Background: an optimization exercise with open tools, aiming at small area, a short achievable clock period and few clock cycles per item. Do not read the settings as production practice. At most, simulation tests tie the RTL to the original design; equivalence was not proved. Some runs may be left out. An edit can pass the tests and still lose a function that they never use. Function not checked in runs 2 to 8: the RTL went through the layout flow alone.

==> flow/run.sh <==
#!/bin/bash
# synth_recipe.tcl (not shown) runs the flow's synth.tcl, then flattens the netlist and writes it again
# the make line also repeats each setting of config.mk as NAME=value (left out here)
make -C /OpenROAD-flow-scripts/flow DESIGN_CONFIG=/design/flow/config.mk WORK_HOME=/design/flow/orfs CLKGATE_MAP_FILE= SYNTH_SCRIPT=/design/flow/synth_recipe.tcl finish
==> flow/config.mk <==
export PLATFORM = sky130hd
export DESIGN_NAME = JAM
export DESIGN_NICKNAME = JAM
export VERILOG_FILES = /design/flow/design.v
export SDC_FILE = /design/flow/constraint.sdc
export NUM_CORES = 4
export LEC_CHECK = 0
export CAP_MARGIN = 20
export CORE_MARGIN = 2
export CORE_UTILIZATION = 40
export SLEW_MARGIN = 20
==> flow/constraint.sdc <==
create_clock -name core_clock -period 16.0 [get_ports {CLK}]
set_input_delay 3.2000 -clock core_clock [delete_from_list [all_inputs] [get_ports {CLK}]]
set_output_delay 3.2000 -clock core_clock [all_outputs]
set_load 0.01 [all_outputs]
==> flow/design.v <==
module JAM (
input CLK,
input RST,
output reg [2:0] W,
output reg [2:0] J,
input [6:0] Cost,
output reg [3:0] MatchCount,
output reg [9:0] MinCost,
output reg Valid );
localparam [6:0] LAST = 7'd73;
reg [6:0] step;
reg [2:0] yr, xr;           
reg [1:0] sF, sG;           
reg [111:0] Fm, Gm;         
reg [9:0] rom;              
always @(*) begin
    case (step)
        7'd0: rom = {3'd1, 3'd5, 2'd1, 2'd1};
        7'd1: rom = {3'd2, 3'd6, 2'd2, 2'd2};
        7'd2: rom = {3'd3, 3'd7, 2'd3, 2'd3};
        7'd3: rom = {3'd4, 3'd0, 2'd0, 2'd0};
        7'd4: rom = {3'd0, 3'd1, 2'd1, 2'd0};
        7'd5: rom = {3'd1, 3'd2, 2'd2, 2'd0};
        7'd6: rom = {3'd2, 3'd3, 2'd3, 2'd0};
        7'd7: rom = {3'd5, 3'd0, 2'd1, 2'd1};
        7'd8: rom = {3'd0, 3'd1, 2'd2, 2'd1};
        7'd9: rom = {3'd3, 3'd0, 2'd2, 2'd0};
        7'd10: rom = {3'd0, 3'd2, 2'd3, 2'd0};
        7'd11: rom = {3'd1, 3'd0, 2'd3, 2'd1};
        7'd12: rom = {3'd0, 3'd3, 2'd2, 2'd1};
        7'd13: rom = {3'd2, 3'd4, 2'd0, 2'd0};
        7'd14: rom = {3'd3, 3'd0, 2'd2, 2'd1};
        7'd15: rom = {3'd0, 3'd1, 2'd3, 2'd1};
        7'd16: rom = {3'd1, 3'd2, 2'd0, 2'd1};
        7'd17: rom = {3'd6, 3'd0, 2'd3, 2'd2};
        7'd18: rom = {3'd0, 3'd1, 2'd0, 2'd2};
        7'd19: rom = {3'd2, 3'd0, 2'd0, 2'd1};
        7'd20: rom = {3'd4, 3'd2, 2'd0, 2'd0};
        7'd21: rom = {3'd0, 3'd3, 2'd2, 2'd1};
        7'd22: rom = {3'd1, 3'd0, 2'd2, 2'd2};
        7'd23: rom = {3'd2, 3'd1, 2'd2, 2'd0};
        7'd24: rom = {3'd0, 3'd4, 2'd0, 2'd2};
        7'd25: rom = {3'd1, 3'd0, 2'd0, 2'd0};
        7'd26: rom = {3'd0, 3'd2, 2'd2, 2'd0};
        7'd27: rom = {3'd2, 3'd5, 2'd1, 2'd0};
        7'd28: rom = {3'd3, 3'd0, 2'd2, 2'd1};
        7'd29: rom = {3'd0, 3'd1, 2'd0, 2'd1};
        7'd30: rom = {3'd1, 3'd2, 2'd1, 2'd1};
        7'd31: rom = {3'd4, 3'd0, 2'd0, 2'd2};
        7'd32: rom = {3'd0, 3'd1, 2'd1, 2'd2};
        7'd33: rom = {3'd2, 3'd0, 2'd1, 2'd1};
        7'd34: rom = {3'd0, 3'd3, 2'd2, 2'd1};
        7'd35: rom = {3'd1, 3'd0, 2'd2, 2'd2};
        7'd36: rom = {3'd0, 3'd2, 2'd1, 2'd2};
        7'd37: rom = {3'd7, 3'd0, 2'd1, 2'd3};
        7'd38: rom = {3'd0, 3'd1, 2'd2, 2'd3};
        7'd39: rom = {3'd2, 3'd0, 2'd2, 2'd2};
        7'd40: rom = {3'd3, 3'd2, 2'd2, 2'd1};
        7'd41: rom = {3'd5, 3'd3, 2'd2, 2'd0};
        7'd42: rom = {3'd0, 3'd4, 2'd0, 2'd2};
        7'd43: rom = {3'd1, 3'd0, 2'd0, 2'd3};
        7'd44: rom = {3'd2, 3'd1, 2'd0, 2'd1};
        7'd45: rom = {3'd3, 3'd2, 2'd0, 2'd0};
        7'd46: rom = {3'd0, 3'd5, 2'd2, 2'd3};
        7'd47: rom = {3'd1, 3'd0, 2'd2, 2'd1};
        7'd48: rom = {3'd2, 3'd1, 2'd2, 2'd0};
        7'd49: rom = {3'd0, 3'd3, 2'd0, 2'd1};
        7'd50: rom = {3'd1, 3'd0, 2'd0, 2'd0};
        7'd51: rom = {3'd0, 3'd2, 2'd2, 2'd0};
        7'd52: rom = {3'd2, 3'd6, 2'd3, 2'd0};
        7'd53: rom = {3'd3, 3'd0, 2'd2, 2'd1};
        7'd54: rom = {3'd0, 3'd1, 2'd0, 2'd1};
        7'd55: rom = {3'd1, 3'd2, 2'd3, 2'd1};
        7'd56: rom = {3'd4, 3'd0, 2'd0, 2'd2};
        7'd57: rom = {3'd0, 3'd1, 2'd3, 2'd2};
        7'd58: rom = {3'd2, 3'd0, 2'd3, 2'd1};
        7'd59: rom = {3'd0, 3'd3, 2'd2, 2'd1};
        7'd60: rom = {3'd1, 3'd0, 2'd2, 2'd2};
        7'd61: rom = {3'd0, 3'd2, 2'd3, 2'd2};
        7'd62: rom = {3'd5, 3'd0, 2'd3, 2'd3};
        7'd63: rom = {3'd0, 3'd1, 2'd2, 2'd3};
        7'd64: rom = {3'd2, 3'd0, 2'd2, 2'd2};
        7'd65: rom = {3'd3, 3'd2, 2'd2, 2'd1};
        7'd66: rom = {3'd0, 3'd4, 2'd0, 2'd2};
        7'd67: rom = {3'd1, 3'd0, 2'd0, 2'd3};
        7'd68: rom = {3'd2, 3'd1, 2'd0, 2'd1};
        7'd69: rom = {3'd0, 3'd3, 2'd2, 2'd3};
        7'd70: rom = {3'd1, 3'd0, 2'd2, 2'd1};
        7'd71: rom = {3'd0, 3'd2, 2'd0, 2'd1};
        default: rom = 10'd0;
    endcase
end
always @(posedge CLK or posedge RST) begin
    if (RST) begin
        W <= 3'd0;
        J <= 3'd0;
        step <= 7'd0;
        yr <= 3'd0;
        xr <= 3'd4;
        sF <= 2'd0;
        sG <= 2'd0;
    end else begin
        W <= W + 3'd1;
        if (W == 3'd3) J <= xr;
        if (W == 3'd7) begin
            J <= rom[9:7];
            {yr, xr, sF, sG} <= rom;
            if (!Valid) step <= step + 7'd1;
        end
    end
end
integer s, r;
always @(posedge CLK) begin
    for (s = 0; s < 4; s = s + 1)
        for (r = 0; r < 4; r = r + 1) begin
            if (!W[2] && sF == s && W[1:0] == r) Fm[(s*4+r)*7 +: 7] <= Cost;
            if ( W[2] && sG == s && W[1:0] == r) Gm[(s*4+r)*7 +: 7] <= Cost;
        end
end
wire [111:0] M = W[2] ? Fm : Gm;
wire [1:0] pt = W[1:0];
wire [27:0] cA = M[27:0];
wire [27:0] cB = (pt == 2'd0) ? M[55:28] : (pt == 2'd1) ? M[83:56] : M[111:84];
wire [27:0] cC = (pt == 2'd0) ? M[83:56] : M[55:28];
wire [27:0] cD = (pt == 2'd2) ? M[83:56] : M[111:84];
function [8:0] pmin;        
    input [6:0] a0, b1, b0, a1;
    reg [7:0] u, v;
    begin
        u = a0 + b1;
        v = b0 + a1;
        pmin = {u == v, (u < v) ? u : v};
    end
endfunction
reg [8:0] q01ab, q23cd, q01cd, q23ab;
always @(posedge CLK) begin
    q01ab <= pmin(cA[6:0],   cB[13:7],  cB[6:0],   cA[13:7]);
    q23cd <= pmin(cC[20:14], cD[27:21], cD[20:14], cC[27:21]);
    q01cd <= pmin(cC[6:0],   cD[13:7],  cD[6:0],   cC[13:7]);
    q23ab <= pmin(cA[20:14], cB[27:21], cB[20:14], cA[27:21]);
end
wire [8:0] v1 = q01ab[7:0] + q23cd[7:0];
wire [8:0] v2 = q01cd[7:0] + q23ab[7:0];
wire [3:0] c1 = (q01ab[8] & q23cd[8]) ? 4'd4 : (q01ab[8] | q23cd[8]) ? 4'd2 : 4'd1;
wire [3:0] c2 = (q01cd[8] & q23ab[8]) ? 4'd4 : (q01cd[8] | q23ab[8]) ? 4'd2 : 4'd1;
reg [8:0] pv;
reg [3:0] pc;
always @(posedge CLK) begin
    pv <= (v1 < v2) ? v1 : v2;
    pc <= (v1 < v2) ? c1 : (v2 < v1) ? c2 : c1 + c2;
end
reg [8:0] acc, fs;
reg [3:0] accc, fsc;
always @(posedge CLK) begin
    if (W == 3'd6 || W == 3'd2) begin
        acc <= pv;
        accc <= pc;
    end else if (pv < acc) begin
        acc <= pv;
        accc <= pc;
    end else if (pv == acc) begin
        accc <= accc + pc;
    end
    if (W == 3'd1) begin
        fs <= acc;
        fsc <= accc;
    end
end
wire [9:0] tot = fs + acc;
wire [7:0] cprod = fsc * accc;
always @(posedge CLK or posedge RST) begin
    if (RST) begin
        MinCost <= 10'h3ff;
        MatchCount <= 4'd0;
        Valid <= 1'b0;
    end else if (W == 3'd5 && step >= 7'd4 && !Valid) begin
        if (tot < MinCost) begin
            MinCost <= tot;
            MatchCount <= cprod[3:0];
        end else if (tot == MinCost) begin
            MatchCount <= MatchCount + cprod[3:0];
        end
        if (step == LAST) Valid <= 1'b1;
    end
end
endmodule
==> qor.yml, run 1 <==
wl_per_cell_um: 20.09
grt_pass1_vias: 13010
fin_area_um2: 22260
synth-seq-cells: 334
start_util: 0.4057
arrival_ns: 6.19
cp_max_fo: 52
port_buffers: 29
cts_root_buffer: "clkbuf_16"
antenna_found_initial: 1
gr-total-overflow: 0
crit_buf_inv: 2
yosysTopAreaCellShare: 0.3772
cp-end-kind: "flop"
clk_latency_ns: 0.59
grt_use_total: 0.1859
avgSynthCellArea_um2: 12.56
drt_pass1_iterations: 5
cts_hold_buffers: 0
cts_setup_buffers: 0
yosys.area.top_type: "edfxtp_1"
cts.repair.resized: 0
die_h_um: 227.1
synthCells: 1584
dr_total_vias: 12620
required_ns: 16.45
syn_nets: 1786
clk_pin_slew_ns: 0.06
grt_pass1_wl_mm: 73.06
h-tree-depth: 2
synth_cell_type_count: 71
start_kind: "flop"
yosys_warnings: 1
num_io_pins: 30
slowest_delay_ns: 1.00
yosysSeqAreaShare: 0.4712
place_congestion: 0.8994
cp_top_family: "compound AO/OA/AOI/OAI gates"
syn2layout_area_growth_pct: 11.84
hold_class: "reg2reg"
cpMaxStageDelayCell: "dfrtp_4"
regArea_um2: 9382
worstPathCellList: "buf_4, mux4_2, nor2_1, a21oi_1, ha_1, inv_1, fa_1, nor2b_1, o21a_1, o21ai_0, a21oi_1, a2111oi_1, ha_1, nand4_1, o21ai_2, mux2_2"
placed_area_um2: 20890
multi_input_area_um2: 9763
fin_skew_ns: 0.04502
rsz0062_at_grt: "no"
final_hold_viol_count: 0
clockBufferDepth: 3
drive_above_1_share: 0.1592
synthTopCellsByArea: "edfxtp_1 38%, ha_1 11%, mux4_2 10%, dfxtp_1 4.9%, mux2_2 3.3%"
die_area_um2: 51560
cts_sinks: 334
outcome: "complete, no violations"
grt_max_degree: 76
drv_cap: 0
postRouteAntennaNets: 0
cts_tree: "yes"
fillCellCount: 4424
critPathKind: "reg2reg"
timing.slew.headroom: 0.2992
fmax_ghz: 0.1742
dpl.hpwl_mm: 33.16
ys.flop_type: "edfxtp_1"
routed_via_density: 5.461
wl_mm: 46.44
first_iter_violations: 829
synth-edff-count: 250
synth-async-reset-ratio: 0.1048
die_w_um: 227.1
drcViolationCount: 0
num-nets-final: 1816
drv_slew: 0
tightest_slew_ns: 1.043
synthesis.area_um2: 19900
finalCritPeriodShare: 0.3589
setup_viol: 0
cts_buffers: 40
Testbench counts for the RTL of run 1, summed over its fixed seeds: cycles 10,620, tables 18.
==> run 1: cells in the mapped netlist (14+ instances only) <==
cell and number:
edfxtp_1 250, ha_1 179, inv_1 132, a21oi_1 96, nor2_1 95, mux4_2 89
mux2i_1 63, mux2_2 58, dfxtp_1 49, nand2_1 49, o21ai_0 48, xnor2_1 41
a21o_1 38, clkbuf_1 27, and2_1 26, buf_2 26, nor2b_1 25, dfrtp_1 24
nor3_1 22, xor2_1 21, o21a_1 19, nand4_1 17, nand2b_1 15, fa_1 14
==> run 1: routing by layer <==
layer,GRT usage,vias up,wire length (um)
li1,-,6006,-
met1,0.2408,6205,20350
met2,0.3136,325,22120
met3,0.03265,84,2495
met4,0.06747,0,1476
met5,0,-,0
==> run 1: placed cells by master (no fill, tap or decap), drive strengths merged, types with 55 or more instances in the layout <==
master / Yosys / layout
mux2: 58 / 58
mux4: 89 / 89
inv: 134 / 136
edfxtp: 250 / 250
o21ai: 55 / 55
nor2: 96 / 96
mux2i: 63 / 63
a21oi: 96 / 96
ha: 179 / 179
==> run 1: sequential cells by signal, indices dropped and copies added (netlist names) <==
| signal | flops |
|---|---|
| Fm | 112 |
| Gm | 112 |
| J | 3 |
| MatchCount | 4 |
| MinCost | 10 |
| Valid | 1 |
| W | 3 |
| acc | 9 |
| accc | 4 |
| fs | 9 |
| fsc | 4 |
| pc | 4 |
| pv | 9 |
| q01ab | 9 |
| q01cd | 9 |
| q23ab | 9 |
| q23cd | 9 |
| sF | 2 |
| sG | 2 |
| step | 7 |
| xr | 3 |
==> run 1: through the flow <==
stage               hold WS (ns)  utilization  cells  setup WS, ns
global placement          0.4175       0.4261   2236         10.39
floorplan                 0.4082            -   1584         11.61
CTS                       0.4369       0.4537   2310         10.19
global route              0.4503       0.4538   2310         9.775
detailed placement        0.4286       0.4260   2236         10.24
finish                    0.4354       0.4538   2311         10.26
==> run 1: final timing paths <==
| path | end | startpoint | slack (ns) | depth (start not counted) |
|---|---|---|---|---|
| max in group asynchronous | W[2] | RST | 12.50 | 3 |
| hold reg to reg | acc[4] | pv[4] | 0.44 | 0 |
| hold / removal | acc[4] | pv[4] | 0.44 | 0 |
| setup / recovery | q23ab[0] | W[2] | 10.26 | 16 |
| min in group asynchronous | W[2] | RST | 3.08 | 3 |
| setup reg to reg | q23ab[0] | W[2] | 10.26 | 16 |
==> run 1: logic make-up after synthesis <==
family                   after synthesis  synth area share
XOR/XNOR                              63           0.02842
multiplexers                         210            0.1652
AO/OA/AOI/OAI                        304           0.09851
flip-flops                           334            0.4712
AND/OR/NAND/NOR                      287           0.07129
adder cells (fa/ha/maj)              193            0.1266
buffers and inverters                193           0.03879
==> run 1: worst register-to-register path: cells and delay by family (launching register included) <==
family,cells,cell delay (ns)
simple gates,3,0.29
fa+ha+maj,3,0.74
compound gates,6,1.61
mux,2,1.01
flops,1,1.00
buf+inv,2,0.95
==> run 1: layout make-up <==
type                    instances  share of cell area
clock buffers                  46             0.04598
flip-flops and latches        334              0.4214
multi-input cells            1057              0.4386
repair buffers                 47             0.01889
diodes                          1           0.0001124
well taps                     664             0.03732
inverters                     134             0.02260
clock inverters                28             0.01506
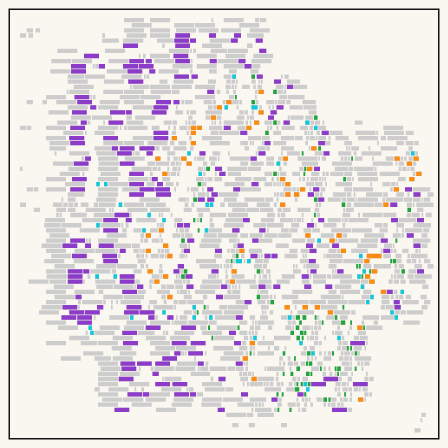
*Gate-type map, run 1*
legend:
  orange:
    family: XOR/XNOR gates
    cells: 63
  cyan:
    family: AND and OR gates
    cells: 47
  purple:
    family: multiplexers
    cells: 210
  green:
    family: NAND gates
    cells: 93
fraction of area in multi-input gates: 0.4386
final std cells w/o fill: 2311
most common cell after layout, fill and taps aside: edfxtp_1

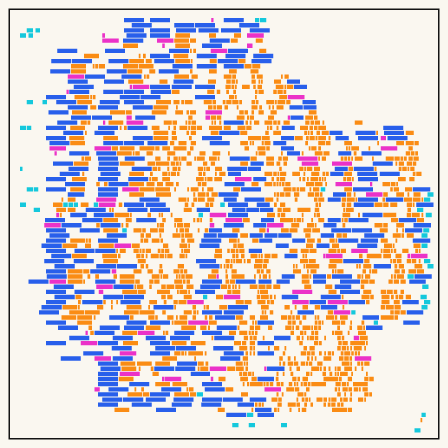
*Cells coloured by class, run 1*
legend:
  cyan:
    class: other buffers and delay cells
    cells: 47
    share_of_their_area: 2.0%
  magenta:
    class: clock drivers and dummy loads
    cells: 74
    share_of_their_area: 6.3%
  orange:
    class: all other logic
    cells: 1191
    share_of_their_area: 48%
  blue:
    class: flops
    cells: 334
    share_of_their_area: 44%
final core occ: 0.4538
FP Rows: 81
Core ar.: 49050 um2

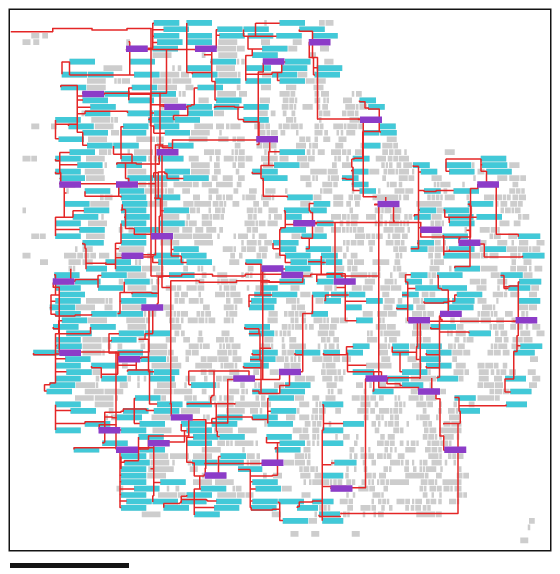
*Clock distribution, run 1*
Scale bar: 50 um.
legend:
  cyan:
    item: flip-flops
    count: 334
  red:
    item: clock wires
    length: 4560 um
  purple:
    item: cells driving clock nets
    count: 40
flops lie: all over the die

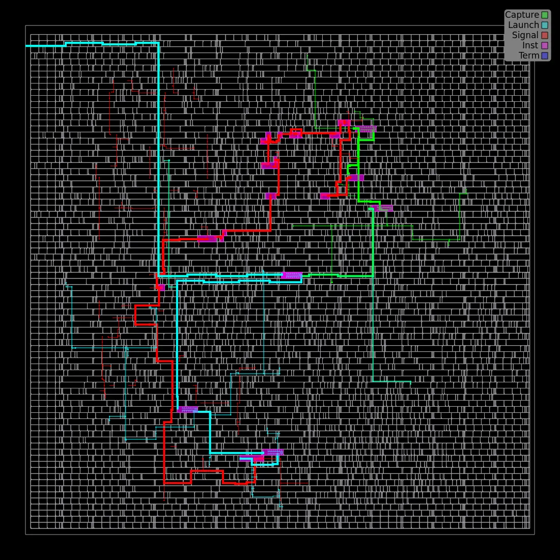
*Critical path on the layout, run 1*
fin crit period: 5.742 ns
total negative slack: 0 ns
final setup margin: 10.26 ns

==> run 2, diff against run 1 <==
--- a/flow/design.v
+++ b/flow/design.v
@@ -90,9 +90,14 @@
         default: rom = 10'd0;
     endcase
 end
+reg [2:0] ph;
+wire [2:0] phn = ph + 3'd1;
+wire [1:0] sn = (ph == 3'd7) ? rom[3:2] : phn[2] ? sG : sF;
+wire [1:0] rn = sn - phn[1:0] - 2'd1;
 always @(posedge CLK or posedge RST) begin
     if (RST) begin
-        W <= 3'd0;
+        ph <= 3'd0;
+        W <= 3'd3;
         J <= 3'd0;
         step <= 7'd0;
         yr <= 3'd0;
@@ -100,29 +105,30 @@
         sF <= 2'd0;
         sG <= 2'd0;
     end else begin
-        W <= W + 3'd1;
-        if (W == 3'd3) J <= xr;
-        if (W == 3'd7) begin
+        ph <= phn;
+        W <= {phn[2], rn};
+        if (ph == 3'd3) J <= xr;
+        if (ph == 3'd7) begin
             J <= rom[9:7];
             {yr, xr, sF, sG} <= rom;
             if (!Valid) step <= step + 7'd1;
         end
     end
 end
-integer s, r;
+integer r, k;
 always @(posedge CLK) begin
-    for (s = 0; s < 4; s = s + 1)
-        for (r = 0; r < 4; r = r + 1) begin
-            if (!W[2] && sF == s && W[1:0] == r) Fm[(s*4+r)*7 +: 7] <= Cost;
-            if ( W[2] && sG == s && W[1:0] == r) Gm[(s*4+r)*7 +: 7] <= Cost;
+    for (r = 0; r < 4; r = r + 1)
+        for (k = 0; k < 4; k = k + 1) begin
+            Fm[(k*4+r)*7 +: 7] <= (k == r && !W[2] && W[1:0] == r) ? Cost : Fm[(((k+1)%4)*4+r)*7 +: 7];
+            Gm[(k*4+r)*7 +: 7] <= (k == r &&  W[2] && W[1:0] == r) ? Cost : Gm[(((k+1)%4)*4+r)*7 +: 7];
         end
 end
-wire [111:0] M = W[2] ? Fm : Gm;
-wire [1:0] pt = W[1:0];
+wire [111:0] M = ph[2] ? Fm : Gm;
+wire swap = (ph[1:0] == 2'd2);
 wire [27:0] cA = M[27:0];
-wire [27:0] cB = (pt == 2'd0) ? M[55:28] : (pt == 2'd1) ? M[83:56] : M[111:84];
-wire [27:0] cC = (pt == 2'd0) ? M[83:56] : M[55:28];
-wire [27:0] cD = (pt == 2'd2) ? M[83:56] : M[111:84];
+wire [27:0] cB = swap ? M[83:56] : M[55:28];
+wire [27:0] cC = swap ? M[55:28] : M[83:56];
+wire [27:0] cD = M[111:84];
 function [8:0] pmin;        
     input [6:0] a0, b1, b0, a1;
     reg [7:0] u, v;
@@ -152,7 +158,7 @@
 reg [8:0] acc, fs;
 reg [3:0] accc, fsc;
 always @(posedge CLK) begin
-    if (W == 3'd6 || W == 3'd2) begin
+    if (ph == 3'd6 || ph == 3'd2) begin
         acc <= pv;
         accc <= pc;
     end else if (pv < acc) begin
@@ -161,7 +167,7 @@
     end else if (pv == acc) begin
         accc <= accc + pc;
     end
-    if (W == 3'd1) begin
+    if (ph == 3'd1) begin
         fs <= acc;
         fsc <= accc;
     end
@@ -173,7 +179,7 @@
         MinCost <= 10'h3ff;
         MatchCount <= 4'd0;
         Valid <= 1'b0;
-    end else if (W == 3'd5 && step >= 7'd4 && !Valid) begin
+    end else if (ph == 3'd5 && step >= 7'd4 && !Valid) begin
         if (tot < MinCost) begin
             MinCost <= tot;
             MatchCount <= cprod[3:0];
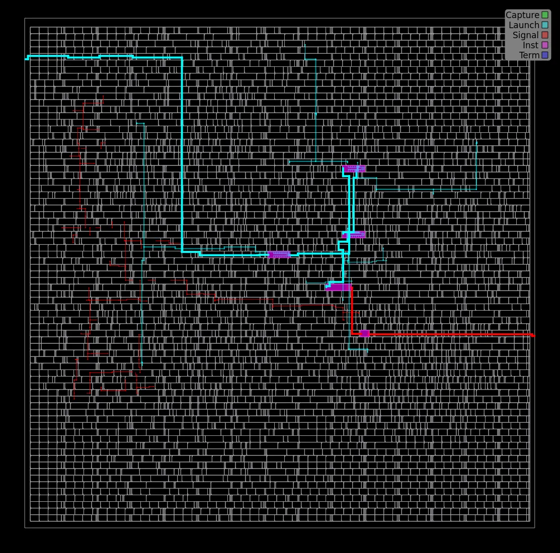
*Critical path on the layout, run 2*
final core occ: 0.4547
fin crit period: 5.506 ns
final std cells w/o fill: 2091

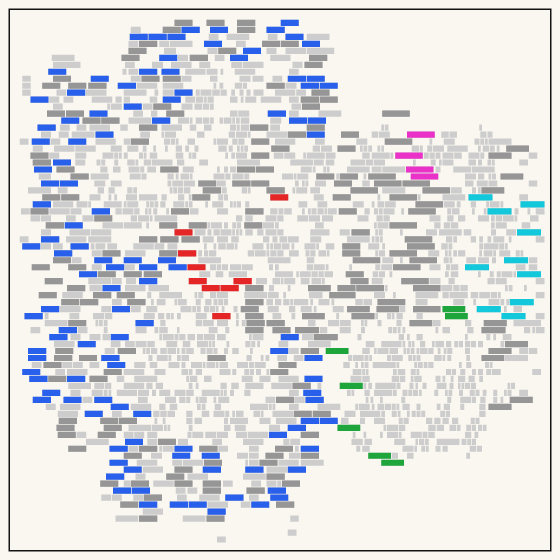
*Where the registers sit, run 2*
legend:
  green:
    name_in_the_netlist: step
    sequential_cells: 7
  blue:
    name_in_the_netlist: Gm
    sequential_cells: 112
  magenta:
    name_in_the_netlist: fsc
    sequential_cells: 4
    where: north-east
  red:
    name_in_the_netlist: q23cd
    sequential_cells: 9
  cyan:
    name_in_the_netlist: MinCost
    sequential_cells: 10
    where: east
not coloured: 194
Storage cell area: 7192 um2
register share of the cell area: 0.3762

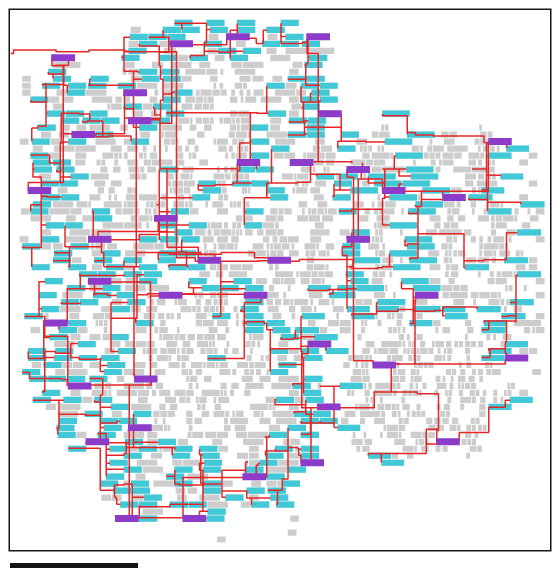
*Clock distribution, run 2*
Scale bar: 50 um.
legend:
  red:
    item: clock wires
    length: 4390 um
  purple:
    item: cells driving clock nets
    count: 38
  cyan:
    item: flip-flops
    count: 336
routed clock nets: 39
flops lie: all over the die

==> qor.yml, run 2 <==
outcome: "complete, no violations"
start_util: 0.4053  # -0.0004816
layout_commonest_cell: "dfxtp_1"
cp-end-kind: "output pin"
cts_tree: "yes"
arrival_ns: 2.31  # -3.88 ns
grt_max_degree: 59  # -22%
clk_pin_slew_ns: 0.06  # about the same
tightest_slew_ns: 0.9218  # -0.1215 ns
port_buffers: 29  # unchanged
dpl.hpwl_mm: 27.31  # -18%
yosysSeqAreaShare: 0.4219  # -0.04928
finalCritPeriodShare: 0.3441  # -0.01476
grt_use_total: 0.1731  # -0.01277
final_hold_viol_count: 0  # unchanged
cts_sinks: 336  # +0.60%
crit_buf_inv: 1  # -1
synth-seq-cells: 336  # +0.60%
yosys.area.top_type: "dfxtp_1"
rsz0062_at_grt: "no"
synthesis.area_um2: 17040  # -14%
rows: 75  # -7.4%
fin_ws_ns: 10.49  # +0.2362 ns
grt_pass1_wl_mm: 60.60  # -17%
setup_viol: 0  # unchanged
cts.repair.resized: 0  # unchanged
num_io_pins: 30  # unchanged
cpMaxStageDelayCell: "dfrtp_4"
drv_slew: 0  # unchanged
yosys_warnings: 1  # unchanged
hold_class: "reg2reg"
die_area_um2: 44260  # -14%
place_congestion: 0.8803  # -2.1%
fillCellCount: 3855  # -13%
fin_skew_ns: 0.03264  # -0.01238 ns
critPathKind: "reg2out"
placed_area_um2: 17830  # -15%
drt_pass1_iterations: 5  # unchanged
cp_top_family: "flip-flops"
clockBufferDepth: 3  # unchanged
n_antenna_cell: 0  # -1
routed_via_density: 5.301  # -2.9%
gr-total-overflow: 0  # unchanged
synthTopCellsByArea: "dfxtp_1 32%, ha_1 13%, mux2_2 8.4%, mux4_2 7.8%, edfxtp_1 4.6%"
final_cell_mix: "273 x dfxtp_1, 177 x ha_1, 127 x mux2_2, 110 x inv_1, 105 x a21oi_1"
worstPathCellList: "clkdlybuf4s50_1"
die_h_um: 210.4  # -7.3%
synth_cell_type_count: 64  # -9.9%
num-nets-final: 1728  # -4.8%
fin_area_um2: 19120  # -14%
die_w_um: 210.4  # -7.3%
yosysTopAreaCellShare: 0.3208  # -0.05642
cts_setup_buffers: 0  # unchanged
drive_above_1_share: 0.1875  # +0.02833
fmax_ghz: 0.1816  # +4.3%
slowest_delay_ns: 0.99  # about the same
largestRegisters: "Fm: 112 flops, Gm: 112 flops, MinCost: 10 flops"
grt_pass1_vias: 11220  # -14%
postRouteAntennaNets: 0  # unchanged
avgSynthCellArea_um2: 11.35  # -9.7%
synth.most_common_cell: "dfxtp_1"
cts_root_buffer: "clkbuf_16"
cts_hold_buffers: 0  # unchanged
start_kind: "flop"
h-tree-depth: 2  # unchanged
syn_nets: 1702  # -4.7%
required_ns: 12.80  # -3.65 ns
dr_total_vias: 11080  # -12%
antenna_found_initial: 1  # unchanged
path_depth: 1  # -15
syn2layout_area_growth_pct: 12.20
run 2: changes by cell type after synthesis, sizes merged, moves of 9 or more:
cell	change
mux4	-30
nand2	+22
nor2	-47
nor3	-11
mux2i	-35
mux2	+69
xor2	+13
dfxtp	+224
inv	-22
edfxtp	-224
a21oi	+9
nand2b	+10
and2	-19
run 2: worst paths after layout:
| check | from | to | slack (ns) |
|---|---|---|---|
| max | W[2] | W[2] | 10.49 |
| min | Gm[7] | Gm[91] | 0.34 |
| max reg2reg | W[2] | q01cd[2] | 10.65 |
| min reg2reg | Gm[7] | Gm[91] | 0.34 |
| max in group asynchronous | RST | W[2] | 12.53 |
| min in group asynchronous | RST | J[2] | 3.08 |
run 2: stage by stage:
step / hold slack [ns] / utilization / std cells
4_1_cts: 0.3431 / 0.4546 / 2091
6_report: 0.3400 / 0.4547 / 2091
3_5_place_dp: 0.3306 / 0.4241 / 2026
3_3_place_gp: 0.3285 / 0.4238 / 2025
2_1_floorplan: 0.3257 / - / 1501
5_1_grt: 0.3486 / 0.4547 / 2091
run 2: logic make-up after synthesis:
| logic type | after synthesis | share of synthesized area |
|---|---|---|
| AOI/OAI and AO/OA | 286 | 0.1032 |
| xor gates and xnor gates | 77 | 0.04039 |
| adders and majority gates | 192 | 0.1472 |
| buffers and inverters | 170 | 0.04223 |
| DFF | 336 | 0.4219 |
| muxes | 214 | 0.1784 |
| and+or+nand+nor | 226 | 0.06676 |
run 2: layout make-up:
type / instances / area (um2) / share of cell area
clock buffer: 48 / 1092 / 0.05714
clock inverter: 17 / 192.7 / 0.01008
inverter: 112 / 420.4 / 0.02199
multi-input combinational: 995 / 9141 / 0.4782
sequential: 336 / 7192 / 0.3762
tap: 539 / 674.4 / 0.03528
timing repair buffer: 44 / 402.9 / 0.02108
run 2: layer usage:
| layer | share of wire | wire length (um) | GRT usage |
|---|---|---|---|
| met1 | 0.47 | 17690 | 0.2362 |
| met2 | 0.46 | 17110 | 0.2817 |
| met3 | 0.045 | 1675 | 0.02890 |
| met4 | 0.025 | 933 | 0.05440 |
| met5 | 0 | 0 | 0 |
==> run 3, diff against run 2 <==
--- a/flow/design.v
+++ b/flow/design.v
@@ -91,6 +91,9 @@
     endcase
 end
 reg [2:0] ph;
+reg [3:0] ldF, ldG;           
+reg selA, selB, selC, selD;   
+reg swB, swC;                 
 wire [2:0] phn = ph + 3'd1;
 wire [1:0] sn = (ph == 3'd7) ? rom[3:2] : phn[2] ? sG : sF;
 wire [1:0] rn = sn - phn[1:0] - 2'd1;
@@ -98,6 +101,14 @@
     if (RST) begin
         ph <= 3'd0;
         W <= 3'd3;
+        ldF <= 4'd8;
+        ldG <= 4'd0;
+        selA <= 1'b0;
+        selB <= 1'b0;
+        selC <= 1'b0;
+        selD <= 1'b0;
+        swB <= 1'b0;
+        swC <= 1'b0;
         J <= 3'd0;
         step <= 7'd0;
         yr <= 3'd0;
@@ -107,6 +118,14 @@
     end else begin
         ph <= phn;
         W <= {phn[2], rn};
+        ldF <= phn[2] ? 4'd0 : (4'd1 << rn);
+        ldG <= phn[2] ? (4'd1 << rn) : 4'd0;
+        selA <= phn[2];
+        selB <= phn[2] & (phn[1:0] != 2'd3);
+        selC <= (phn >= 3'd3) & (phn <= 3'd6);
+        selD <= (phn >= 3'd3);
+        swB <= (phn[1:0] == 2'd2);
+        swC <= phn[1];
         if (ph == 3'd3) J <= xr;
         if (ph == 3'd7) begin
             J <= rom[9:7];
@@ -119,16 +138,14 @@
 always @(posedge CLK) begin
     for (r = 0; r < 4; r = r + 1)
         for (k = 0; k < 4; k = k + 1) begin
-            Fm[(k*4+r)*7 +: 7] <= (k == r && !W[2] && W[1:0] == r) ? Cost : Fm[(((k+1)%4)*4+r)*7 +: 7];
-            Gm[(k*4+r)*7 +: 7] <= (k == r &&  W[2] && W[1:0] == r) ? Cost : Gm[(((k+1)%4)*4+r)*7 +: 7];
+            Fm[(k*4+r)*7 +: 7] <= (k == r && ldF[r]) ? Cost : Fm[(((k+1)%4)*4+r)*7 +: 7];
+            Gm[(k*4+r)*7 +: 7] <= (k == r && ldG[r]) ? Cost : Gm[(((k+1)%4)*4+r)*7 +: 7];
         end
 end
-wire [111:0] M = ph[2] ? Fm : Gm;
-wire swap = (ph[1:0] == 2'd2);
-wire [27:0] cA = M[27:0];
-wire [27:0] cB = swap ? M[83:56] : M[55:28];
-wire [27:0] cC = swap ? M[55:28] : M[83:56];
-wire [27:0] cD = M[111:84];
+wire [27:0] cA = selA ? Fm[27:0] : Gm[27:0];
+wire [27:0] cB = selB ? (swB ? Fm[83:56] : Fm[55:28]) : (swB ? Gm[83:56] : Gm[55:28]);
+wire [27:0] cC = selC ? (swC ? Fm[55:28] : Fm[83:56]) : (swC ? Gm[55:28] : Gm[83:56]);
+wire [27:0] cD = selD ? Fm[111:84] : Gm[111:84];
 function [8:0] pmin;        
     input [6:0] a0, b1, b0, a1;
     reg [7:0] u, v;
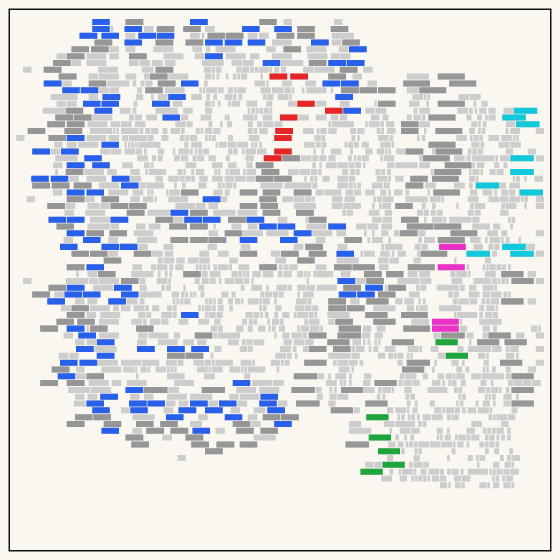
*Where the registers sit, run 3*
legend:
  blue:
    name_in_the_netlist: Gm
    sequential_cells: 112
  red:
    name_in_the_netlist: q23cd
    sequential_cells: 9
    where: north
  cyan:
    name_in_the_netlist: MinCost
    sequential_cells: 10
  green:
    name_in_the_netlist: step
    sequential_cells: 7
  magenta:
    name_in_the_netlist: fsc
    sequential_cells: 4
    where: east

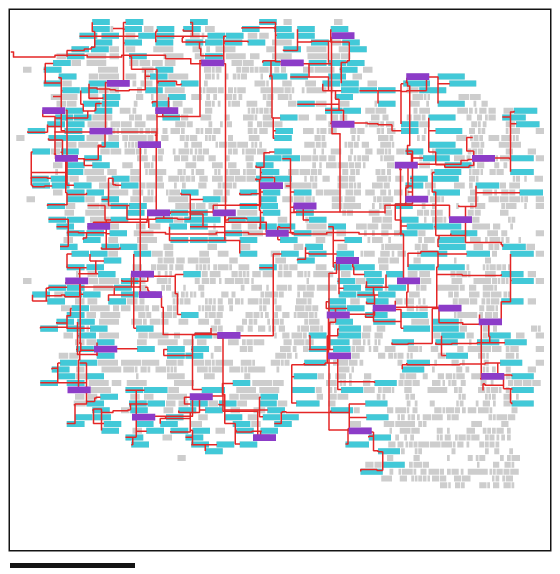
*Clock distribution, run 3*
Scale bar: 50 um.
legend:
  red:
    item: clock wires
    length: 4230 um
  purple:
    item: cells driving clock nets
    count: 39
  cyan:
    item: flip-flops
    count: 348
routed clock nets: 40
Layout Skew: 0.02194 ns

==> qor.yml, run 3 <==
cpMaxStageDelayCell: "clkdlybuf4s50_1"
start_kind: "flop"
yosys.area.top_type: "dfxtp_1"
worstPathCellList: "buf_4, clkdlybuf4s50_1"
cp_top_family: "buffers and inverters"
cts_setup_buffers: 0  # unchanged
die_area_um2: 46500  # +5.0%
min_from: "Gm[108]"
clk_pin_slew_ns: 0.06  # about the same
avgSynthCellArea_um2: 11.22  # -1.1%
place_congestion: 0.8319  # -5.5%
start_util: 0.4051  # about the same
cts_tree: "yes"
grt_pass1_wl_mm: 65.21  # +7.6%
port_buffers: 29  # unchanged
routed_via_density: 5.273  # -0.53%
clockBufferDepth: 3  # unchanged
cts_sinks: 348  # +3.6%
n_antenna_cell: 0  # unchanged
regToRegSetupSlack_ns: 11.07  # +0.42 ns
required_ns: 12.80  # about the same
postRouteAntennaNets: 0  # unchanged
placed_area_um2: 18780  # +5.3%
worstSetupStartpoint: "W[2]"
drv_slew: 0  # unchanged
tightest_slew_ns: 0.8966  # -0.02519 ns
grt_use_total: 0.1772  # +0.004017
outcome: "complete, no violations"
gr-total-overflow: 0  # unchanged
dpl.hpwl_mm: 29.81  # +9.2%
final_hold_viol_count: 0  # unchanged
die_h_um: 215.6  # +2.5%
fmax_ghz: 0.1848  # +1.7%
placed_cells: 2167  # +7.0%
synthesis.area_um2: 17910  # +5.1%
setup_viol: 0  # unchanged
rsz0062_at_grt: "no"
slowest_delay_ns: 0.63  # -0.36 ns
finalCritPeriodShare: 0.3383  # -0.005812
num-nets-final: 1818  # +5.2%
final_cell_mix: "273 x dfxtp_1, 179 x ha_1, 142 x inv_1, 137 x mux2_2, 70 x nor2_1"
synth.most_common_cell: "dfxtp_1"
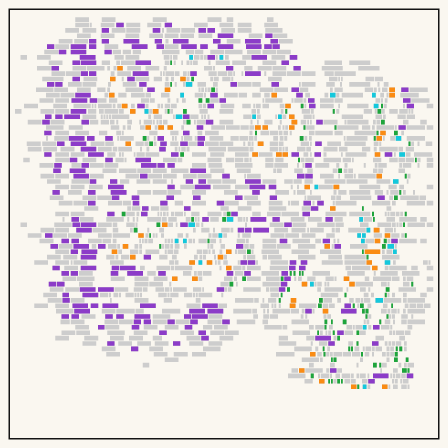
*Gate-type map, run 3*
legend:
  green:
    family: NAND gates
    cells: 107
  orange:
    family: XOR/XNOR gates
    cells: 62
  purple:
    family: multiplexers
    cells: 249
  cyan:
    family: AND and OR gates
    cells: 33
final std cells w/o fill: 2238
fraction of area in multi-input gates: 0.4799
most common cell after layout, fill and taps aside: dfxtp_1

==> run 3: path summary, 6_finish.rpt <==
path                                  to  cells past startpoint
min in group asynchronous  MatchCount[0]                      3
hold / removal                    Gm[80]                      0
setup / recovery                    W[2]                      2
setup reg to reg                q23cd[4]                     15
max in group asynchronous           selB                      3
hold reg to reg                   Gm[80]                      0
==> run 3: logic make-up (layout without fill, tap and decap cells) <==
logic type / count (synthesis) / in the layout / share of synthesized area
flip-flops: 348 / 348 / 0.4181
XOR/XNOR: 62 / 62 / 0.03108
AO/OA/AOI/OAI: 282 / 282 / 0.1035
multiplexers: 249 / 249 / 0.1899
adder cells (fa/ha/maj): 193 / 193 / 0.1407
AND/OR/NAND/NOR: 258 / 258 / 0.07250
buffers and inverters: 204 / 254 / 0.04428
==> run 3: routing by layer <==
metal,vias to the layer above,wire length [um],track usage
met3,62,1537,0.02565
met1,5731,19970,0.2504
met4,0,915,0.04943
met5,-,0,0
li1,5770,-,-
met2,237,18680,0.2829
==> run 3: through the flow <==
step | worst slack [ns] | hold WS (ns) | util
floorplan | 11.53 | 0.3257 | -
global placement | 11.16 | 0.3289 | 0.4246
detailed placement | 11.13 | 0.3331 | 0.4246
CTS | 10.57 | 0.3475 | 0.4539
global route | 10.53 | 0.3547 | 0.4540
finish | 10.59 | 0.3453 | 0.4540
==> run 3: cell type report <==
| cell class | instances | area, um2 |
|---|---|---|
| fill | 4006 | 24150 |
| tap | 592 | 740.7 |
| clock inverter | 12 | 132.6 |
| sequential | 348 | 7496 |
| multi-input combinational | 1044 | 9634 |
| clock buffer | 59 | 1162 |
| inverter | 143 | 536.8 |
| timing repair buffer | 40 | 372.9 |
==> run 4, diff against run 3 <==
--- a/flow/design.v
+++ b/flow/design.v
@@ -8,6 +8,7 @@
 output reg [9:0] MinCost,
 output reg Valid );
 localparam [6:0] LAST = 7'd73;
+reg [2:0] ph;
 reg [6:0] step;
 reg [2:0] yr, xr;           
 reg [1:0] sF, sG;           
@@ -87,51 +88,38 @@
         7'd69: rom = {3'd0, 3'd3, 2'd2, 2'd3};
         7'd70: rom = {3'd1, 3'd0, 2'd2, 2'd1};
         7'd71: rom = {3'd0, 3'd2, 2'd0, 2'd1};
-        default: rom = 10'd0;
+        default: rom = {3'd0, 3'd4, 2'd0, 2'd0};
     endcase
 end
-reg [2:0] ph;
-reg [3:0] ldF, ldG;           
-reg selA, selB, selC, selD;   
-reg swB, swC;                 
 wire [2:0] phn = ph + 3'd1;
 wire [1:0] sn = (ph == 3'd7) ? rom[3:2] : phn[2] ? sG : sF;
 wire [1:0] rn = sn - phn[1:0] - 2'd1;
+reg [3:0] ldF, ldG;         
+reg selA, selB, selC, selD;  
+reg swB, swC;               
 always @(posedge CLK or posedge RST) begin
     if (RST) begin
-        ph <= 3'd0;
-        W <= 3'd3;
-        ldF <= 4'd8;
-        ldG <= 4'd0;
-        selA <= 1'b0;
-        selB <= 1'b0;
-        selC <= 1'b0;
-        selD <= 1'b0;
-        swB <= 1'b0;
-        swC <= 1'b0;
-        J <= 3'd0;
-        step <= 7'd0;
-        yr <= 3'd0;
-        xr <= 3'd4;
-        sF <= 2'd0;
-        sG <= 2'd0;
+        ph <= 3'd7;
+        step <= 7'h7f;
     end else begin
         ph <= phn;
-        W <= {phn[2], rn};
-        ldF <= phn[2] ? 4'd0 : (4'd1 << rn);
-        ldG <= phn[2] ? (4'd1 << rn) : 4'd0;
-        selA <= phn[2];
-        selB <= phn[2] & (phn[1:0] != 2'd3);
-        selC <= (phn >= 3'd3) & (phn <= 3'd6);
-        selD <= (phn >= 3'd3);
-        swB <= (phn[1:0] == 2'd2);
-        swC <= phn[1];
-        if (ph == 3'd3) J <= xr;
-        if (ph == 3'd7) begin
-            J <= rom[9:7];
-            {yr, xr, sF, sG} <= rom;
-            if (!Valid) step <= step + 7'd1;
-        end
+        if (ph == 3'd7 && !Valid) step <= step + 7'd1;
+    end
+end
+always @(posedge CLK) begin
+    W <= {phn[2], rn};
+    ldF <= phn[2] ? 4'd0 : (4'd1 << rn);
+    ldG <= phn[2] ? (4'd1 << rn) : 4'd0;
+    selA <= (phn <= 3'd2);
+    selB <= (phn >= 3'd4) & (phn <= 3'd6);
+    selC <= (phn >= 3'd3) & (phn <= 3'd6);
+    selD <= (phn >= 3'd3);
+    swB <= (phn[1:0] == 2'd2);
+    swC <= phn[1];
+    if (ph == 3'd3) J <= xr;
+    if (ph == 3'd7) begin
+        J <= rom[9:7];
+        {yr, xr, sF, sG} <= rom;
     end
 end
 integer r, k;
@@ -142,7 +130,7 @@
             Gm[(k*4+r)*7 +: 7] <= (k == r && ldG[r]) ? Cost : Gm[(((k+1)%4)*4+r)*7 +: 7];
         end
 end
-wire [27:0] cA = selA ? Fm[27:0] : Gm[27:0];
+wire [27:0] cA = selA ? Gm[27:0] : Fm[27:0];
 wire [27:0] cB = selB ? (swB ? Fm[83:56] : Fm[55:28]) : (swB ? Gm[83:56] : Gm[55:28]);
 wire [27:0] cC = selC ? (swC ? Fm[55:28] : Fm[83:56]) : (swC ? Gm[55:28] : Gm[83:56]);
 wire [27:0] cD = selD ? Fm[111:84] : Gm[111:84];
@@ -191,19 +179,19 @@
 end
 wire [9:0] tot = fs + acc;
 wire [7:0] cprod = fsc * accc;
-always @(posedge CLK or posedge RST) begin
-    if (RST) begin
-        MinCost <= 10'h3ff;
-        MatchCount <= 4'd0;
-        Valid <= 1'b0;
-    end else if (ph == 3'd5 && step >= 7'd4 && !Valid) begin
-        if (tot < MinCost) begin
+wire merge = (ph == 3'd5) && (step >= 7'd4) && (step <= LAST) && !Valid;
+always @(posedge CLK) begin
+    if (merge) begin
+        if (step == 7'd4 || tot < MinCost) begin
             MinCost <= tot;
             MatchCount <= cprod[3:0];
         end else if (tot == MinCost) begin
             MatchCount <= MatchCount + cprod[3:0];
         end
-        if (step == LAST) Valid <= 1'b1;
     end
 end
+always @(posedge CLK or posedge RST) begin
+    if (RST) Valid <= 1'b0;
+    else if (merge && step == LAST) Valid <= 1'b1;
+end
 endmodule
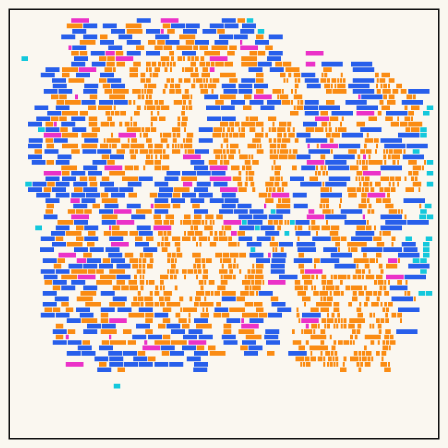
*Cells coloured by class, run 4*
legend:
  orange:
    class: all other logic
    cells: 1113
    share_of_their_area: 51%
  cyan:
    class: other buffers and delay cells
    cells: 35
    share_of_their_area: 1.8%
  blue:
    class: flops
    cells: 351
    share_of_their_area: 40%
  magenta:
    class: clock drivers and dummy loads
    cells: 68
    share_of_their_area: 6.5%

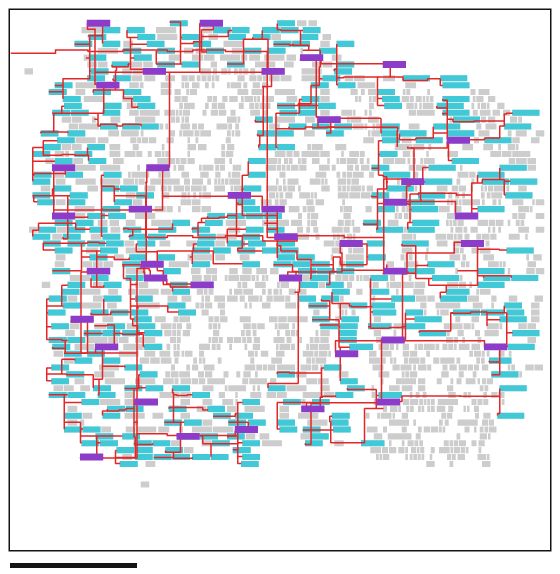
*Clock distribution, run 4*
Scale bar: 50 um.
legend:
  purple:
    item: cells driving clock nets
    count: 38
  red:
    item: clock wires
    length: 4260 um
  cyan:
    item: flip-flops
    count: 351
routed clock nets: 39
flops lie: all over the die

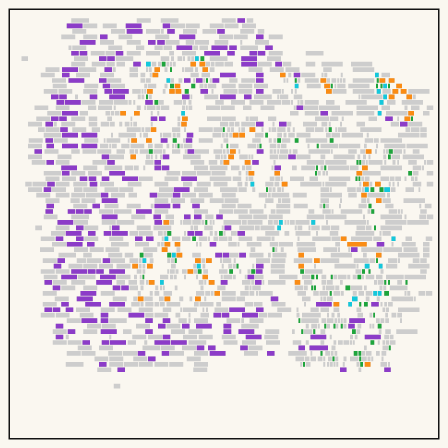
*Gate-type map, run 4*
fraction of area in multi-input gates: 0.4729
final std cells w/o fill: 2152

==> qor.yml, run 4 <==
fmax_ghz: 0.2116  # +15%
synthTopCellsByArea: "dfxtp_1 33%, ha_1 13%, edfxtp_1 8.6%, mux2_2 8.2%, mux4_2 7.7%"
cp_max_fo: 5
rsz0062_at_grt: "no"
cts_tree: "yes"
routed_via_density: 5.261  # -0.23%
drv_slew: 0  # unchanged
final_cell_mix: "286 x dfxtp_1, 179 x ha_1, 128 x mux2_2, 112 x inv_1, 89 x a21oi_1"
worstPathCellList: "clkdlybuf4s50_1"
port_buffers: 29  # unchanged
antenna_found_initial: 0
postRouteAntennaNets: 0  # unchanged
start_util: 0.4059  # +0.0007504
die_h_um: 213.3  # -1.1%
drt_pass1_iterations: 5
setup_viol: 0  # unchanged
maxUsedRoutingLayer: "met4"
place_congestion: 0.8618  # +3.6%
clockBufferDepth: 3  # unchanged
drcViolationCount: 0
yosysTopAreaCellShare: 0.3313
cpMaxStageDelayCell: "clkdlybuf4s50_1"
avgSynthCellArea_um2: 11.53  # +2.7%
largestRegisters: "Fm: 112 flops, Gm: 112 flops, MinCost: 10 flops"
clk_pin_slew_ns: 0.06  # about the same
cts_sinks: 351  # +0.86%
layout_commonest_cell: "dfxtp_1"
wl_per_cell_um: 18.88
synth-async-reset-ratio: 0.03134
placed_cells: 2084  # -3.8%
wl_met3_mm: 1.629  # +6.0%
grt_pass1_vias: 11620
wl_met2_mm: 18.80  # +0.62%
cts_buffers: 38
setup-tns-final_ns: 0
tightest_slew_ns: 0.9941  # +0.09753 ns
finalCritPeriodShare: 0.2954  # -0.04292
placed_area_um2: 18340  # -2.4%
required_ns: 12.80  # about the same
cts.repair.resized: 0
dpl.hpwl_mm: 29.03  # -2.6%
outcome: "complete, no violations"
syn2layout_area_growth_pct: 11.60
syn_nets: 1722
n_antenna_cell: 0  # unchanged
wl_mm: 40.63
cts_root_buffer: "clkbuf_16"
gr-total-overflow: 0  # unchanged
num-nets-final: 1741  # -4.2%
die_area_um2: 45490  # -2.2%
yosys_warnings: 1
first_iter_violations: 758
rows: 76
clk_latency_ns: 0.54
cp_top_family: "buffers and inverters"
synthesis.area_um2: 17520  # -2.2%
synth.most_common_cell: "dfxtp_1"
synth_cell_type_count: 71
synthCells: 1520
synth-seq-cells: 351
cts_setup_buffers: 0  # unchanged
synth-edff-count: 50
yosysSeqAreaShare: 0.4334
cts_hold_buffers: 0
crit_buf_inv: 1
fin_area_um2: 19550
timing.slew.headroom: 0.3286
grt_use_total: 0.1841  # +0.006914
coreArea_um2: 43170
fin_skew_ns: 0.01868  # -0.003257 ns
regToRegSetupSlack_ns: 11.42  # +0.35 ns
dr_total_vias: 11320
hold_class: "reg2reg"
fin_crit_ns: 4.726
slowest_delay_ns: 0.57  # -0.06 ns
start_kind: "flop"
critPathKind: "reg2out"
grt_pass1_wl_mm: 64.78  # -0.67%
final_core_util: 0.4529  # -0.001047
yosys.area.top_type: "dfxtp_1"
final_hold_viol_count: 0  # unchanged
m1WireLength_mm: 19.47  # -2.5%
==> run 4: layout make-up <==
cell class | instances | area [um2]
Multi-Input combinational cell | 1000 | 9248
Timing Repair Buffer | 35 | 335.3
Clock buffer | 53 | 1090
Clock inverter | 15 | 125.1
Fill cell | 3984 | 23620
Tap cell | 585 | 732.0
Inverter | 113 | 424.2
Sequential cell | 351 | 7600
==> run 4: path summary, 6_finish.rpt <==
path	endpoint	from	cells past startpoint
worst min-delay path	Gm[101]	Gm[17]	0
worst min register to register	Gm[101]	Gm[17]	0
max in group asynchronous	step[0]	RST	2
worst max register to register	q23cd[0]	selC	15
min in group asynchronous	Valid	RST	2
worst max-delay path	Valid	Valid	1
==> run 4: routing by layer <==
| layer | vias to the layer above | global-route usage |
|---|---|---|
| met4 | 0 | 0.04167 |
| met2 | 221 | 0.3028 |
| met1 | 5506 | 0.2550 |
| met3 | 56 | 0.02868 |
| li1 | 5538 | - |
| met5 | - | 0 |
==> run 4: cells by family (layout without fill, tap and decap cells) <==
family	count (synthesis)	after routing	synth area share
AOI/OAI and AO/OA	271	271	0.09762
xor gates and xnor gates	73	73	0.03756
adders and majority gates	193	193	0.1438
buffers and inverters	169	216	0.03892
DFF	351	351	0.4334
muxes	224	224	0.1809
and+or+nand+nor	239	239	0.06777
==> run 4: metrics by stage <==
step	hold WS, ns	setup WS, ns
after detailed placement	0.3306	11.48
after CTS	0.3432	11.25
final	0.3410	11.27
after global routing	0.3483	11.16
after global placement	0.3281	11.48
after floorplan	0.3257	11.87
### Where the registers sit, run 4

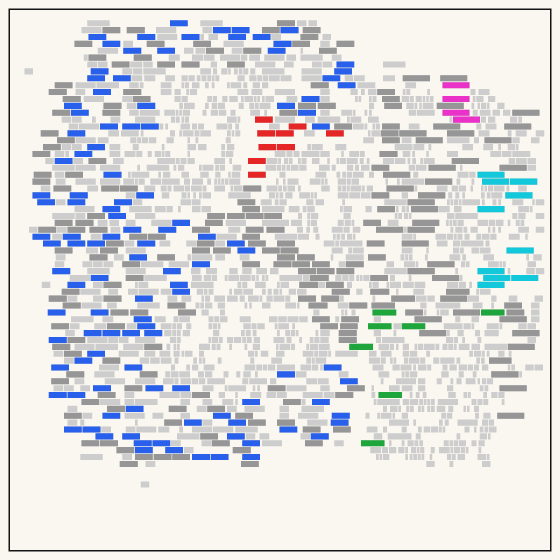

==> run 5, diff against run 4 <==
--- a/flow/config.mk
+++ b/flow/config.mk
@@ -7,5 +7,6 @@
 export LEC_CHECK = 0
 export CAP_MARGIN = 20
 export CORE_MARGIN = 2
-export CORE_UTILIZATION = 40
+export CORE_UTILIZATION = 60
+export CTS_BUF_LIST = sky130_fd_sc_hd__clkbuf_4 sky130_fd_sc_hd__clkbuf_8
 export SLEW_MARGIN = 20
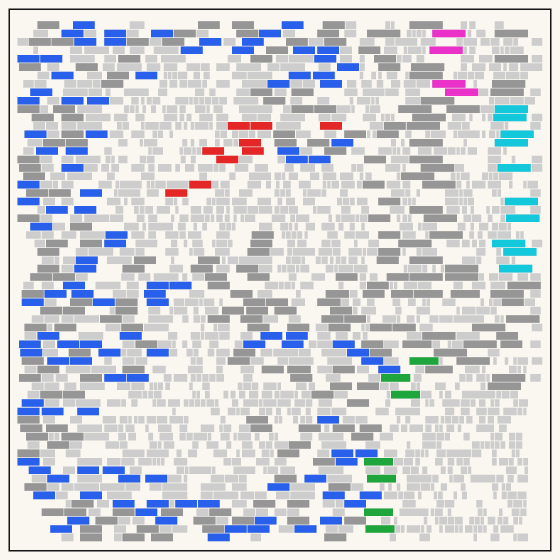
*Where the registers sit, run 5*
legend:
  blue:
    name_in_the_netlist: Gm
    sequential_cells: 112
  magenta:
    name_in_the_netlist: fsc
    sequential_cells: 4
    where: north-east
  cyan:
    name_in_the_netlist: MinCost
    sequential_cells: 10
  green:
    name_in_the_netlist: step
    sequential_cells: 7
  red:
    name_in_the_netlist: q23cd
    sequential_cells: 9
    where: north

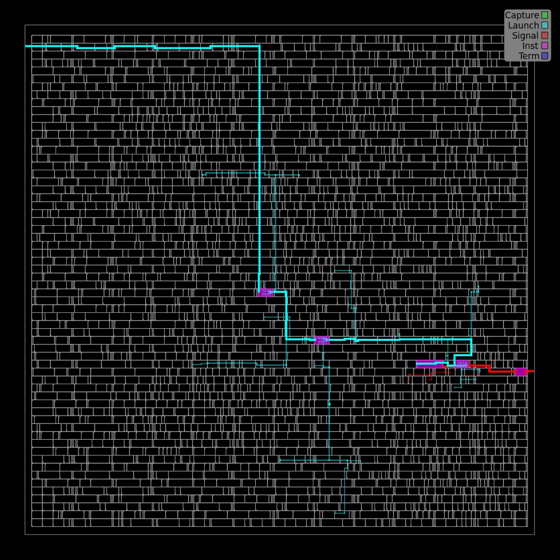
*Critical path on the layout, run 5*
final std cells w/o fill: 1984
final core occ: 0.6721
final setup margin: 11.23 ns
fin crit period: 4.770 ns

==> qor.yml, run 5 <==
die_h_um: 174.9  # -18%
worstPathCellList: "clkdlybuf4s50_1"
dr_total_vias: 11420  # +0.88%
rows: 62  # -18%
postRouteAntennaNets: 0  # unchanged
antenna_found_initial: 0  # unchanged
required_ns: 12.80  # about the same
synth-edff-count: 50  # unchanged
grt_pass1_vias: 11450  # -1.4%
synth-seq-cells: 351  # unchanged
regToRegSetupSlack_ns: 11.51  # +0.09 ns
wl_per_cell_um: 19.43  # +2.9%
cts_tree: "yes"
synthTopCellsByArea: "dfxtp_1 33%, ha_1 13%, edfxtp_1 8.6%, mux2_2 8.2%, mux4_2 7.7%"
gr-total-overflow: 0  # unchanged
clockBufferDepth: 3  # unchanged
cts_hold_buffers: 0  # unchanged
place_congestion: 0.8847  # +2.7%
post-place-ws_ns: 11.54  # +0.05960 ns
critPathKind: "reg2out"
port_buffers: 29  # unchanged
outcome: "complete, no violations"
synthesis.area_um2: 17520  # unchanged
grt_use_total: 0.2563  # +0.07227
coreArea_um2: 28700  # -34%
cp_max_fo: 5  # unchanged
hold_class: "reg2reg"
setup_viol: 0  # unchanged
avgSynthCellArea_um2: 11.53  # unchanged
yosysSeqAreaShare: 0.4334  # unchanged
cts_setup_buffers: 0  # unchanged
cts_sinks: 351  # unchanged
fmax_ghz: 0.2097  # -0.92%
slowest_delay_ns: 0.56  # about the same
syn2layout_area_growth_pct: 10.09
timing.slew.headroom: 0.4016  # +0.07302
clk_pin_slew_ns: 0.06  # about the same
cpMaxStageDelayCell: "clkdlybuf4s50_1"
grt_pass1_wl_mm: 61.32  # -5.3%
die_area_um2: 30590  # -33%
synth_cell_type_count: 71  # unchanged
start_util: 0.6105  # +0.2046
fin_skew_ns: 0.01942  # +0.0007364 ns
crit_buf_inv: 1  # unchanged
drv_slew: 0  # unchanged
drt_pass1_iterations: 5  # unchanged
final_cell_mix: "286 x dfxtp_1, 179 x ha_1, 128 x mux2_2, 112 x inv_1, 89 x a21oi_1"
synth.most_common_cell: "dfxtp_1"
yosys_warnings: 1  # unchanged
num-nets-final: 1757  # +0.92%
yosysTopAreaCellShare: 0.3313  # unchanged
start_kind: "flop"
clk_latency_ns: 0.59  # +0.05 ns
cts.repair.resized: 0  # unchanged
final_hold_viol_count: 0  # unchanged
layout_commonest_cell: "dfxtp_1"
rsz0062_at_grt: "no"
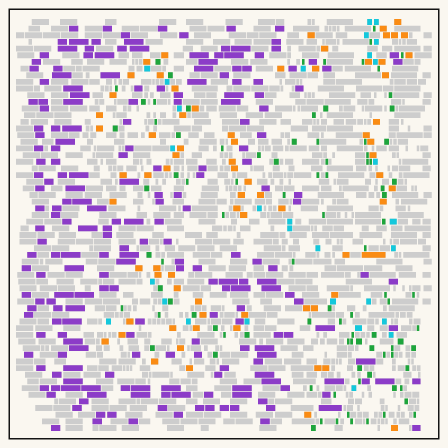
*Gate-type map, run 5*
legend:
  green:
    family: NAND gates
    cells: 94
  purple:
    family: multiplexers
    cells: 224
  cyan:
    family: AND and OR gates
    cells: 29
  orange:
    family: XOR/XNOR gates
    cells: 73

[run 5: cell counts after synthesis]
No cell type changed its count.
[run 5: path summary, 6_finish.rpt]
| check | from | cells past startpoint | endpoint |
|---|---|---|---|
| worst max-delay path | Valid | 1 | Valid |
| worst min-delay path | Gm[107] | 0 | Gm[79] |
| worst max register to register | swB | 16 | q23ab[0] |
| worst min register to register | Gm[107] | 0 | Gm[79] |
| max in group asynchronous | RST | 2 | step[1] |
| min in group asynchronous | RST | 2 | Valid |
[run 5: area by class of cell]
| type | count | area [um2] |
|---|---|---|
| Clock buffer | 76 | 983.4 |
| Clock inverter | 25 | 211.5 |
| Fill cell | 2235 | 9413 |
| Inverter | 113 | 424.2 |
| Multi-Input combinational cell | 1000 | 9255 |
| Sequential cell | 351 | 7600 |
| Tap cell | 384 | 480.5 |
| Timing Repair Buffer | 35 | 335.3 |
[run 5: worst register-to-register path: stages (launching register included)]
cell and delay [ns]:
dfxtp_2 0.31, buf_4 0.46, mux4_2 0.61, ha_1 0.23, fa_1 0.42, a21o_1 0.17
a21oi_1 0.27, o21bai_1 0.12, a21oi_1 0.20, xor2_1 0.23, inv_1 0.07, ha_1 0.29
nand4_1 0.10, a21oi_1 0.15, nor2_1 0.06, nand2_1 0.32, mux2_2 0.38
[run 5: metrics by stage]
| step | area, um2 | hold WS (ns) |
|---|---|---|
| floorplan | 17520 | 0.3257 |
| global placement | 18080 | 0.3290 |
| detailed placement | 18080 | 0.3320 |
| CTS | 19280 | 0.3443 |
| global route | 19290 | 0.3513 |
| finish | 19290 | 0.3443 |
[run 5: logic make-up (layout without fill, tap and decap cells)]
logic type,after synthesis,count (layout),synth area share
DFF,351,351,0.4334
and+or+nand+nor,239,239,0.06777
xor gates and xnor gates,73,73,0.03756
AOI/OAI and AO/OA,271,271,0.09762
muxes,224,224,0.1809
adders and majority gates,193,193,0.1438
buffers and inverters,169,249,0.03892
[run 5: routing by layer]
| layer | vias to the layer above | GRT usage | part of all wire |
|---|---|---|---|
| li1 | 5570 | - | - |
| met1 | 5517 | 0.3477 | 0.46 |
| met2 | 262 | 0.4224 | 0.47 |
| met3 | 72 | 0.03851 | 0.048 |
| met4 | 0 | 0.08646 | 0.031 |
| met5 | - | 0 | 0 |
### Clock distribution, run 5

Scale bar: 50 um.
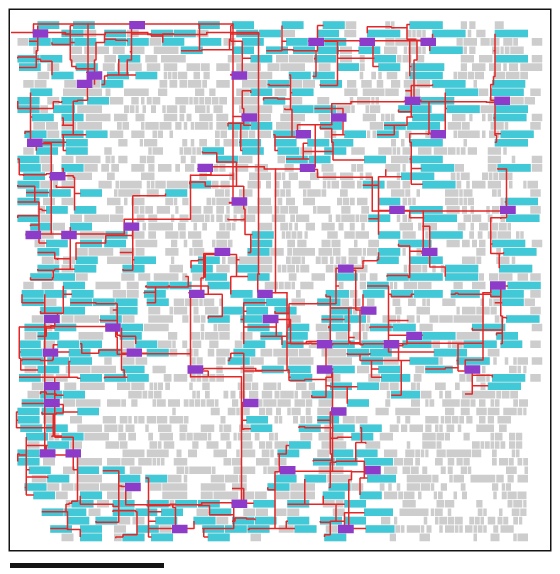

==> run 6, diff against run 5 <==
==> flow/flow/run.sh (new file) <==
#!/bin/bash
# Standard layout, with repair_timing aiming for more setup slack than the
# clock period needs (the SDC and the clock period are the design's).
set -euo pipefail
bash standard.sh SETUP_SLACK_MARGIN=11.5 finish > standard_make.log 2>&1
==> flow/standard.sh (new file) <==
#!/bin/bash
# synth_recipe.tcl (not shown) runs the flow's synth.tcl, then flattens the netlist and writes it again
# the make line also repeats each setting of config.mk as NAME=value (left out here)
make -C /OpenROAD-flow-scripts/flow DESIGN_CONFIG=/design/flow/config.mk WORK_HOME=/design/flow/orfs CLKGATE_MAP_FILE= SYNTH_SCRIPT=/design/flow/synth_recipe.tcl "${@:-finish}"
--- a/flow/config.mk
+++ b/flow/config.mk
@@ -7,6 +7,5 @@
 export LEC_CHECK = 0
 export CAP_MARGIN = 20
 export CORE_MARGIN = 2
-export CORE_UTILIZATION = 60
-export CTS_BUF_LIST = sky130_fd_sc_hd__clkbuf_4 sky130_fd_sc_hd__clkbuf_8
+export CORE_UTILIZATION = 40
 export SLEW_MARGIN = 20
removed: flow/run.sh
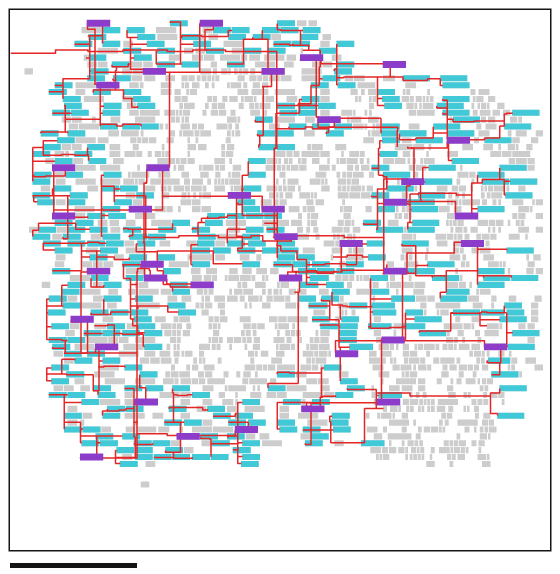
*Clock distribution, run 6*
Scale bar: 50 um.
Layout Skew: 0.01877 ns
clock latency on the worst-skew pair: 0.54 ns

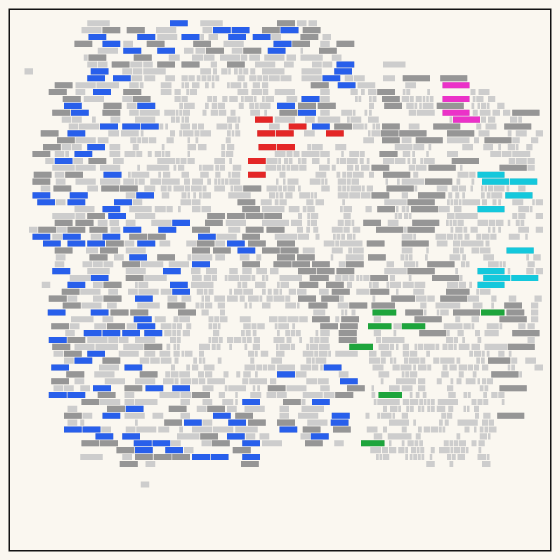
*Where the registers sit, run 6*
legend:
  magenta:
    name_in_the_netlist: fsc
    sequential_cells: 4
    where: north-east
  cyan:
    name_in_the_netlist: MinCost
    sequential_cells: 10
    where: east
  green:
    name_in_the_netlist: step
    sequential_cells: 7
  blue:
    name_in_the_netlist: Gm
    sequential_cells: 112
  red:
    name_in_the_netlist: q23cd
    sequential_cells: 9
    where: north
register share of the cell area: 0.3881
Storage cell area: 7600 um2
final core occ: 0.4535

==> qor.yml, run 6 <==
synthesis.area_um2: 17520  # unchanged
r2r_end: "q23cd[0]"
syn2layout_area_growth_pct: 11.75
setup-tns-final_ns: 0
ys.flop_type: "dfxtp_1"
port_buffers: 29  # unchanged
path_depth: 1  # unchanged
timing.slew.headroom: 0.3286  # -0.07302
cp_max_fo: 2  # -3
synthCells: 1520
die_h_um: 213.3  # +22%
crit_buf_inv: 1  # unchanged
final_cell_mix: "286 x dfxtp_1, 179 x ha_1, 128 x mux2_2, 112 x inv_1, 89 x a21oi_1"
h-tree-depth: 2
synth-async-reset-ratio: 0.03134
reg2reg_depth: 15  # -1
cts_tree: "yes"
fmax_ghz: 0.2255  # +7.6%
wl_met3_mm: 1.684  # -9.8%
grt_use_total: 0.1842  # -0.07215
die_w_um: 213.3
drt_pass1_iterations: 5  # unchanged
slowest_delay_ns: 0.41  # -0.15 ns
worstPathCellList: "dlygate4sd2_1"
yosysSeqAreaShare: 0.4334  # unchanged
largestRegisters: "Fm: 112 flops, Gm: 112 flops, MinCost: 10 flops"
cpMaxStageDelayCell: "edfxtp_1"
grt_max_degree: 49
setup_viol: 0  # unchanged
fillCellCount: 3990  # +79%
maxUsedRoutingLayer: "met4"
avgSynthCellArea_um2: 11.53  # unchanged
drv_cap: 0
outcome: "complete, no violations"
cts_root_buffer: "clkbuf_16"
critPathKind: "reg2out"
dpl.hpwl_mm: 29.03
r2r-start: "selC"
endpoint: "MinCost[7]"
coreArea_um2: 43170  # +50%
required_ns: 12.80  # about the same
cts_sinks: 351  # unchanged
drive_above_1_share: 0.1836
gr-total-overflow: 0  # unchanged
start_kind: "flop"
regToRegSetupSlack_ns: 11.74  # +0.23 ns
cts_buffers: 38
first_iter_violations: 767
clk_pin_slew_ns: 0.06  # about the same
yosysTopAreaCellShare: 0.3313  # unchanged
postRouteAntennaNets: 0  # unchanged
finalCritPeriodShare: 0.2772
wl_met2_mm: 18.59  # +3.6%
synth-edff-count: 50  # unchanged
hold_class: "reg2reg"
cp-end-kind: "output pin"
arrival_ns: 1.23
place_congestion: 0.8618  # -2.6%
grt_pass1_wl_mm: 64.80  # +5.7%
drcViolationCount: 0
syn_nets: 1722
antenna_found_initial: 0  # unchanged
die_area_um2: 45490  # +49%
synthTopCellsByArea: "dfxtp_1 33%, ha_1 13%, edfxtp_1 8.6%, mux2_2 8.2%, mux4_2 7.7%"
synth_cell_type_count: 71  # unchanged
rsz0062_at_grt: "yes"
yosys_warnings: 1  # unchanged
synth.most_common_cell: "dfxtp_1"
cts_hold_buffers: 0  # unchanged
dr_total_vias: 11330  # -0.82%
layout_commonest_cell: "dfxtp_1"
num_io_pins: 30
num-nets-final: 1743  # -0.80%
yosys.area.top_type: "dfxtp_1"
worstSetupStartpoint: "MinCost[7]"
final_hold_viol_count: 0  # unchanged
routed_via_density: 5.259
rows: 76  # +23%
clockBufferDepth: 3  # unchanged
cp_top_family: "flip-flops"
start_util: 0.4059  # -0.2046
m1WireLength_mm: 19.59  # +12%
n_antenna_cell: 0
synth-seq-cells: 351  # unchanged
wl_per_cell_um: 18.92  # -2.6%
grt_pass1_vias: 11630  # +1.6%
drv_slew: 0  # unchanged
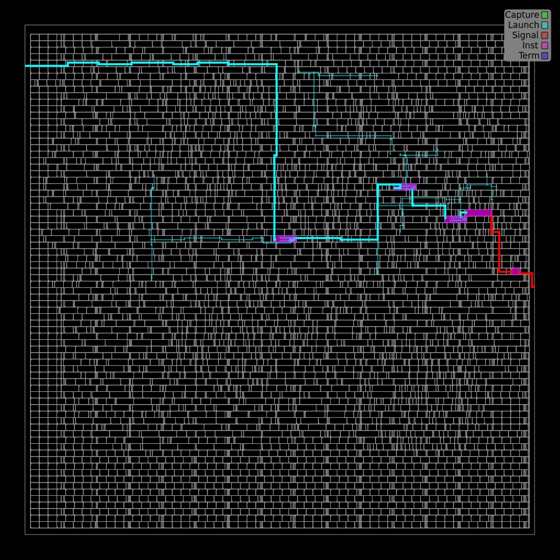
*Critical path on the layout, run 6*
fin crit period: 4.435 ns
final setup margin: 11.57 ns
final std cells w/o fill: 2154

==> run 6: cell types whose count changed in the layout (fill, tap and decap cells not counted), sizes merged <==
cell           previous run  this run
dlygate4sd2               0        20
clkdlybuf4s50            29         8
dlymetal6s2s              0         1
bufinv                    3         1
clkinvlp                  3         1
clkinv                   18        11
inv                     114       115
clkbuf                   76        55
==> run 6: repair_timing <==
| action | CTS | global route |
|---|---|---|
| cloned | 0 | 0 |
| setup buffers | 1 | 1 |
| hold endpoints to repair | 0 | 0 |
| pin swaps | 0 | 0 |
| resized for setup | 22 | 11 |
| setup endpoints to repair | 27 | 34 |
==> run 6: routing by layer <==
metal / vias to the layer above / global-route usage
met5: - / 0
met4: 0 / 0.04550
met3: 58 / 0.02927
met2: 217 / 0.3009
met1: 5507 / 0.2551
li1: 5545 / -
==> run 6: metrics by stage <==
step	std cells	area [um2]	hold WS [ns]	setup WS [ns]	util
6_report	2154	19580	0.3408	11.57	0.4535
3_5_place_dp	2084	18340	0.3306	11.48	0.4247
2_1_floorplan	1520	17520	0.3257	11.87	-
5_1_grt	2154	19580	0.3483	11.48	0.4535
3_3_place_gp	2084	18340	0.3281	11.48	0.4247
4_1_cts	2153	19540	0.3432	11.37	0.4526
==> run 6: how the worst min path moves through the flow <==
stage / start / cells past startpoint / endpoint / slack [ns]
after floorplan: Fm[84] / 0 / Fm[56] / 0.33
after global placement: Fm[87] / 0 / Fm[59] / 0.33
after detailed placement: Gm[2] / 0 / Gm[86] / 0.33
after CTS: Fm[91] / 0 / Fm[63] / 0.34
after global routing: Gm[17] / 0 / Gm[101] / 0.35
final: Gm[17] / 0 / Gm[101] / 0.34
==> run 6: area by class of cell <==
type / count / area, um2 / share of cell area
Multi-Input combinational cell: 1000 / 9258 / 0.4728
Sequential cell: 351 / 7600 / 0.3881
Clock buffer: 53 / 1090 / 0.05566
Tap cell: 585 / 732.0 / 0.03738
Inverter: 113 / 424.2 / 0.02166
Timing Repair Buffer: 37 / 351.6 / 0.01796
Clock inverter: 15 / 125.1 / 0.006390
==> run 6: kinds of logic (layout without fill, tap and decap cells) <==
logic type | after synthesis | in the layout | share of synthesized area
buffers and inverters | 169 | 218 | 0.03892
flip-flops | 351 | 351 | 0.4334
AO/OA/AOI/OAI | 271 | 271 | 0.09762
XOR/XNOR | 73 | 73 | 0.03756
adder cells (fa/ha/maj) | 193 | 193 | 0.1438
multiplexers | 224 | 224 | 0.1809
AND/OR/NAND/NOR | 239 | 239 | 0.06777
### Cells coloured by class, run 6

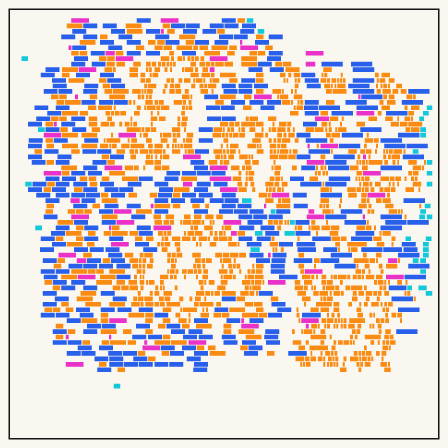

==> run 7, diff against run 6 <==
==> flow/flow/run.sh (replaced) <==
#!/bin/bash
# Standard layout, with repair_timing aiming for more setup slack than the
# clock period needs (the SDC and the clock period are the design's), and
# plain buffers on the ports.
set -euo pipefail
bash standard.sh SETUP_SLACK_MARGIN=11.8 "BUFFER_PORTS_ARGS=-buffer_cell sky130_fd_sc_hd__buf_2" finish > standard_make.log 2>&1
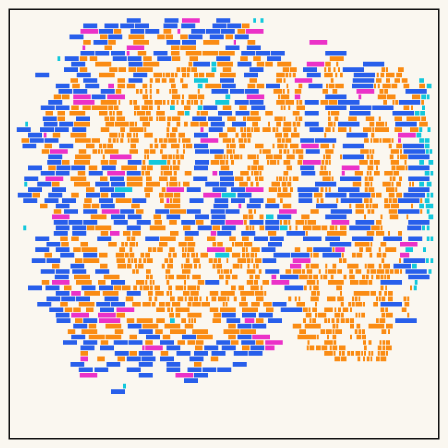
*Cells coloured by class, run 7*
legend:
  cyan:
    class: other buffers and delay cells
    cells: 63
    share_of_their_area: 2.6%
  blue:
    class: flops
    cells: 351
    share_of_their_area: 40%
  orange:
    class: all other logic
    cells: 1113
    share_of_their_area: 51%
  magenta:
    class: clock drivers and dummy loads
    cells: 68
    share_of_their_area: 6.8%

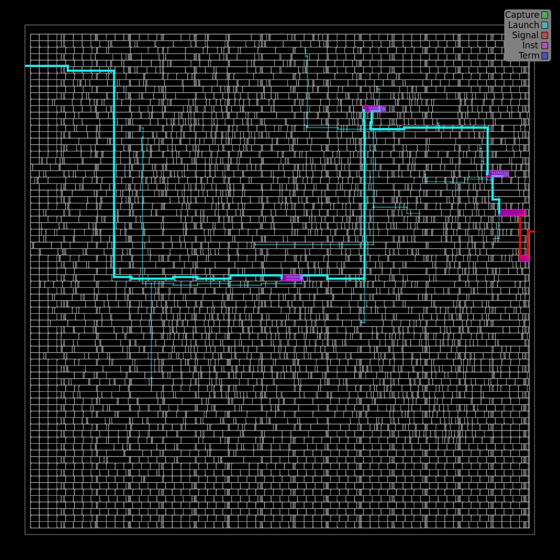
*Critical path on the layout, run 7*
final core occ: 0.4600
final std cells w/o fill: 2180
final setup margin: 11.69 ns

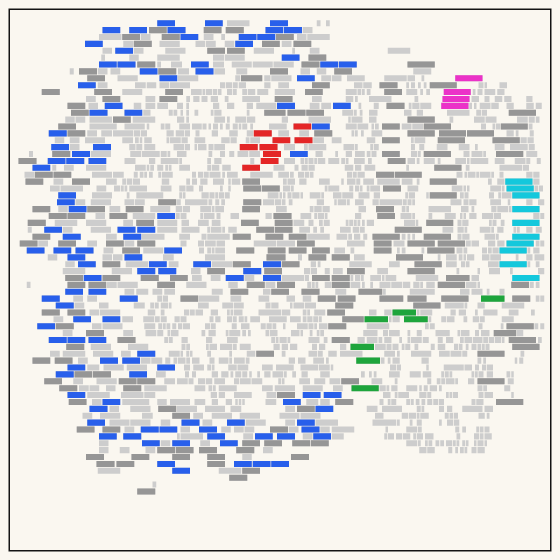
*Where the registers sit, run 7*
legend:
  magenta:
    name_in_the_netlist: fsc
    sequential_cells: 4
    where: north-east
  blue:
    name_in_the_netlist: Gm
    sequential_cells: 112
  cyan:
    name_in_the_netlist: MinCost
    sequential_cells: 10
    where: east
  green:
    name_in_the_netlist: step
    sequential_cells: 7
  red:
    name_in_the_netlist: q23cd
    sequential_cells: 9
    where: north
not coloured: 209
register share of the cell area: 0.3833
Storage cell area: 7612 um2

==> qor.yml, run 7 <==
coreArea_um2: 43170  # unchanged
rows: 76  # unchanged
layout_commonest_cell: "dfxtp_1"
slowest_delay_ns: 0.41  # about the same
yosys_warnings: 1  # unchanged
grt_use_total: 0.1834  # -0.0008417
m1WireLength_mm: 19.39  # -1.0%
syn_nets: 1722  # unchanged
yosysSeqAreaShare: 0.4334  # unchanged
cp_max_fo: 2  # unchanged
post-place-ws_ns: 11.47  # -0.002500 ns
synth.most_common_cell: "dfxtp_1"
synthCells: 1520  # unchanged
hold_slack_ns: 0.3430  # +0.002242 ns
port_buffers: 29  # unchanged
ys.flop_type: "dfxtp_1"
arrival_ns: 1.11  # -0.12 ns
synth-seq-cells: 351  # unchanged
drv_cap: 0  # unchanged
wl_met3_mm: 1.798  # +6.8%
drv_slew: 0  # unchanged
dr_total_vias: 11440  # +1.0%
yosysTopAreaCellShare: 0.3313  # unchanged
required_ns: 12.80  # about the same
yosys.area.top_type: "dfxtp_1"
outcome: "complete, no violations"
setup-tns-final_ns: 0  # unchanged
crit_buf_inv: 1  # unchanged
synth_cell_type_count: 71  # unchanged
first_iter_violations: 625  # -19%
antenna_found_initial: 0  # unchanged
h-tree-depth: 2  # unchanged
routed_via_density: 5.250  # -0.17%
fin_crit_ns: 4.306  # -0.1290 ns
gr-total-overflow: 0  # unchanged
cp_top_family: "flip-flops"
maxUsedRoutingLayer: "met4"
dpl.hpwl_mm: 29.02  # about the same
worstPathCellList: "buf_6"
postRouteAntennaNets: 0  # unchanged
synthTopCellsByArea: "dfxtp_1 33%, ha_1 13%, edfxtp_1 8.6%, mux2_2 8.2%, mux4_2 7.7%"
final_hold_viol_count: 0  # unchanged
clk_pin_slew_ns: 0.06  # about the same
cts_sinks: 351  # unchanged
drt_pass1_iterations: 7  # +2
clockBufferDepth: 3  # unchanged
n_antenna_cell: 0  # unchanged
cp-end-kind: "output pin"
fin_skew_ns: 0.03021  # +0.01144 ns
synth-edff-count: 50  # unchanged
fmax_ghz: 0.2323  # +3.0%
synth-async-reset-ratio: 0.03134  # unchanged
place_congestion: 0.8461  # -1.8%
syn2layout_area_growth_pct: 13.34
largestRegisters: "Fm: 112 flops, Gm: 112 flops, MinCost: 10 flops"
finalCritPeriodShare: 0.2691  # -0.008062
die_w_um: 213.3  # unchanged
start_util: 0.4059  # unchanged
wl_met2_mm: 18.31  # -1.5%
timing.slew.headroom: 0.3303  # +0.001736
final_cell_mix: "285 x dfxtp_1, 179 x ha_1, 128 x mux2_2, 112 x inv_1, 86 x a21oi_1"
fillCellCount: 3996  # +0.15%
cts_root_buffer: "clkbuf_16"
drive_above_1_share: 0.2226  # +0.03901
hold_class: "reg2reg"
start_kind: "flop"
wl_per_cell_um: 18.70  # -1.2%
drcViolationCount: 0  # unchanged
synthesis.area_um2: 17520  # unchanged
clk_latency_ns: 0.56  # +0.02 ns
grt_max_degree: 49  # unchanged
grt_pass1_wl_mm: 64.00  # -1.2%
num-nets-final: 1769  # +1.5%
critPathKind: "reg2out"
tightest_slew_ns: 0.9916
die_area_um2: 45490  # unchanged
rsz0062_at_grt: "yes"
[run 7: cell counts after synthesis]
Identical to the previous run, type by type.
[run 7: area by class of cell]
| cell class | instances | area, um2 | share of cell area |
|---|---|---|---|
| timing repair buffer | 63 | 505.5 | 0.02545 |
| inverter | 113 | 424.2 | 0.02136 |
| clock inverter | 19 | 203.9 | 0.01027 |
| multi-input combinational | 1000 | 9285 | 0.4676 |
| sequential | 351 | 7612 | 0.3833 |
| tap | 585 | 732.0 | 0.03686 |
| clock buffer | 49 | 1096 | 0.05519 |
[run 7: worst paths after layout]
kind	slack [ns]	cells past startpoint	endpoint	from
max	11.69	1	MinCost[3]	MinCost[3]
min	0.34	0	Fm[89]	Fm[5]
max reg2reg	12.01	16	q23ab[0]	selA
min reg2reg	0.34	0	Fm[89]	Fm[5]
max in group asynchronous	12.98	2	step[5]	RST
min in group asynchronous	2.67	2	Valid	RST
[run 7: per-layer routing]
layer	global-route usage	up-vias
li1	-	5587
met1	0.2552	5540
met2	0.2867	250
met3	0.02765	67
met4	0.07160	0
met5	0	-
[run 7: worst reg2reg max path: cells and delay by family (launching register included)]
family	cells	cell delay, ns
fa+ha+maj	3	0.93
mux	2	0.79
compound gates	5	0.79
buf+inv	2	0.43
simple gates	3	0.38
flops	1	0.33
xor+xnor	1	0.23
[run 7: through the flow]
stage          area (um2)  std cells    util
3_5_place_dp        18190       2084  0.4214
4_1_cts             19640       2165  0.4548
3_3_place_gp        18190       2084  0.4214
5_1_grt             19860       2180  0.4600
2_1_floorplan       17520       1520       -
6_report            19860       2180  0.4600
[run 7: kinds of logic (layout without fill, tap and decap cells)]
group | after synthesis | in the layout | share of synthesized area
buffers and inverters | 169 | 244 | 0.03892
multiplexers | 224 | 224 | 0.1809
AND/OR/NAND/NOR | 239 | 239 | 0.06777
adder cells (fa/ha/maj) | 193 | 193 | 0.1438
flip-flops | 351 | 351 | 0.4334
XOR/XNOR | 73 | 73 | 0.03756
AO/OA/AOI/OAI | 271 | 271 | 0.09762
[run 7: timing repair]
action / in CTS / in global routing
buffers inserted: 13 / 13
hold buffers: 0 / 0
endpoints found under the setup margin: 44 / 72
resized for setup: 14 / 18
cloned: 0 / 2
==> run 8, diff against run 7 <==
--- a/flow/config.mk
+++ b/flow/config.mk
@@ -8,4 +8,6 @@
 export CAP_MARGIN = 20
 export CORE_MARGIN = 2
 export CORE_UTILIZATION = 40
+export CTS_CLUSTER_DIAMETER = 80
+export CTS_CLUSTER_SIZE = 40
 export SLEW_MARGIN = 20
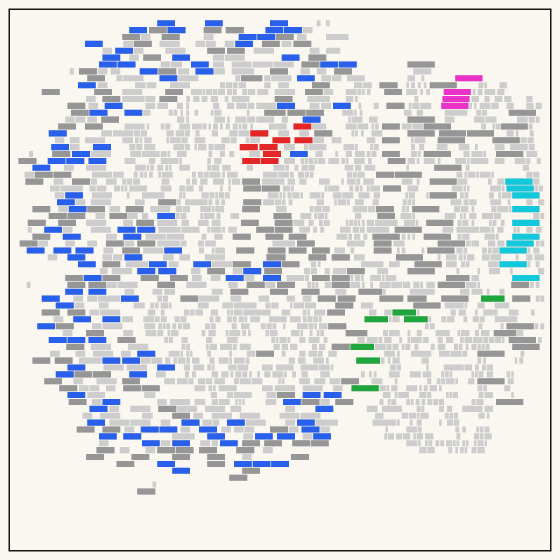
*Where the registers sit, run 8*
legend:
  green:
    name_in_the_netlist: step
    sequential_cells: 7
  blue:
    name_in_the_netlist: Gm
    sequential_cells: 112
  cyan:
    name_in_the_netlist: MinCost
    sequential_cells: 10
    where: east
  red:
    name_in_the_netlist: q23cd
    sequential_cells: 9
    where: north
  magenta:
    name_in_the_netlist: fsc
    sequential_cells: 4
    where: north-east

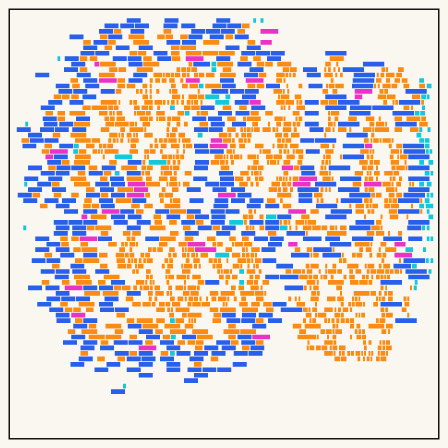
*Cells coloured by class, run 8*
legend:
  blue:
    class: flops
    cells: 351
    share_of_their_area: 41%
  cyan:
    class: other buffers and delay cells
    cells: 70
    share_of_their_area: 3.0%
  orange:
    class: all other logic
    cells: 1113
    share_of_their_area: 52%
  magenta:
    class: clock drivers and dummy loads
    cells: 36
    share_of_their_area: 4.1%

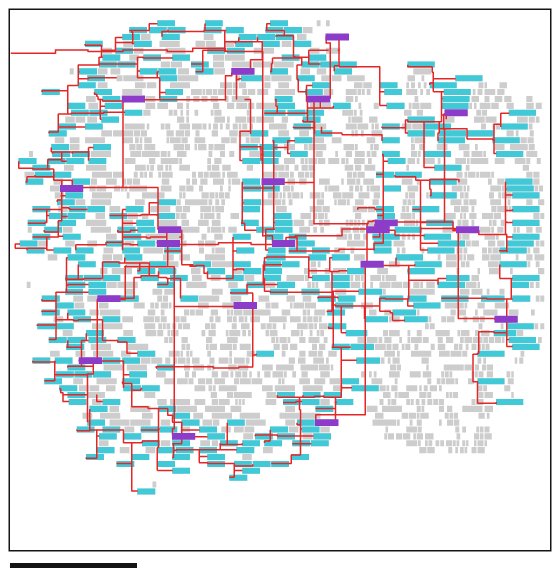
*Clock distribution, run 8*
Scale bar: 50 um.
legend:
  red:
    item: clock wires
    length: 3910 um
  purple:
    item: cells driving clock nets
    count: 20
  cyan:
    item: flip-flops
    count: 351
flops lie: all over the die

==> qor.yml, run 8 <==
grt_use_total: 0.1792  # -0.004146
hold_slack_ns: 0.3335  # -0.009502 ns
h-tree-depth: 1  # -1
cts_root_buffer: "clkbuf_16"
coreArea_um2: 43170  # unchanged
wl_per_cell_um: 18.66  # -0.21%
syn_nets: 1722  # unchanged
die_w_um: 213.3  # unchanged
synthesis.area_um2: 17520  # unchanged
arrival_ns: 1.11  # about the same
fin_crit_ns: 4.306  # +0.0009000 ns
start_kind: "flop"
grt_max_degree: 49  # unchanged
rows: 76  # unchanged
syn2layout_area_growth_pct: 10.63
yosys_warnings: 1  # unchanged
port_buffers: 29  # unchanged
cpMaxStageDelayCell: "edfxtp_1"
fin_ws_ns: 11.69  # -0.0009000 ns
cp_top_family: "flip-flops"
clk_pin_slew_ns: 0.10  # +0.04 ns
post-place-ws_ns: 11.47  # unchanged
final_cell_mix: "285 x dfxtp_1, 179 x ha_1, 128 x mux2_2, 112 x inv_1, 85 x a21oi_1"
slowest_delay_ns: 0.43  # +0.02 ns
largestRegisters: "Fm: 112 flops, Gm: 112 flops, MinCost: 10 flops"
avgSynthCellArea_um2: 11.53
n_antenna_cell: 0  # unchanged
synth-seq-cells: 351  # unchanged
final_core_util: 0.4490  # -0.01099
cts_sinks: 351  # unchanged
cp_max_fo: 2  # unchanged
dr_total_vias: 11370  # -0.68%
critPathKind: "reg2out"
place_congestion: 0.8461  # unchanged
layout_commonest_cell: "dfxtp_1"
synth-edff-count: 50  # unchanged
fmax_ghz: 0.2322  # about the same
hold_class: "reg2reg"
drv_slew: 0  # unchanged
antenna_found_initial: 0  # unchanged
timing.slew.headroom: 0.3332  # +0.002916
finalCritPeriodShare: 0.2692  # about the same
gr-total-overflow: 0  # unchanged
drive_above_1_share: 0.2127  # -0.009832
yosysSeqAreaShare: 0.4334  # unchanged
start_util: 0.4059  # unchanged
synth.most_common_cell: "dfxtp_1"
hold_depth: 0  # unchanged
synth_cell_type_count: 71  # unchanged
rsz0062_at_grt: "yes"
grt_pass1_wl_mm: 63.39  # -0.95%
fin_skew_ns: 0.03791  # +0.007701 ns
yosys.area.top_type: "dfxtp_1"
drv_cap: 0  # unchanged
drcViolationCount: 0  # unchanged
path_depth: 1  # unchanged
yosysTopAreaCellShare: 0.3313  # unchanged
required_ns: 12.80  # about the same
cts_hold_buffers: 0  # unchanged
tightest_slew_ns: 0.9872  # -0.004318 ns
synth-async-reset-ratio: 0.03134  # unchanged
first_iter_violations: 660  # +5.6%
num-nets-final: 1758  # -0.62%
ys.flop_type: "dfxtp_1"
crit_buf_inv: 1  # unchanged
dpl.hpwl_mm: 29.02  # unchanged
postRouteAntennaNets: 0  # unchanged
die_area_um2: 45490  # unchanged
reg2reg_depth: 15  # -1
final_hold_viol_count: 0  # unchanged
synthTopCellsByArea: "dfxtp_1 33%, ha_1 13%, edfxtp_1 8.6%, mux2_2 8.2%, mux4_2 7.7%"
grt_pass1_vias: 11350
setup-tns-final_ns: 0  # unchanged
clk_latency_ns: 0.57  # about the same
drt_pass1_iterations: 5  # -2
clockBufferDepth: 3  # unchanged
routed_via_density: 5.274  # +0.47%
outcome: "complete, no violations"
cp-end-kind: "output pin"
worstPathCellList: "buf_6"
synthCells: 1520  # unchanged
run 8: cell count changes in the layout (fill, tap and decap cells not counted), moves of 3 or more:
cell       change
clkbuf_16     -19
clkinv_2       -9
bufinv_16      -3
inv_16         +3
clkbuf_8       -5
inv_12         +3
buf_4          +7
run 8: through the flow:
stage,cells,instance area (um2)
after global placement,2084,18190
final,2155,19380
after floorplan,1520,17520
after detailed placement,2084,18190
after global routing,2155,19380
after CTS,2133,19100
run 8: cells by family after synthesis:
kind of cell               Yosys count  share of synthesized area
DFF                                351                     0.4334
xor gates and xnor gates            73                    0.03756
adders and majority gates          193                     0.1438
AOI/OAI and AO/OA                  271                    0.09762
muxes                              224                     0.1809
buffers and inverters              169                    0.03892
and+or+nand+nor                    239                    0.06777
run 8: layout make-up:
class | count | area (um2)
Clock buffer | 22 | 539.3
Clock inverter | 14 | 221.5
Fill cell | 4022 | 23790
Inverter | 113 | 424.2
Multi-Input combinational cell | 1000 | 9294
Sequential cell | 351 | 7612
Tap cell | 585 | 732.0
Timing Repair Buffer | 70 | 561.8
run 8: layer usage:
metal / up-vias / wire [um] / global-route usage
li1: 5553 / - / -
met1: 5542 / 19530 / 0.2573
met2: 217 / 18100 / 0.2845
met3: 54 / 1481 / 0.02191
met4: 0 / 1109 / 0.04885
met5: - / 0 / 0
run 8: path summary, 6_finish.rpt:
path / start / slack (ns) / to
worst max-delay path: MinCost[3] / 11.69 / MinCost[3]
worst min-delay path: Fm[97] / 0.33 / Fm[69]
worst max register to register: selC / 12.00 / q23cd[0]
worst min register to register: Fm[97] / 0.33 / Fm[69]
max in group asynchronous: RST / 12.98 / step[6]
min in group asynchronous: RST / 2.67 / Valid
run 8: what timing repair did:
action	in CTS	in global routing
resized for setup	16	21
cloned	0	2
setup buffers	13	20
endpoints found under the setup margin	46	74
==> run 9, diff against run 8 <==
--- a/flow/design.v
+++ b/flow/design.v
@@ -160,29 +160,28 @@
     pv <= (v1 < v2) ? v1 : v2;
     pc <= (v1 < v2) ? c1 : (v2 < v1) ? c2 : c1 + c2;
 end
-reg [8:0] acc, fs;
-reg [3:0] accc, fsc;
+reg [8:0] acc;
+reg [3:0] accc;
 always @(posedge CLK) begin
-    if (ph == 3'd6 || ph == 3'd2) begin
+    if (ph == 3'd6) begin
         acc <= pv;
         accc <= pc;
-    end else if (pv < acc) begin
-        acc <= pv;
-        accc <= pc;
-    end else if (pv == acc) begin
-        accc <= accc + pc;
-    end
-    if (ph == 3'd1) begin
-        fs <= acc;
-        fsc <= accc;
+    end else if (ph == 3'd7 || ph == 3'd0) begin
+        if (pv < acc) begin
+            acc <= pv;
+            accc <= pc;
+        end else if (pv == acc) begin
+            accc <= accc + pc;
+        end
     end
 end
-wire [9:0] tot = fs + acc;
-wire [7:0] cprod = fsc * accc;
-wire merge = (ph == 3'd5) && (step >= 7'd4) && (step <= LAST) && !Valid;
+wire [9:0] tot = acc + pv;
+wire [7:0] cprod = accc * pc;
+wire merge = (ph >= 3'd2) && (ph <= 3'd4) && (step >= 7'd4) && (step <= LAST) && !Valid;
+wire first = (step == 7'd4) && (ph == 3'd2);
 always @(posedge CLK) begin
     if (merge) begin
-        if (step == 7'd4 || tot < MinCost) begin
+        if (first || tot < MinCost) begin
             MinCost <= tot;
             MatchCount <= cprod[3:0];
         end else if (tot == MinCost) begin
@@ -192,6 +191,6 @@
 end
 always @(posedge CLK or posedge RST) begin
     if (RST) Valid <= 1'b0;
-    else if (merge && step == LAST) Valid <= 1'b1;
+    else if (merge && step == LAST && ph == 3'd4) Valid <= 1'b1;
 end
 endmodule
--- a/flow/config.mk
+++ b/flow/config.mk
@@ -8,6 +8,6 @@
 export CAP_MARGIN = 20
 export CORE_MARGIN = 2
 export CORE_UTILIZATION = 40
-export CTS_CLUSTER_DIAMETER = 80
+export CTS_CLUSTER_DIAMETER = 50
 export CTS_CLUSTER_SIZE = 40
 export SLEW_MARGIN = 20
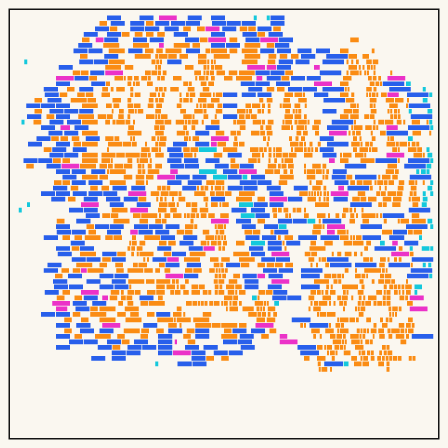
*Cells coloured by class, run 9*
legend:
  cyan:
    class: other buffers and delay cells
    cells: 53
    share_of_their_area: 2.3%
  orange:
    class: all other logic
    cells: 1132
    share_of_their_area: 53%
  blue:
    class: flops
    cells: 338
    share_of_their_area: 39%
  magenta:
    class: clock drivers and dummy loads
    cells: 57
    share_of_their_area: 5.9%

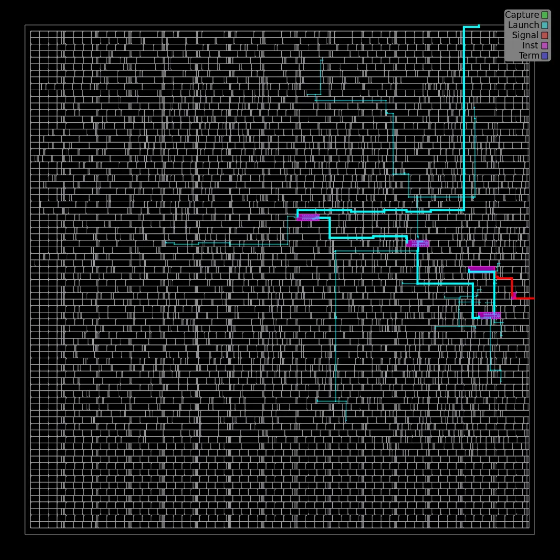
*Critical path on the layout, run 9*
final core occ: 0.4515
final std cells w/o fill: 2165
final setup margin: 11.66 ns

==> qor.yml, run 9 <==
dpl.hpwl_mm: 29.24  # +0.76%
start_util: 0.4034  # -0.002435
layout_commonest_cell: "dfxtp_1"
setup-tns-final_ns: 0  # unchanged
synth-edff-count: 37  # -26%
yosysSeqAreaShare: 0.4164  # -0.01705
rows: 76  # unchanged
cp_max_fo: 2  # unchanged
fmax_ghz: 0.2306  # -0.68%
cts_sinks: 338  # -3.7%
h-tree-depth: 1  # unchanged
drcViolationCount: 0  # unchanged
synthTopCellsByArea: "dfxtp_1 34%, ha_1 13%, mux2_2 7.7%, mux4_2 7.4%, edfxtp_1 6.4%"
required_ns: 12.80  # about the same
yosys.area.top_type: "dfxtp_1"
grt_use_total: 0.1808  # +0.001633
rsz0062_at_grt: "yes"
tightest_slew_ns: 0.8562  # -0.1311 ns
gr-total-overflow: 0  # unchanged
drive_above_1_share: 0.2127  # about the same
first_iter_violations: 773  # +17%
cpMaxStageDelayCell: "edfxtp_1"
drv_cap: 0  # unchanged
routed_via_density: 5.292  # +0.34%
cts_root_buffer: "clkbuf_16"
port_buffers: 29  # unchanged
placed_area_um2: 17960  # -1.3%
dr_total_vias: 11460  # +0.80%
timing.slew.headroom: 0.4292  # +0.09600
worstPathCellList: "buf_2"
critPathKind: "reg2out"
clockBufferDepth: 3  # unchanged
outcome: "complete, no violations"
yosys_warnings: 1  # unchanged
fin_skew_ns: 0.02622  # -0.01169 ns
yosysTopAreaCellShare: 0.3356  # +0.004217
crit_buf_inv: 1  # unchanged
synth-async-reset-ratio: 0.03254  # +0.001205
fin_crit_ns: 4.336  # +0.02950 ns
wl_per_cell_um: 18.69  # +0.11%
place_congestion: 0.8806  # +4.1%
final_hold_viol_count: 0  # unchanged
syn2layout_area_growth_pct: 11.90
start_kind: "flop"
grt_pass1_wl_mm: 63.69  # +0.47%
num-nets-final: 1758  # unchanged
slowest_delay_ns: 0.40  # -0.03 ns
n_antenna_cell: 0  # unchanged
ys.flop_type: "dfxtp_1"
coreArea_um2: 42890  # -0.66%
grt_max_degree: 51  # +4.1%
finalCritPeriodShare: 0.2710  # +0.001844
die_w_um: 212.0  # -0.62%
synth_cell_type_count: 83  # +17%
antenna_found_initial: 0  # unchanged
Testbench counts for the RTL of run 9, summed over its fixed seeds: cycles 10,620, tables 18.
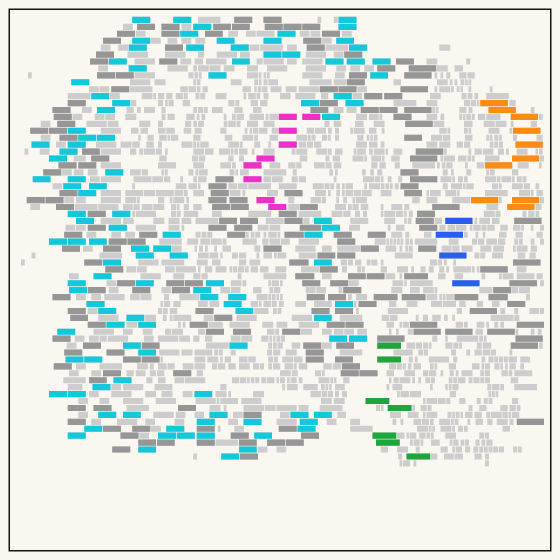
*Where the registers sit, run 9*
legend:
  magenta:
    name_in_the_netlist: q23cd
    sequential_cells: 9
    where: north
  blue:
    name_in_the_netlist: accc
    sequential_cells: 4
    where: east
  cyan:
    name_in_the_netlist: Gm
    sequential_cells: 112
  green:
    name_in_the_netlist: step
    sequential_cells: 7
  orange:
    name_in_the_netlist: MinCost
    sequential_cells: 10
    where: north-east
not coloured: 196

[run 9: cell count changes after synthesis, sizes merged, moves of 7 or more]
cell and delta:
nor3 +13, o22ai +7, nand2 -9, inv +10, edfxtp -13, a211oi -8
o21ba +7, a31oi -9, a21o +7, nor2 -12, nand2b +7
[run 9: repair_timing]
action                                  4_1_cts  5_1_grt
buffers inserted                             12        3
pin swaps                                     2        2
endpoints found under the setup margin       62       65
gates cloned                                  0        2
hold buffers                                  0        0
resized for setup                            18       17
[run 9: final cells by class]
type	count	area, um2	share of cell area
flip-flops and latches	338	7214	0.3726
clock inverters	22	266.5	0.01377
well taps	585	732.0	0.03781
inverters	124	465.4	0.02404
clock buffers	35	832.0	0.04298
multi-input cells	1008	9420	0.4866
repair buffers	53	430.4	0.02223
[run 9: layer usage]
layer  vias up  wire, um  track usage
met5         -         0            0
met3        53      1653      0.01965
li1       5575         -            -
met4         0       871      0.04153
met1      5553     19550       0.2607
met2       276     18370       0.2915
[run 9: stage by stage]
stage                     hold WS, ns  utilization  setup slack (ns)  std cells
after detailed placement       0.3306       0.4188             11.31       2091
after global routing           0.3523       0.4515             11.61       2165
final                          0.3437       0.4515             11.66       2165
after CTS                      0.3476       0.4484             11.63       2160
after global placement         0.3282       0.4188             11.36       2091
after floorplan                0.3257            -             11.85       1525
[run 9: worst paths after layout]
kind                                 end  cells past startpoint          start  slack (ns)
min in group asynchronous          Valid                      2            RST        2.66
max in group asynchronous          Valid                      2            RST       12.96
max reg2reg                     q01ab[0]                     14           selA       11.98
max                        MatchCount[0]                      1  MatchCount[0]       11.66
min reg2reg                       Fm[85]                      0          Fm[1]        0.34
min                               Fm[85]                      0          Fm[1]        0.34
[run 9: cells by family after synthesis]
kind of cell             Yosys count  synth area share
flip-flops                       338            0.4164
AO/OA/AOI/OAI                    280            0.1070
AND/OR/NAND/NOR                  240           0.07224
multiplexers                     218            0.1769
adder cells (fa/ha/maj)          193            0.1456
buffers and inverters            179           0.04288
XOR/XNOR                          77           0.03898
==> run 10, diff against run 9 <==
--- a/flow/config.mk
+++ b/flow/config.mk
@@ -8,6 +8,6 @@
 export CAP_MARGIN = 20
 export CORE_MARGIN = 2
 export CORE_UTILIZATION = 40
-export CTS_CLUSTER_DIAMETER = 50
-export CTS_CLUSTER_SIZE = 40
+export CTS_CLUSTER_DIAMETER = 60
+export CTS_CLUSTER_SIZE = 30
 export SLEW_MARGIN = 20
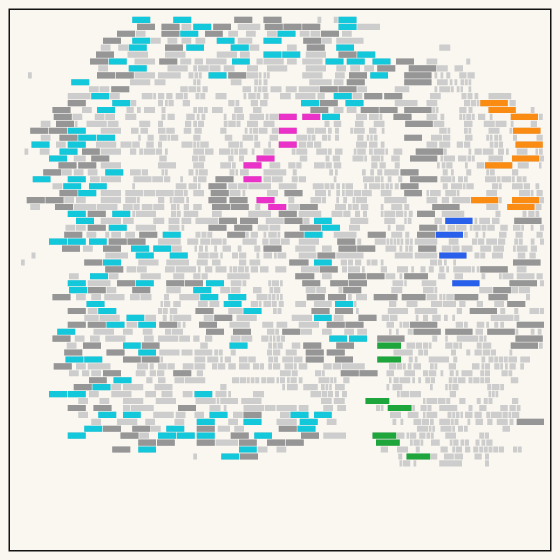
*Where the registers sit, run 10*
legend:
  green:
    name_in_the_netlist: step
    sequential_cells: 7
  orange:
    name_in_the_netlist: MinCost
    sequential_cells: 10
    where: north-east
  blue:
    name_in_the_netlist: accc
    sequential_cells: 4
    where: east
  cyan:
    name_in_the_netlist: Gm
    sequential_cells: 112
  magenta:
    name_in_the_netlist: q23cd
    sequential_cells: 9
    where: north
final core occ: 0.4504
Storage cell area: 7214 um2
register share of the cell area: 0.3735

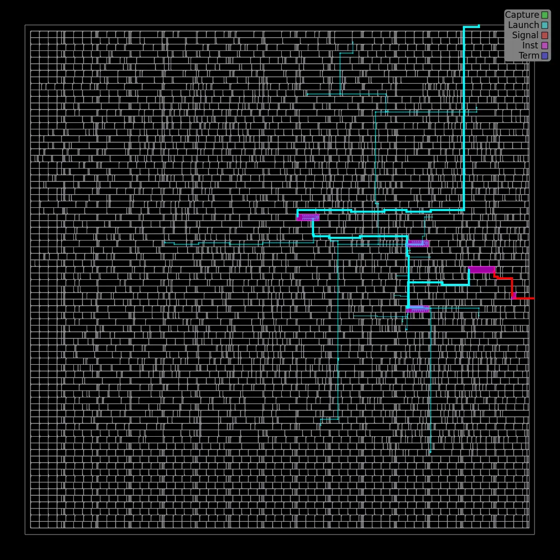
*Critical path on the layout, run 10*
fin crit period: 4.325 ns
final setup margin: 11.68 ns
final std cells w/o fill: 2160

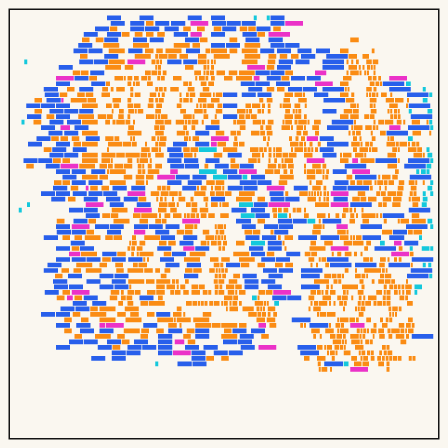
*Cells coloured by class, run 10*
legend:
  orange:
    class: all other logic
    cells: 1132
    share_of_their_area: 53%
  magenta:
    class: clock drivers and dummy loads
    cells: 52
    share_of_their_area: 5.6%
  cyan:
    class: other buffers and delay cells
    cells: 53
    share_of_their_area: 2.3%
  blue:
    class: flops
    cells: 338
    share_of_their_area: 39%

==> qor.yml, run 10 <==
crit_buf_inv: 1  # unchanged
synth_cell_type_count: 83  # unchanged
critPathKind: "reg2out"
dr_total_vias: 11410  # -0.42%
top_usage_layer: "met2"
multi_input_area_um2: 9423  # about the same
gr-usage-met1: 0.2600  # -0.0006373
outcome: "complete, no violations"
drcViolationCount: 0  # unchanged
gr-total-overflow: 0  # unchanged
port_buffers: 29  # unchanged
yosys.area.top_type: "dfxtp_1"
cts_root_buffer: "clkbuf_16"
grt_use_met2: 0.2937  # +0.002261
setup-tns-final_ns: 0  # unchanged
hold_slack_ns: 0.3475  # +0.003821 ns
synth-edff-count: 37  # unchanged
layout_commonest_cell: "dfxtp_1"
start_util: 0.4034  # unchanged
wl_per_cell_um: 18.77  # +0.45%
finalCritPeriodShare: 0.2703  # -0.0006875
rows: 76  # unchanged
rsz0062_at_grt: "yes"
drive_above_1_share: 0.2102  # -0.002499
coreArea_um2: 42890  # unchanged
routed_via_density: 5.282  # -0.19%
timing.slew.headroom: 0.4372  # +0.007952
start_kind: "flop"
synthTopCellsByArea: "dfxtp_1 34%, ha_1 13%, mux2_2 7.7%, mux4_2 7.4%, edfxtp_1 6.4%"
dpl.hpwl_mm: 29.24  # unchanged
yosysSeqAreaShare: 0.4164  # unchanged
ys.flop_type: "dfxtp_1"
fin_skew_ns: 0.01384  # -0.01238 ns
synth-async-reset-ratio: 0.03254  # unchanged
num-nets-final: 1755  # -0.17%
grt_use_total: 0.1811  # +0.0002385
required_ns: 12.80  # about the same
worstPathCellList: "buf_2"
yosys_warnings: 1  # unchanged
tightest_slew_ns: 0.8442  # -0.01193 ns
-- run 10: cell count changes in the layout (fill, tap and decap cells not counted), moves of 2 or more --
cell | previous run | this run
clkinv_8 | 2 | 5
bufinv_16 | 0 | 2
inv_6 | 7 | 5
inv_8 | 6 | 3
clkbuf_16 | 34 | 31
-- run 10: layout make-up --
type | instances | share of cell area
well taps | 585 | 0.03789
repair buffers | 53 | 0.02241
inverters | 124 | 0.02409
multi-input cells | 1008 | 0.4878
clock inverters | 20 | 0.01516
flip-flops and latches | 338 | 0.3735
clock buffers | 32 | 0.03919
-- run 10: cell families after synthesis --
group                      synth area share
and+or+nand+nor                     0.07224
adders and majority gates            0.1456
muxes                                0.1769
DFF                                  0.4164
xor gates and xnor gates            0.03898
AOI/OAI and AO/OA                    0.1070
buffers and inverters               0.04288
-- run 10: metrics by stage --
| stage | std cells | cell area, um2 | setup slack [ns] | utilization |
|---|---|---|---|---|
| 2_1_floorplan | 1525 | 17300 | 11.85 | - |
| 3_3_place_gp | 2091 | 17960 | 11.36 | 0.4188 |
| 3_5_place_dp | 2091 | 17960 | 11.31 | 0.4188 |
| 4_1_cts | 2155 | 19180 | 11.64 | 0.4472 |
| 5_1_grt | 2160 | 19320 | 11.62 | 0.4504 |
| 6_report | 2160 | 19320 | 11.68 | 0.4504 |
-- run 10: routing by layer --
layer  vias to the layer above  wire, um
met5                         -         0
met4                         0       816
met3                        49      1427
met2                       254     18470
met1                      5545     19830
li1                       5561         -
-- run 10: worst paths after layout --
check,to,startpoint,slack [ns],cells after the start
worst max-delay path,MatchCount[0],MatchCount[0],11.68,1
worst min-delay path,Fm[65],Fm[93],0.35,0
worst max register to register,q01ab[0],selA,11.95,14
worst min register to register,Fm[65],Fm[93],0.35,0
max in group asynchronous,Valid,RST,12.95,2
min in group asynchronous,Valid,RST,2.67,2
-- run 10: what timing repair did --
| action | 4_1_cts | 5_1_grt |
|---|---|---|
| gates cloned | 0 | 2 |
| gates resized for setup | 18 | 18 |
| setup endpoints to repair | 63 | 65 |
| pin swaps | 2 | 2 |
| setup buffers | 12 | 3 |
==> run 11, diff against run 10 <==
--- a/flow/config.mk
+++ b/flow/config.mk
@@ -5,6 +5,7 @@
 export SDC_FILE = /design/flow/constraint.sdc
 export NUM_CORES = 4
 export LEC_CHECK = 0
+export ABC_AREA = 1
 export CAP_MARGIN = 20
 export CORE_MARGIN = 2
 export CORE_UTILIZATION = 40
==> qor.yml, run 11 <==
cpMaxStageDelayCell: "dfrtp_2"
clk_pin_slew_ns: 0.09
place_congestion: 0.9138
grt_pass1_vias: 12720
drcViolationCount: 0  # unchanged
syn_nets: 2162
die_area_um2: 43870
start_kind: "flop"
start_util: 0.4043  # +0.0008836
dpl.hpwl_mm: 31.56  # +7.9%
slowest_delay_ns: 0.42
rows: 75  # -1.3%
arrival_ns: 1.10
cts_buffers: 28
synth_cell_type_count: 51  # -39%
coreArea_um2: 41760  # -2.6%
cp_top_family: "flip-flops"
synth-edff-count: 37  # unchanged
die_w_um: 209.5
final_cell_mix: "317 x nand2_1, 285 x dfxtp_1, 244 x o21ai_0, 201 x inv_1, 179 x ha_1"
antenna_found_initial: 0
die_h_um: 209.5
cp_max_fo: 2
port_buffers: 29  # unchanged
synthCells: 1960
cts_tree: "yes"
synthTopCellsByArea: "dfxtp_1 34%, ha_1 13%, o21ai_0 7.3%, nand2_1 7.0%, edfxtp_1 6.6%"
placed_cells: 2468  # +18%
synth-seq-cells: 338
hold_slack_ns: 0.3408  # -0.006733 ns
avgSynthCellArea_um2: 8.614
timing.slew.headroom: 0.4695  # +0.03236
setup_viol: 0
drv_slew: 0
hold_class: "reg2reg"
wl_mm: 43.19
wl_per_cell_um: 17.04  # -9.2%
grt_pass1_wl_mm: 68.82
cts_sinks: 338
n_antenna_cell: 0
required_ns: 12.80  # about the same
yosys_warnings: 1  # unchanged
grt_use_total: 0.1961  # +0.01497
worstPathCellList: "buf_6"
clockBufferDepth: 3
yosysTopAreaCellShare: 0.3439
outcome: "complete, no violations"
syn2layout_area_growth_pct: 11.35
yosysSeqAreaShare: 0.4267  # +0.01031
finalCritPeriodShare: 0.2686  # -0.001744
drt_pass1_iterations: 6
synth.top_cells.by_count: "317 x nand2_1, 290 x dfxtp_1, 245 x o21ai_0"
cts_root_buffer: "clkbuf_16"
num-nets-final: 2175  # +24%
synth-async-reset-ratio: 0.03254  # unchanged
drive_above_1_share: 0.09975  # -0.1104
setup-tns-final_ns: 0  # unchanged
first_iter_violations: 1118
rsz0062_at_grt: "yes"
synth.most_common_cell: "nand2_1"
synthesis.area_um2: 16880
fmax_ghz: 0.2327
final_hold_viol_count: 0
fin_skew_ns: 0.05664  # +0.04280 ns
h-tree-depth: 1
ys.flop_type: "dfxtp_1"
drv_cap: 0
yosys.area.top_type: "dfxtp_1"
num_io_pins: 30
tightest_slew_ns: 0.7946  # -0.04963 ns
cp-end-kind: "output pin"
dr_total_vias: 13290  # +17%
largestRegisters: "Fm: 112 flops, Gm: 112 flops, MinCost: 10 flops"
routed_via_density: 5.246  # -0.68%
crit_buf_inv: 1  # unchanged
grt_max_degree: 69
critPathKind: "reg2out"
gr-total-overflow: 0  # unchanged
postRouteAntennaNets: 0
## run 11: cell types whose count changed after synthesis, moves of 40 or more
cell,before,now
mux4_2,57,0
a21oi_1,86,162
nand2_1,45,317
inv_1,122,207
o21ai_0,49,245
mux2_2,119,56
nor2_1,61,120
nand3_1,10,50
## run 11: what timing repair did
item                       in CTS  in global routing
hold buffers                    0                  0
setup endpoints to repair      52                 52
pin swaps                       0                  0
gates resized for setup        10                 29
setup buffers                   9                  4
cloned                          0                  1
## run 11: metal layers
metal / GRT usage / part of all wire / vias to the layer above
li1: - / - / 6650
met1: 0.2755 / 0.48 / 6247
met2: 0.3277 / 0.46 / 349
met3: 0.02319 / 0.045 / 48
met4: 0.03644 / 0.016 / 0
met5: 0 / 0 / -
## run 11: layout make-up
| class | count | area, um2 |
|---|---|---|
| Sequential cell | 338 | 7217 |
| Clock buffer | 32 | 747.0 |
| Multi-Input combinational cell | 1343 | 8621 |
| Clock inverter | 20 | 321.6 |
| Fill cell | 3984 | 22960 |
| Inverter | 212 | 833.3 |
| Timing Repair Buffer | 50 | 385.4 |
| Tap cell | 539 | 674.4 |
## run 11: final timing paths
path | start | to | slack [ns] | cells after the start
max | Valid | Valid | 11.70 | 1
min | Gm[76] | Gm[48] | 0.34 | 0
max reg2reg | swC | q01cd[6] | 12.10 | 22
min reg2reg | Gm[76] | Gm[48] | 0.34 | 0
max in group asynchronous | RST | step[2] | 13.00 | 2
min in group asynchronous | RST | Valid | 2.65 | 2
## run 11: kinds of logic after synthesis
kind of cell	share of synthesized area
buf+inv	0.06336
flops	0.4267
mux	0.03735
compound gates	0.1577
xor+xnor	0.03631
fa+ha+maj	0.1493
simple gates	0.1293
## run 11: per-stage QoR
step | setup slack (ns) | instance area [um2] | utilization
2_1_floorplan | 12.33 | 16880 | -
5_1_grt | 11.64 | 18800 | 0.4502
3_3_place_gp | 11.55 | 17480 | 0.4187
6_report | 11.70 | 18800 | 0.4502
4_1_cts | 11.66 | 18650 | 0.4467
3_5_place_dp | 11.46 | 17480 | 0.4187
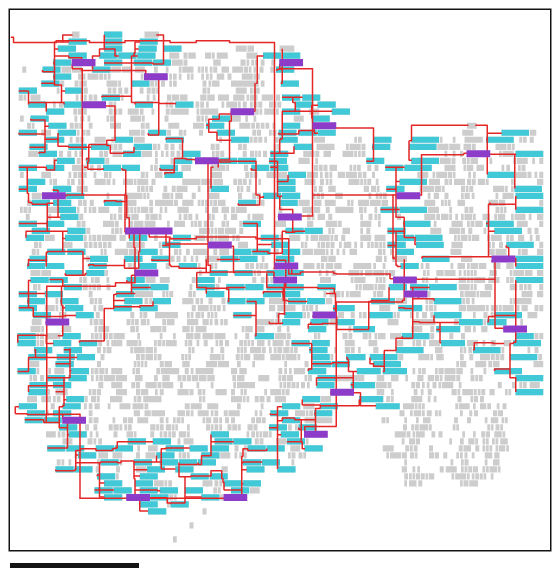
*Clock distribution, run 11*
Scale bar: 50 um.
clock latency on the worst-skew pair: 0.60 ns

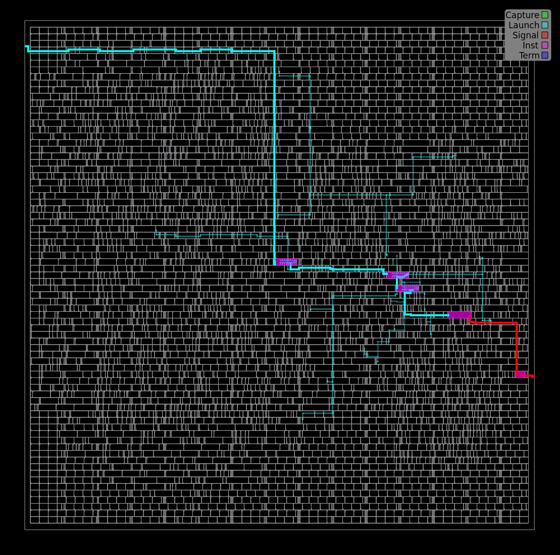
*Critical path on the layout, run 11*
fin crit period: 4.297 ns
final std cells w/o fill: 2534

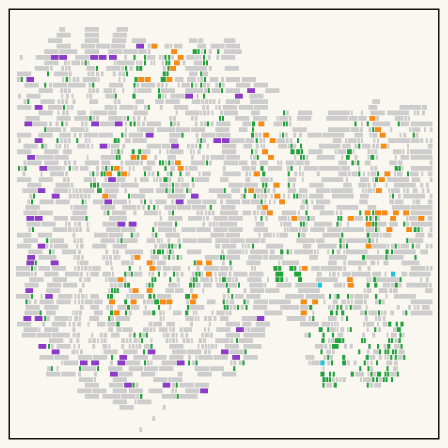
*Gate-type map, run 11*
legend:
  cyan:
    family: AND and OR gates
    cells: 3
  purple:
    family: multiplexers
    cells: 56
  green:
    family: NAND gates
    cells: 393
    where: all over the die
  orange:
    family: XOR/XNOR gates
    cells: 70
most common cell after layout, fill and taps aside: nand2_1
fraction of area in multi-input gates: 0.4586

==> run 12, diff against run 11 <==
--- a/flow/config.mk
+++ b/flow/config.mk
@@ -8,7 +8,7 @@
 export ABC_AREA = 1
 export CAP_MARGIN = 20
 export CORE_MARGIN = 2
-export CORE_UTILIZATION = 40
+export CORE_UTILIZATION = 65
 export CTS_CLUSTER_DIAMETER = 60
 export CTS_CLUSTER_SIZE = 30
 export SLEW_MARGIN = 20
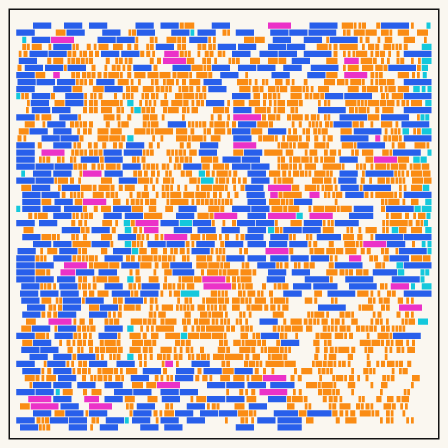
*Cells coloured by class, run 12*
legend:
  orange:
    class: all other logic
    cells: 1556
    share_of_their_area: 53%
  magenta:
    class: clock drivers and dummy loads
    cells: 41
    share_of_their_area: 5.0%
  blue:
    class: flops
    cells: 338
    share_of_their_area: 40%
  cyan:
    class: other buffers and delay cells
    cells: 59
    share_of_their_area: 2.4%
Design Area, Final: 18430 um2
Core ar.: 25330 um2
FP Rows: 58

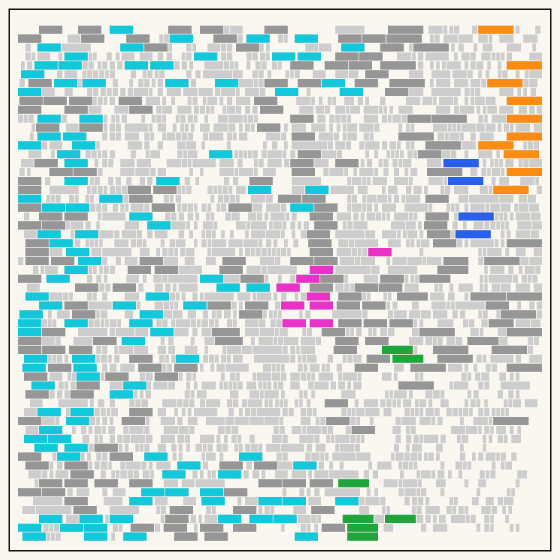
*Where the registers sit, run 12*
legend:
  green:
    name_in_the_netlist: step
    sequential_cells: 7
  magenta:
    name_in_the_netlist: q23cd
    sequential_cells: 9
    where: centre
  cyan:
    name_in_the_netlist: Gm
    sequential_cells: 112
  orange:
    name_in_the_netlist: MinCost
    sequential_cells: 10
    where: north-east
  blue:
    name_in_the_netlist: accc
    sequential_cells: 4
not coloured: 196

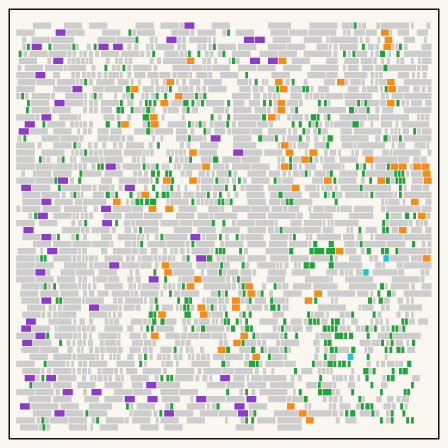
*Gate-type map, run 12*
legend:
  green:
    family: NAND gates
    cells: 393
    where: all over the die
  orange:
    family: XOR/XNOR gates
    cells: 70
  purple:
    family: multiplexers
    cells: 56
  cyan:
    family: AND and OR gates
    cells: 3
fraction of area in multi-input gates: 0.4676
final std cells w/o fill: 2324

==> qor.yml, run 12 <==
worstPathCellList: "buf_6"
drv_cap: 0  # unchanged
num_io_pins: 30  # unchanged
grt_max_degree: 69  # unchanged
synth-async-reset-ratio: 0.03254  # unchanged
cp-end-kind: "output pin"
syn2layout_area_growth_pct: 9.152
die_area_um2: 27280  # -38%
die_w_um: 165.2  # -21%
yosys_warnings: 1  # unchanged
grt_use_total: 0.3210  # +0.1250
final_cell_mix: "317 x nand2_1, 286 x dfxtp_1, 244 x o21ai_0, 199 x inv_1, 179 x ha_1"
post-place-ws_ns: 11.59  # +0.1271 ns
clockBufferDepth: 3  # unchanged
dpl.hpwl_mm: 31.19  # -1.2%
cpMaxStageDelayCell: "edfxtp_1"
grt_pass1_vias: 13000  # +2.2%
grt_pass1_wl_mm: 68.08  # -1.1%
die_h_um: 165.2  # -21%
place_congestion: 0.9436  # +3.3%
synth.top_cells.by_count: "317 x nand2_1, 290 x dfxtp_1, 245 x o21ai_0"
outcome: "complete, no violations"
clk_pin_slew_ns: 0.10  # about the same
synth-seq-cells: 338  # unchanged
cp_max_fo: 2  # unchanged
synthTopCellsByArea: "dfxtp_1 34%, ha_1 13%, o21ai_0 7.3%, nand2_1 7.0%, edfxtp_1 6.6%"
wl_mm: 43.69  # +1.2%
start_util: 0.6666  # +0.2623
wl_per_cell_um: 18.80  # +10%
clk_latency_ns: 0.56  # -0.04 ns
num-nets-final: 2180  # +0.23%
fmax_ghz: 0.2331  # +0.17%
synthesis.area_um2: 16880  # unchanged
arrival_ns: 1.09  # about the same
routed_via_density: 5.866  # +12%
port_buffers: 29  # unchanged
setup_viol: 0  # unchanged
slowest_delay_ns: 0.42  # about the same
fillCellCount: 1931  # -52%
finalCritPeriodShare: 0.2681  # -0.0004438
drive_above_1_share: 0.1003  # +0.0005515
syn_nets: 2162  # unchanged
placed_cells: 2258  # -8.5%
drt_pass1_iterations: 5  # -1
hold_class: "reg2reg"
cts_tree: "yes"
required_ns: 12.80  # about the same
avgSynthCellArea_um2: 8.614  # unchanged
hold_depth: 0  # unchanged
yosysSeqAreaShare: 0.4267  # unchanged
synth_cell_type_count: 51  # unchanged
crit_buf_inv: 1  # unchanged
cts_sinks: 338  # unchanged
dr_total_vias: 13630  # +2.6%
n_antenna_cell: 0  # unchanged
fin_ws_ns: 11.71  # +0.007100 ns
yosysTopAreaCellShare: 0.3439  # unchanged
final_hold_viol_count: 0  # unchanged
drcViolationCount: 0  # unchanged
cts_root_buffer: "clkbuf_16"
critPathKind: "reg2out"
reg2reg_depth: 21  # -4.5%
tightest_slew_ns: 0.7859  # -0.008751 ns
first_iter_violations: 1378  # +23%
setup-tns-final_ns: 0  # unchanged
antenna_found_initial: 0  # unchanged
synth.most_common_cell: "nand2_1"
fin_skew_ns: 0.03717  # -0.01947 ns
h-tree-depth: 1  # unchanged
-- run 12: cell counts after synthesis --
Identical to the previous run, type by type.
-- run 12: what timing repair did --
item / CTS / global route
gates cloned: 1 / 0
gates resized for setup: 8 / 28
endpoints found under the setup margin: 49 / 51
hold buffers: 0 / 0
pin swaps: 0 / 1
setup buffers: 9 / 15
endpoints found under the hold margin: 0 / 0
-- run 12: final timing paths --
path                            start          to  slack, ns
max reg2reg                       swC    q23cd[5]      12.05
min                           Fm[108]      Fm[80]       0.33
max                        MinCost[5]  MinCost[5]      11.71
min reg2reg                   Fm[108]      Fm[80]       0.33
max in group asynchronous         RST       Valid      12.93
min in group asynchronous         RST       Valid       2.69
-- run 12: area by class of cell --
type	instances	area [um2]	share of cell area
inverters	212	842.1	0.04569
flip-flops and latches	338	7216	0.3915
clock buffers	24	589.3	0.03198
repair inverters	1	5.005	0.0002716
multi-input cells	1343	8617	0.4676
repair buffers	59	432.9	0.02349
well taps	330	412.9	0.02240
clock inverters	17	314.1	0.01704
-- run 12: metrics by stage --
stage	cell area (um2)	hold slack, ns	util
global placement	17220	0.3271	0.6797
finish	18430	0.3319	0.7276
CTS	18210	0.3332	0.7191
detailed placement	17220	0.3333	0.6797
floorplan	16880	0.3257	-
global route	18430	0.3233	0.7276
-- run 12: logic make-up (layout without fill, tap and decap cells) --
kind of cell | after synthesis | after routing | share of synthesized area
AO/OA/AOI/OAI | 492 | 492 | 0.1577
flip-flops | 338 | 338 | 0.4267
adder cells (fa/ha/maj) | 193 | 193 | 0.1493
buffers and inverters | 279 | 313 | 0.06336
AND/OR/NAND/NOR | 532 | 532 | 0.1293
multiplexers | 56 | 56 | 0.03735
XOR/XNOR | 70 | 70 | 0.03631
-- run 12: layer usage --
metal  wire [um]  GRT usage  share of wire  up-vias
li1            -          -              -     6642
met1       18510     0.4329           0.42     6301
met2       20080     0.5250           0.46      573
met3        3246    0.04171          0.074      117
met4        1847     0.1277          0.042        0
met5           0          0              0        -

-- static timing again, ports no longer ideal --
No port has a modelled driver above. Below, the same layouts with a new extraction and two added sets of constraints. Step 1 (the two cells are an assumption about what drives the block):
set clk [get_ports {CLK}]
set_driving_cell -lib_cell sky130_fd_sc_hd__clkbuf_16 $clk
set_driving_cell -lib_cell sky130_fd_sc_hd__buf_2 [delete_from_list [all_inputs] $clk]
Step 2 moves the port delays by t, midway between the first and last clock arrival at a register: inputs arrive t later, outputs are due t later. That takes back most of the time a late clock gives input paths. Slacks: ideal ports / drivers / drivers and shift; pairs: ideal ports / drivers.
| run | t (ns) | setup WS [ns] | latest minus earliest clock arrival (ns) | cell pins on the clock port's net |
|---|---|---|---|---|
| run 1 | 0.629 | 10.258 / 10.258 / 10.258 | 0.046 / 0.046 | 1 |
| run 2 | 0.596 | 10.495 / 10.443 / 10.645 | 0.033 / 0.032 | 1 |
| run 3 | 0.584 | 10.588 / 10.533 / 11.067 | 0.024 / 0.024 | 1 |
| run 4 | 0.583 | 11.274 / 11.220 / 11.423 | 0.021 / 0.021 | 1 |
| run 5 | 0.628 | 11.230 / 11.182 / 11.515 | 0.023 / 0.022 | 1 |
| run 6 | 0.581 | 11.566 / 11.511 / 11.586 | 0.022 / 0.021 | 1 |
| run 7 | 0.605 | 11.694 / 11.637 / 12.006 | 0.034 / 0.035 | 1 |
| run 8 | 0.600 | 11.694 / 11.640 / 12.004 | 0.038 / 0.038 | 1 |
| run 9 | 0.631 | 11.664 / 11.616 / 11.984 | 0.030 / 0.029 | 1 |
| run 10 | 0.619 | 11.675 / 11.627 / 11.947 | 0.019 / 0.019 | 1 |
| run 11 | 0.629 | 11.703 / 11.649 / 12.104 | 0.058 / 0.059 | 1 |
| run 12 | 0.586 | 11.710 / 11.661 / 12.045 | 0.048 / 0.049 | 1 |
After both steps setup and hold are still met in every run listed.
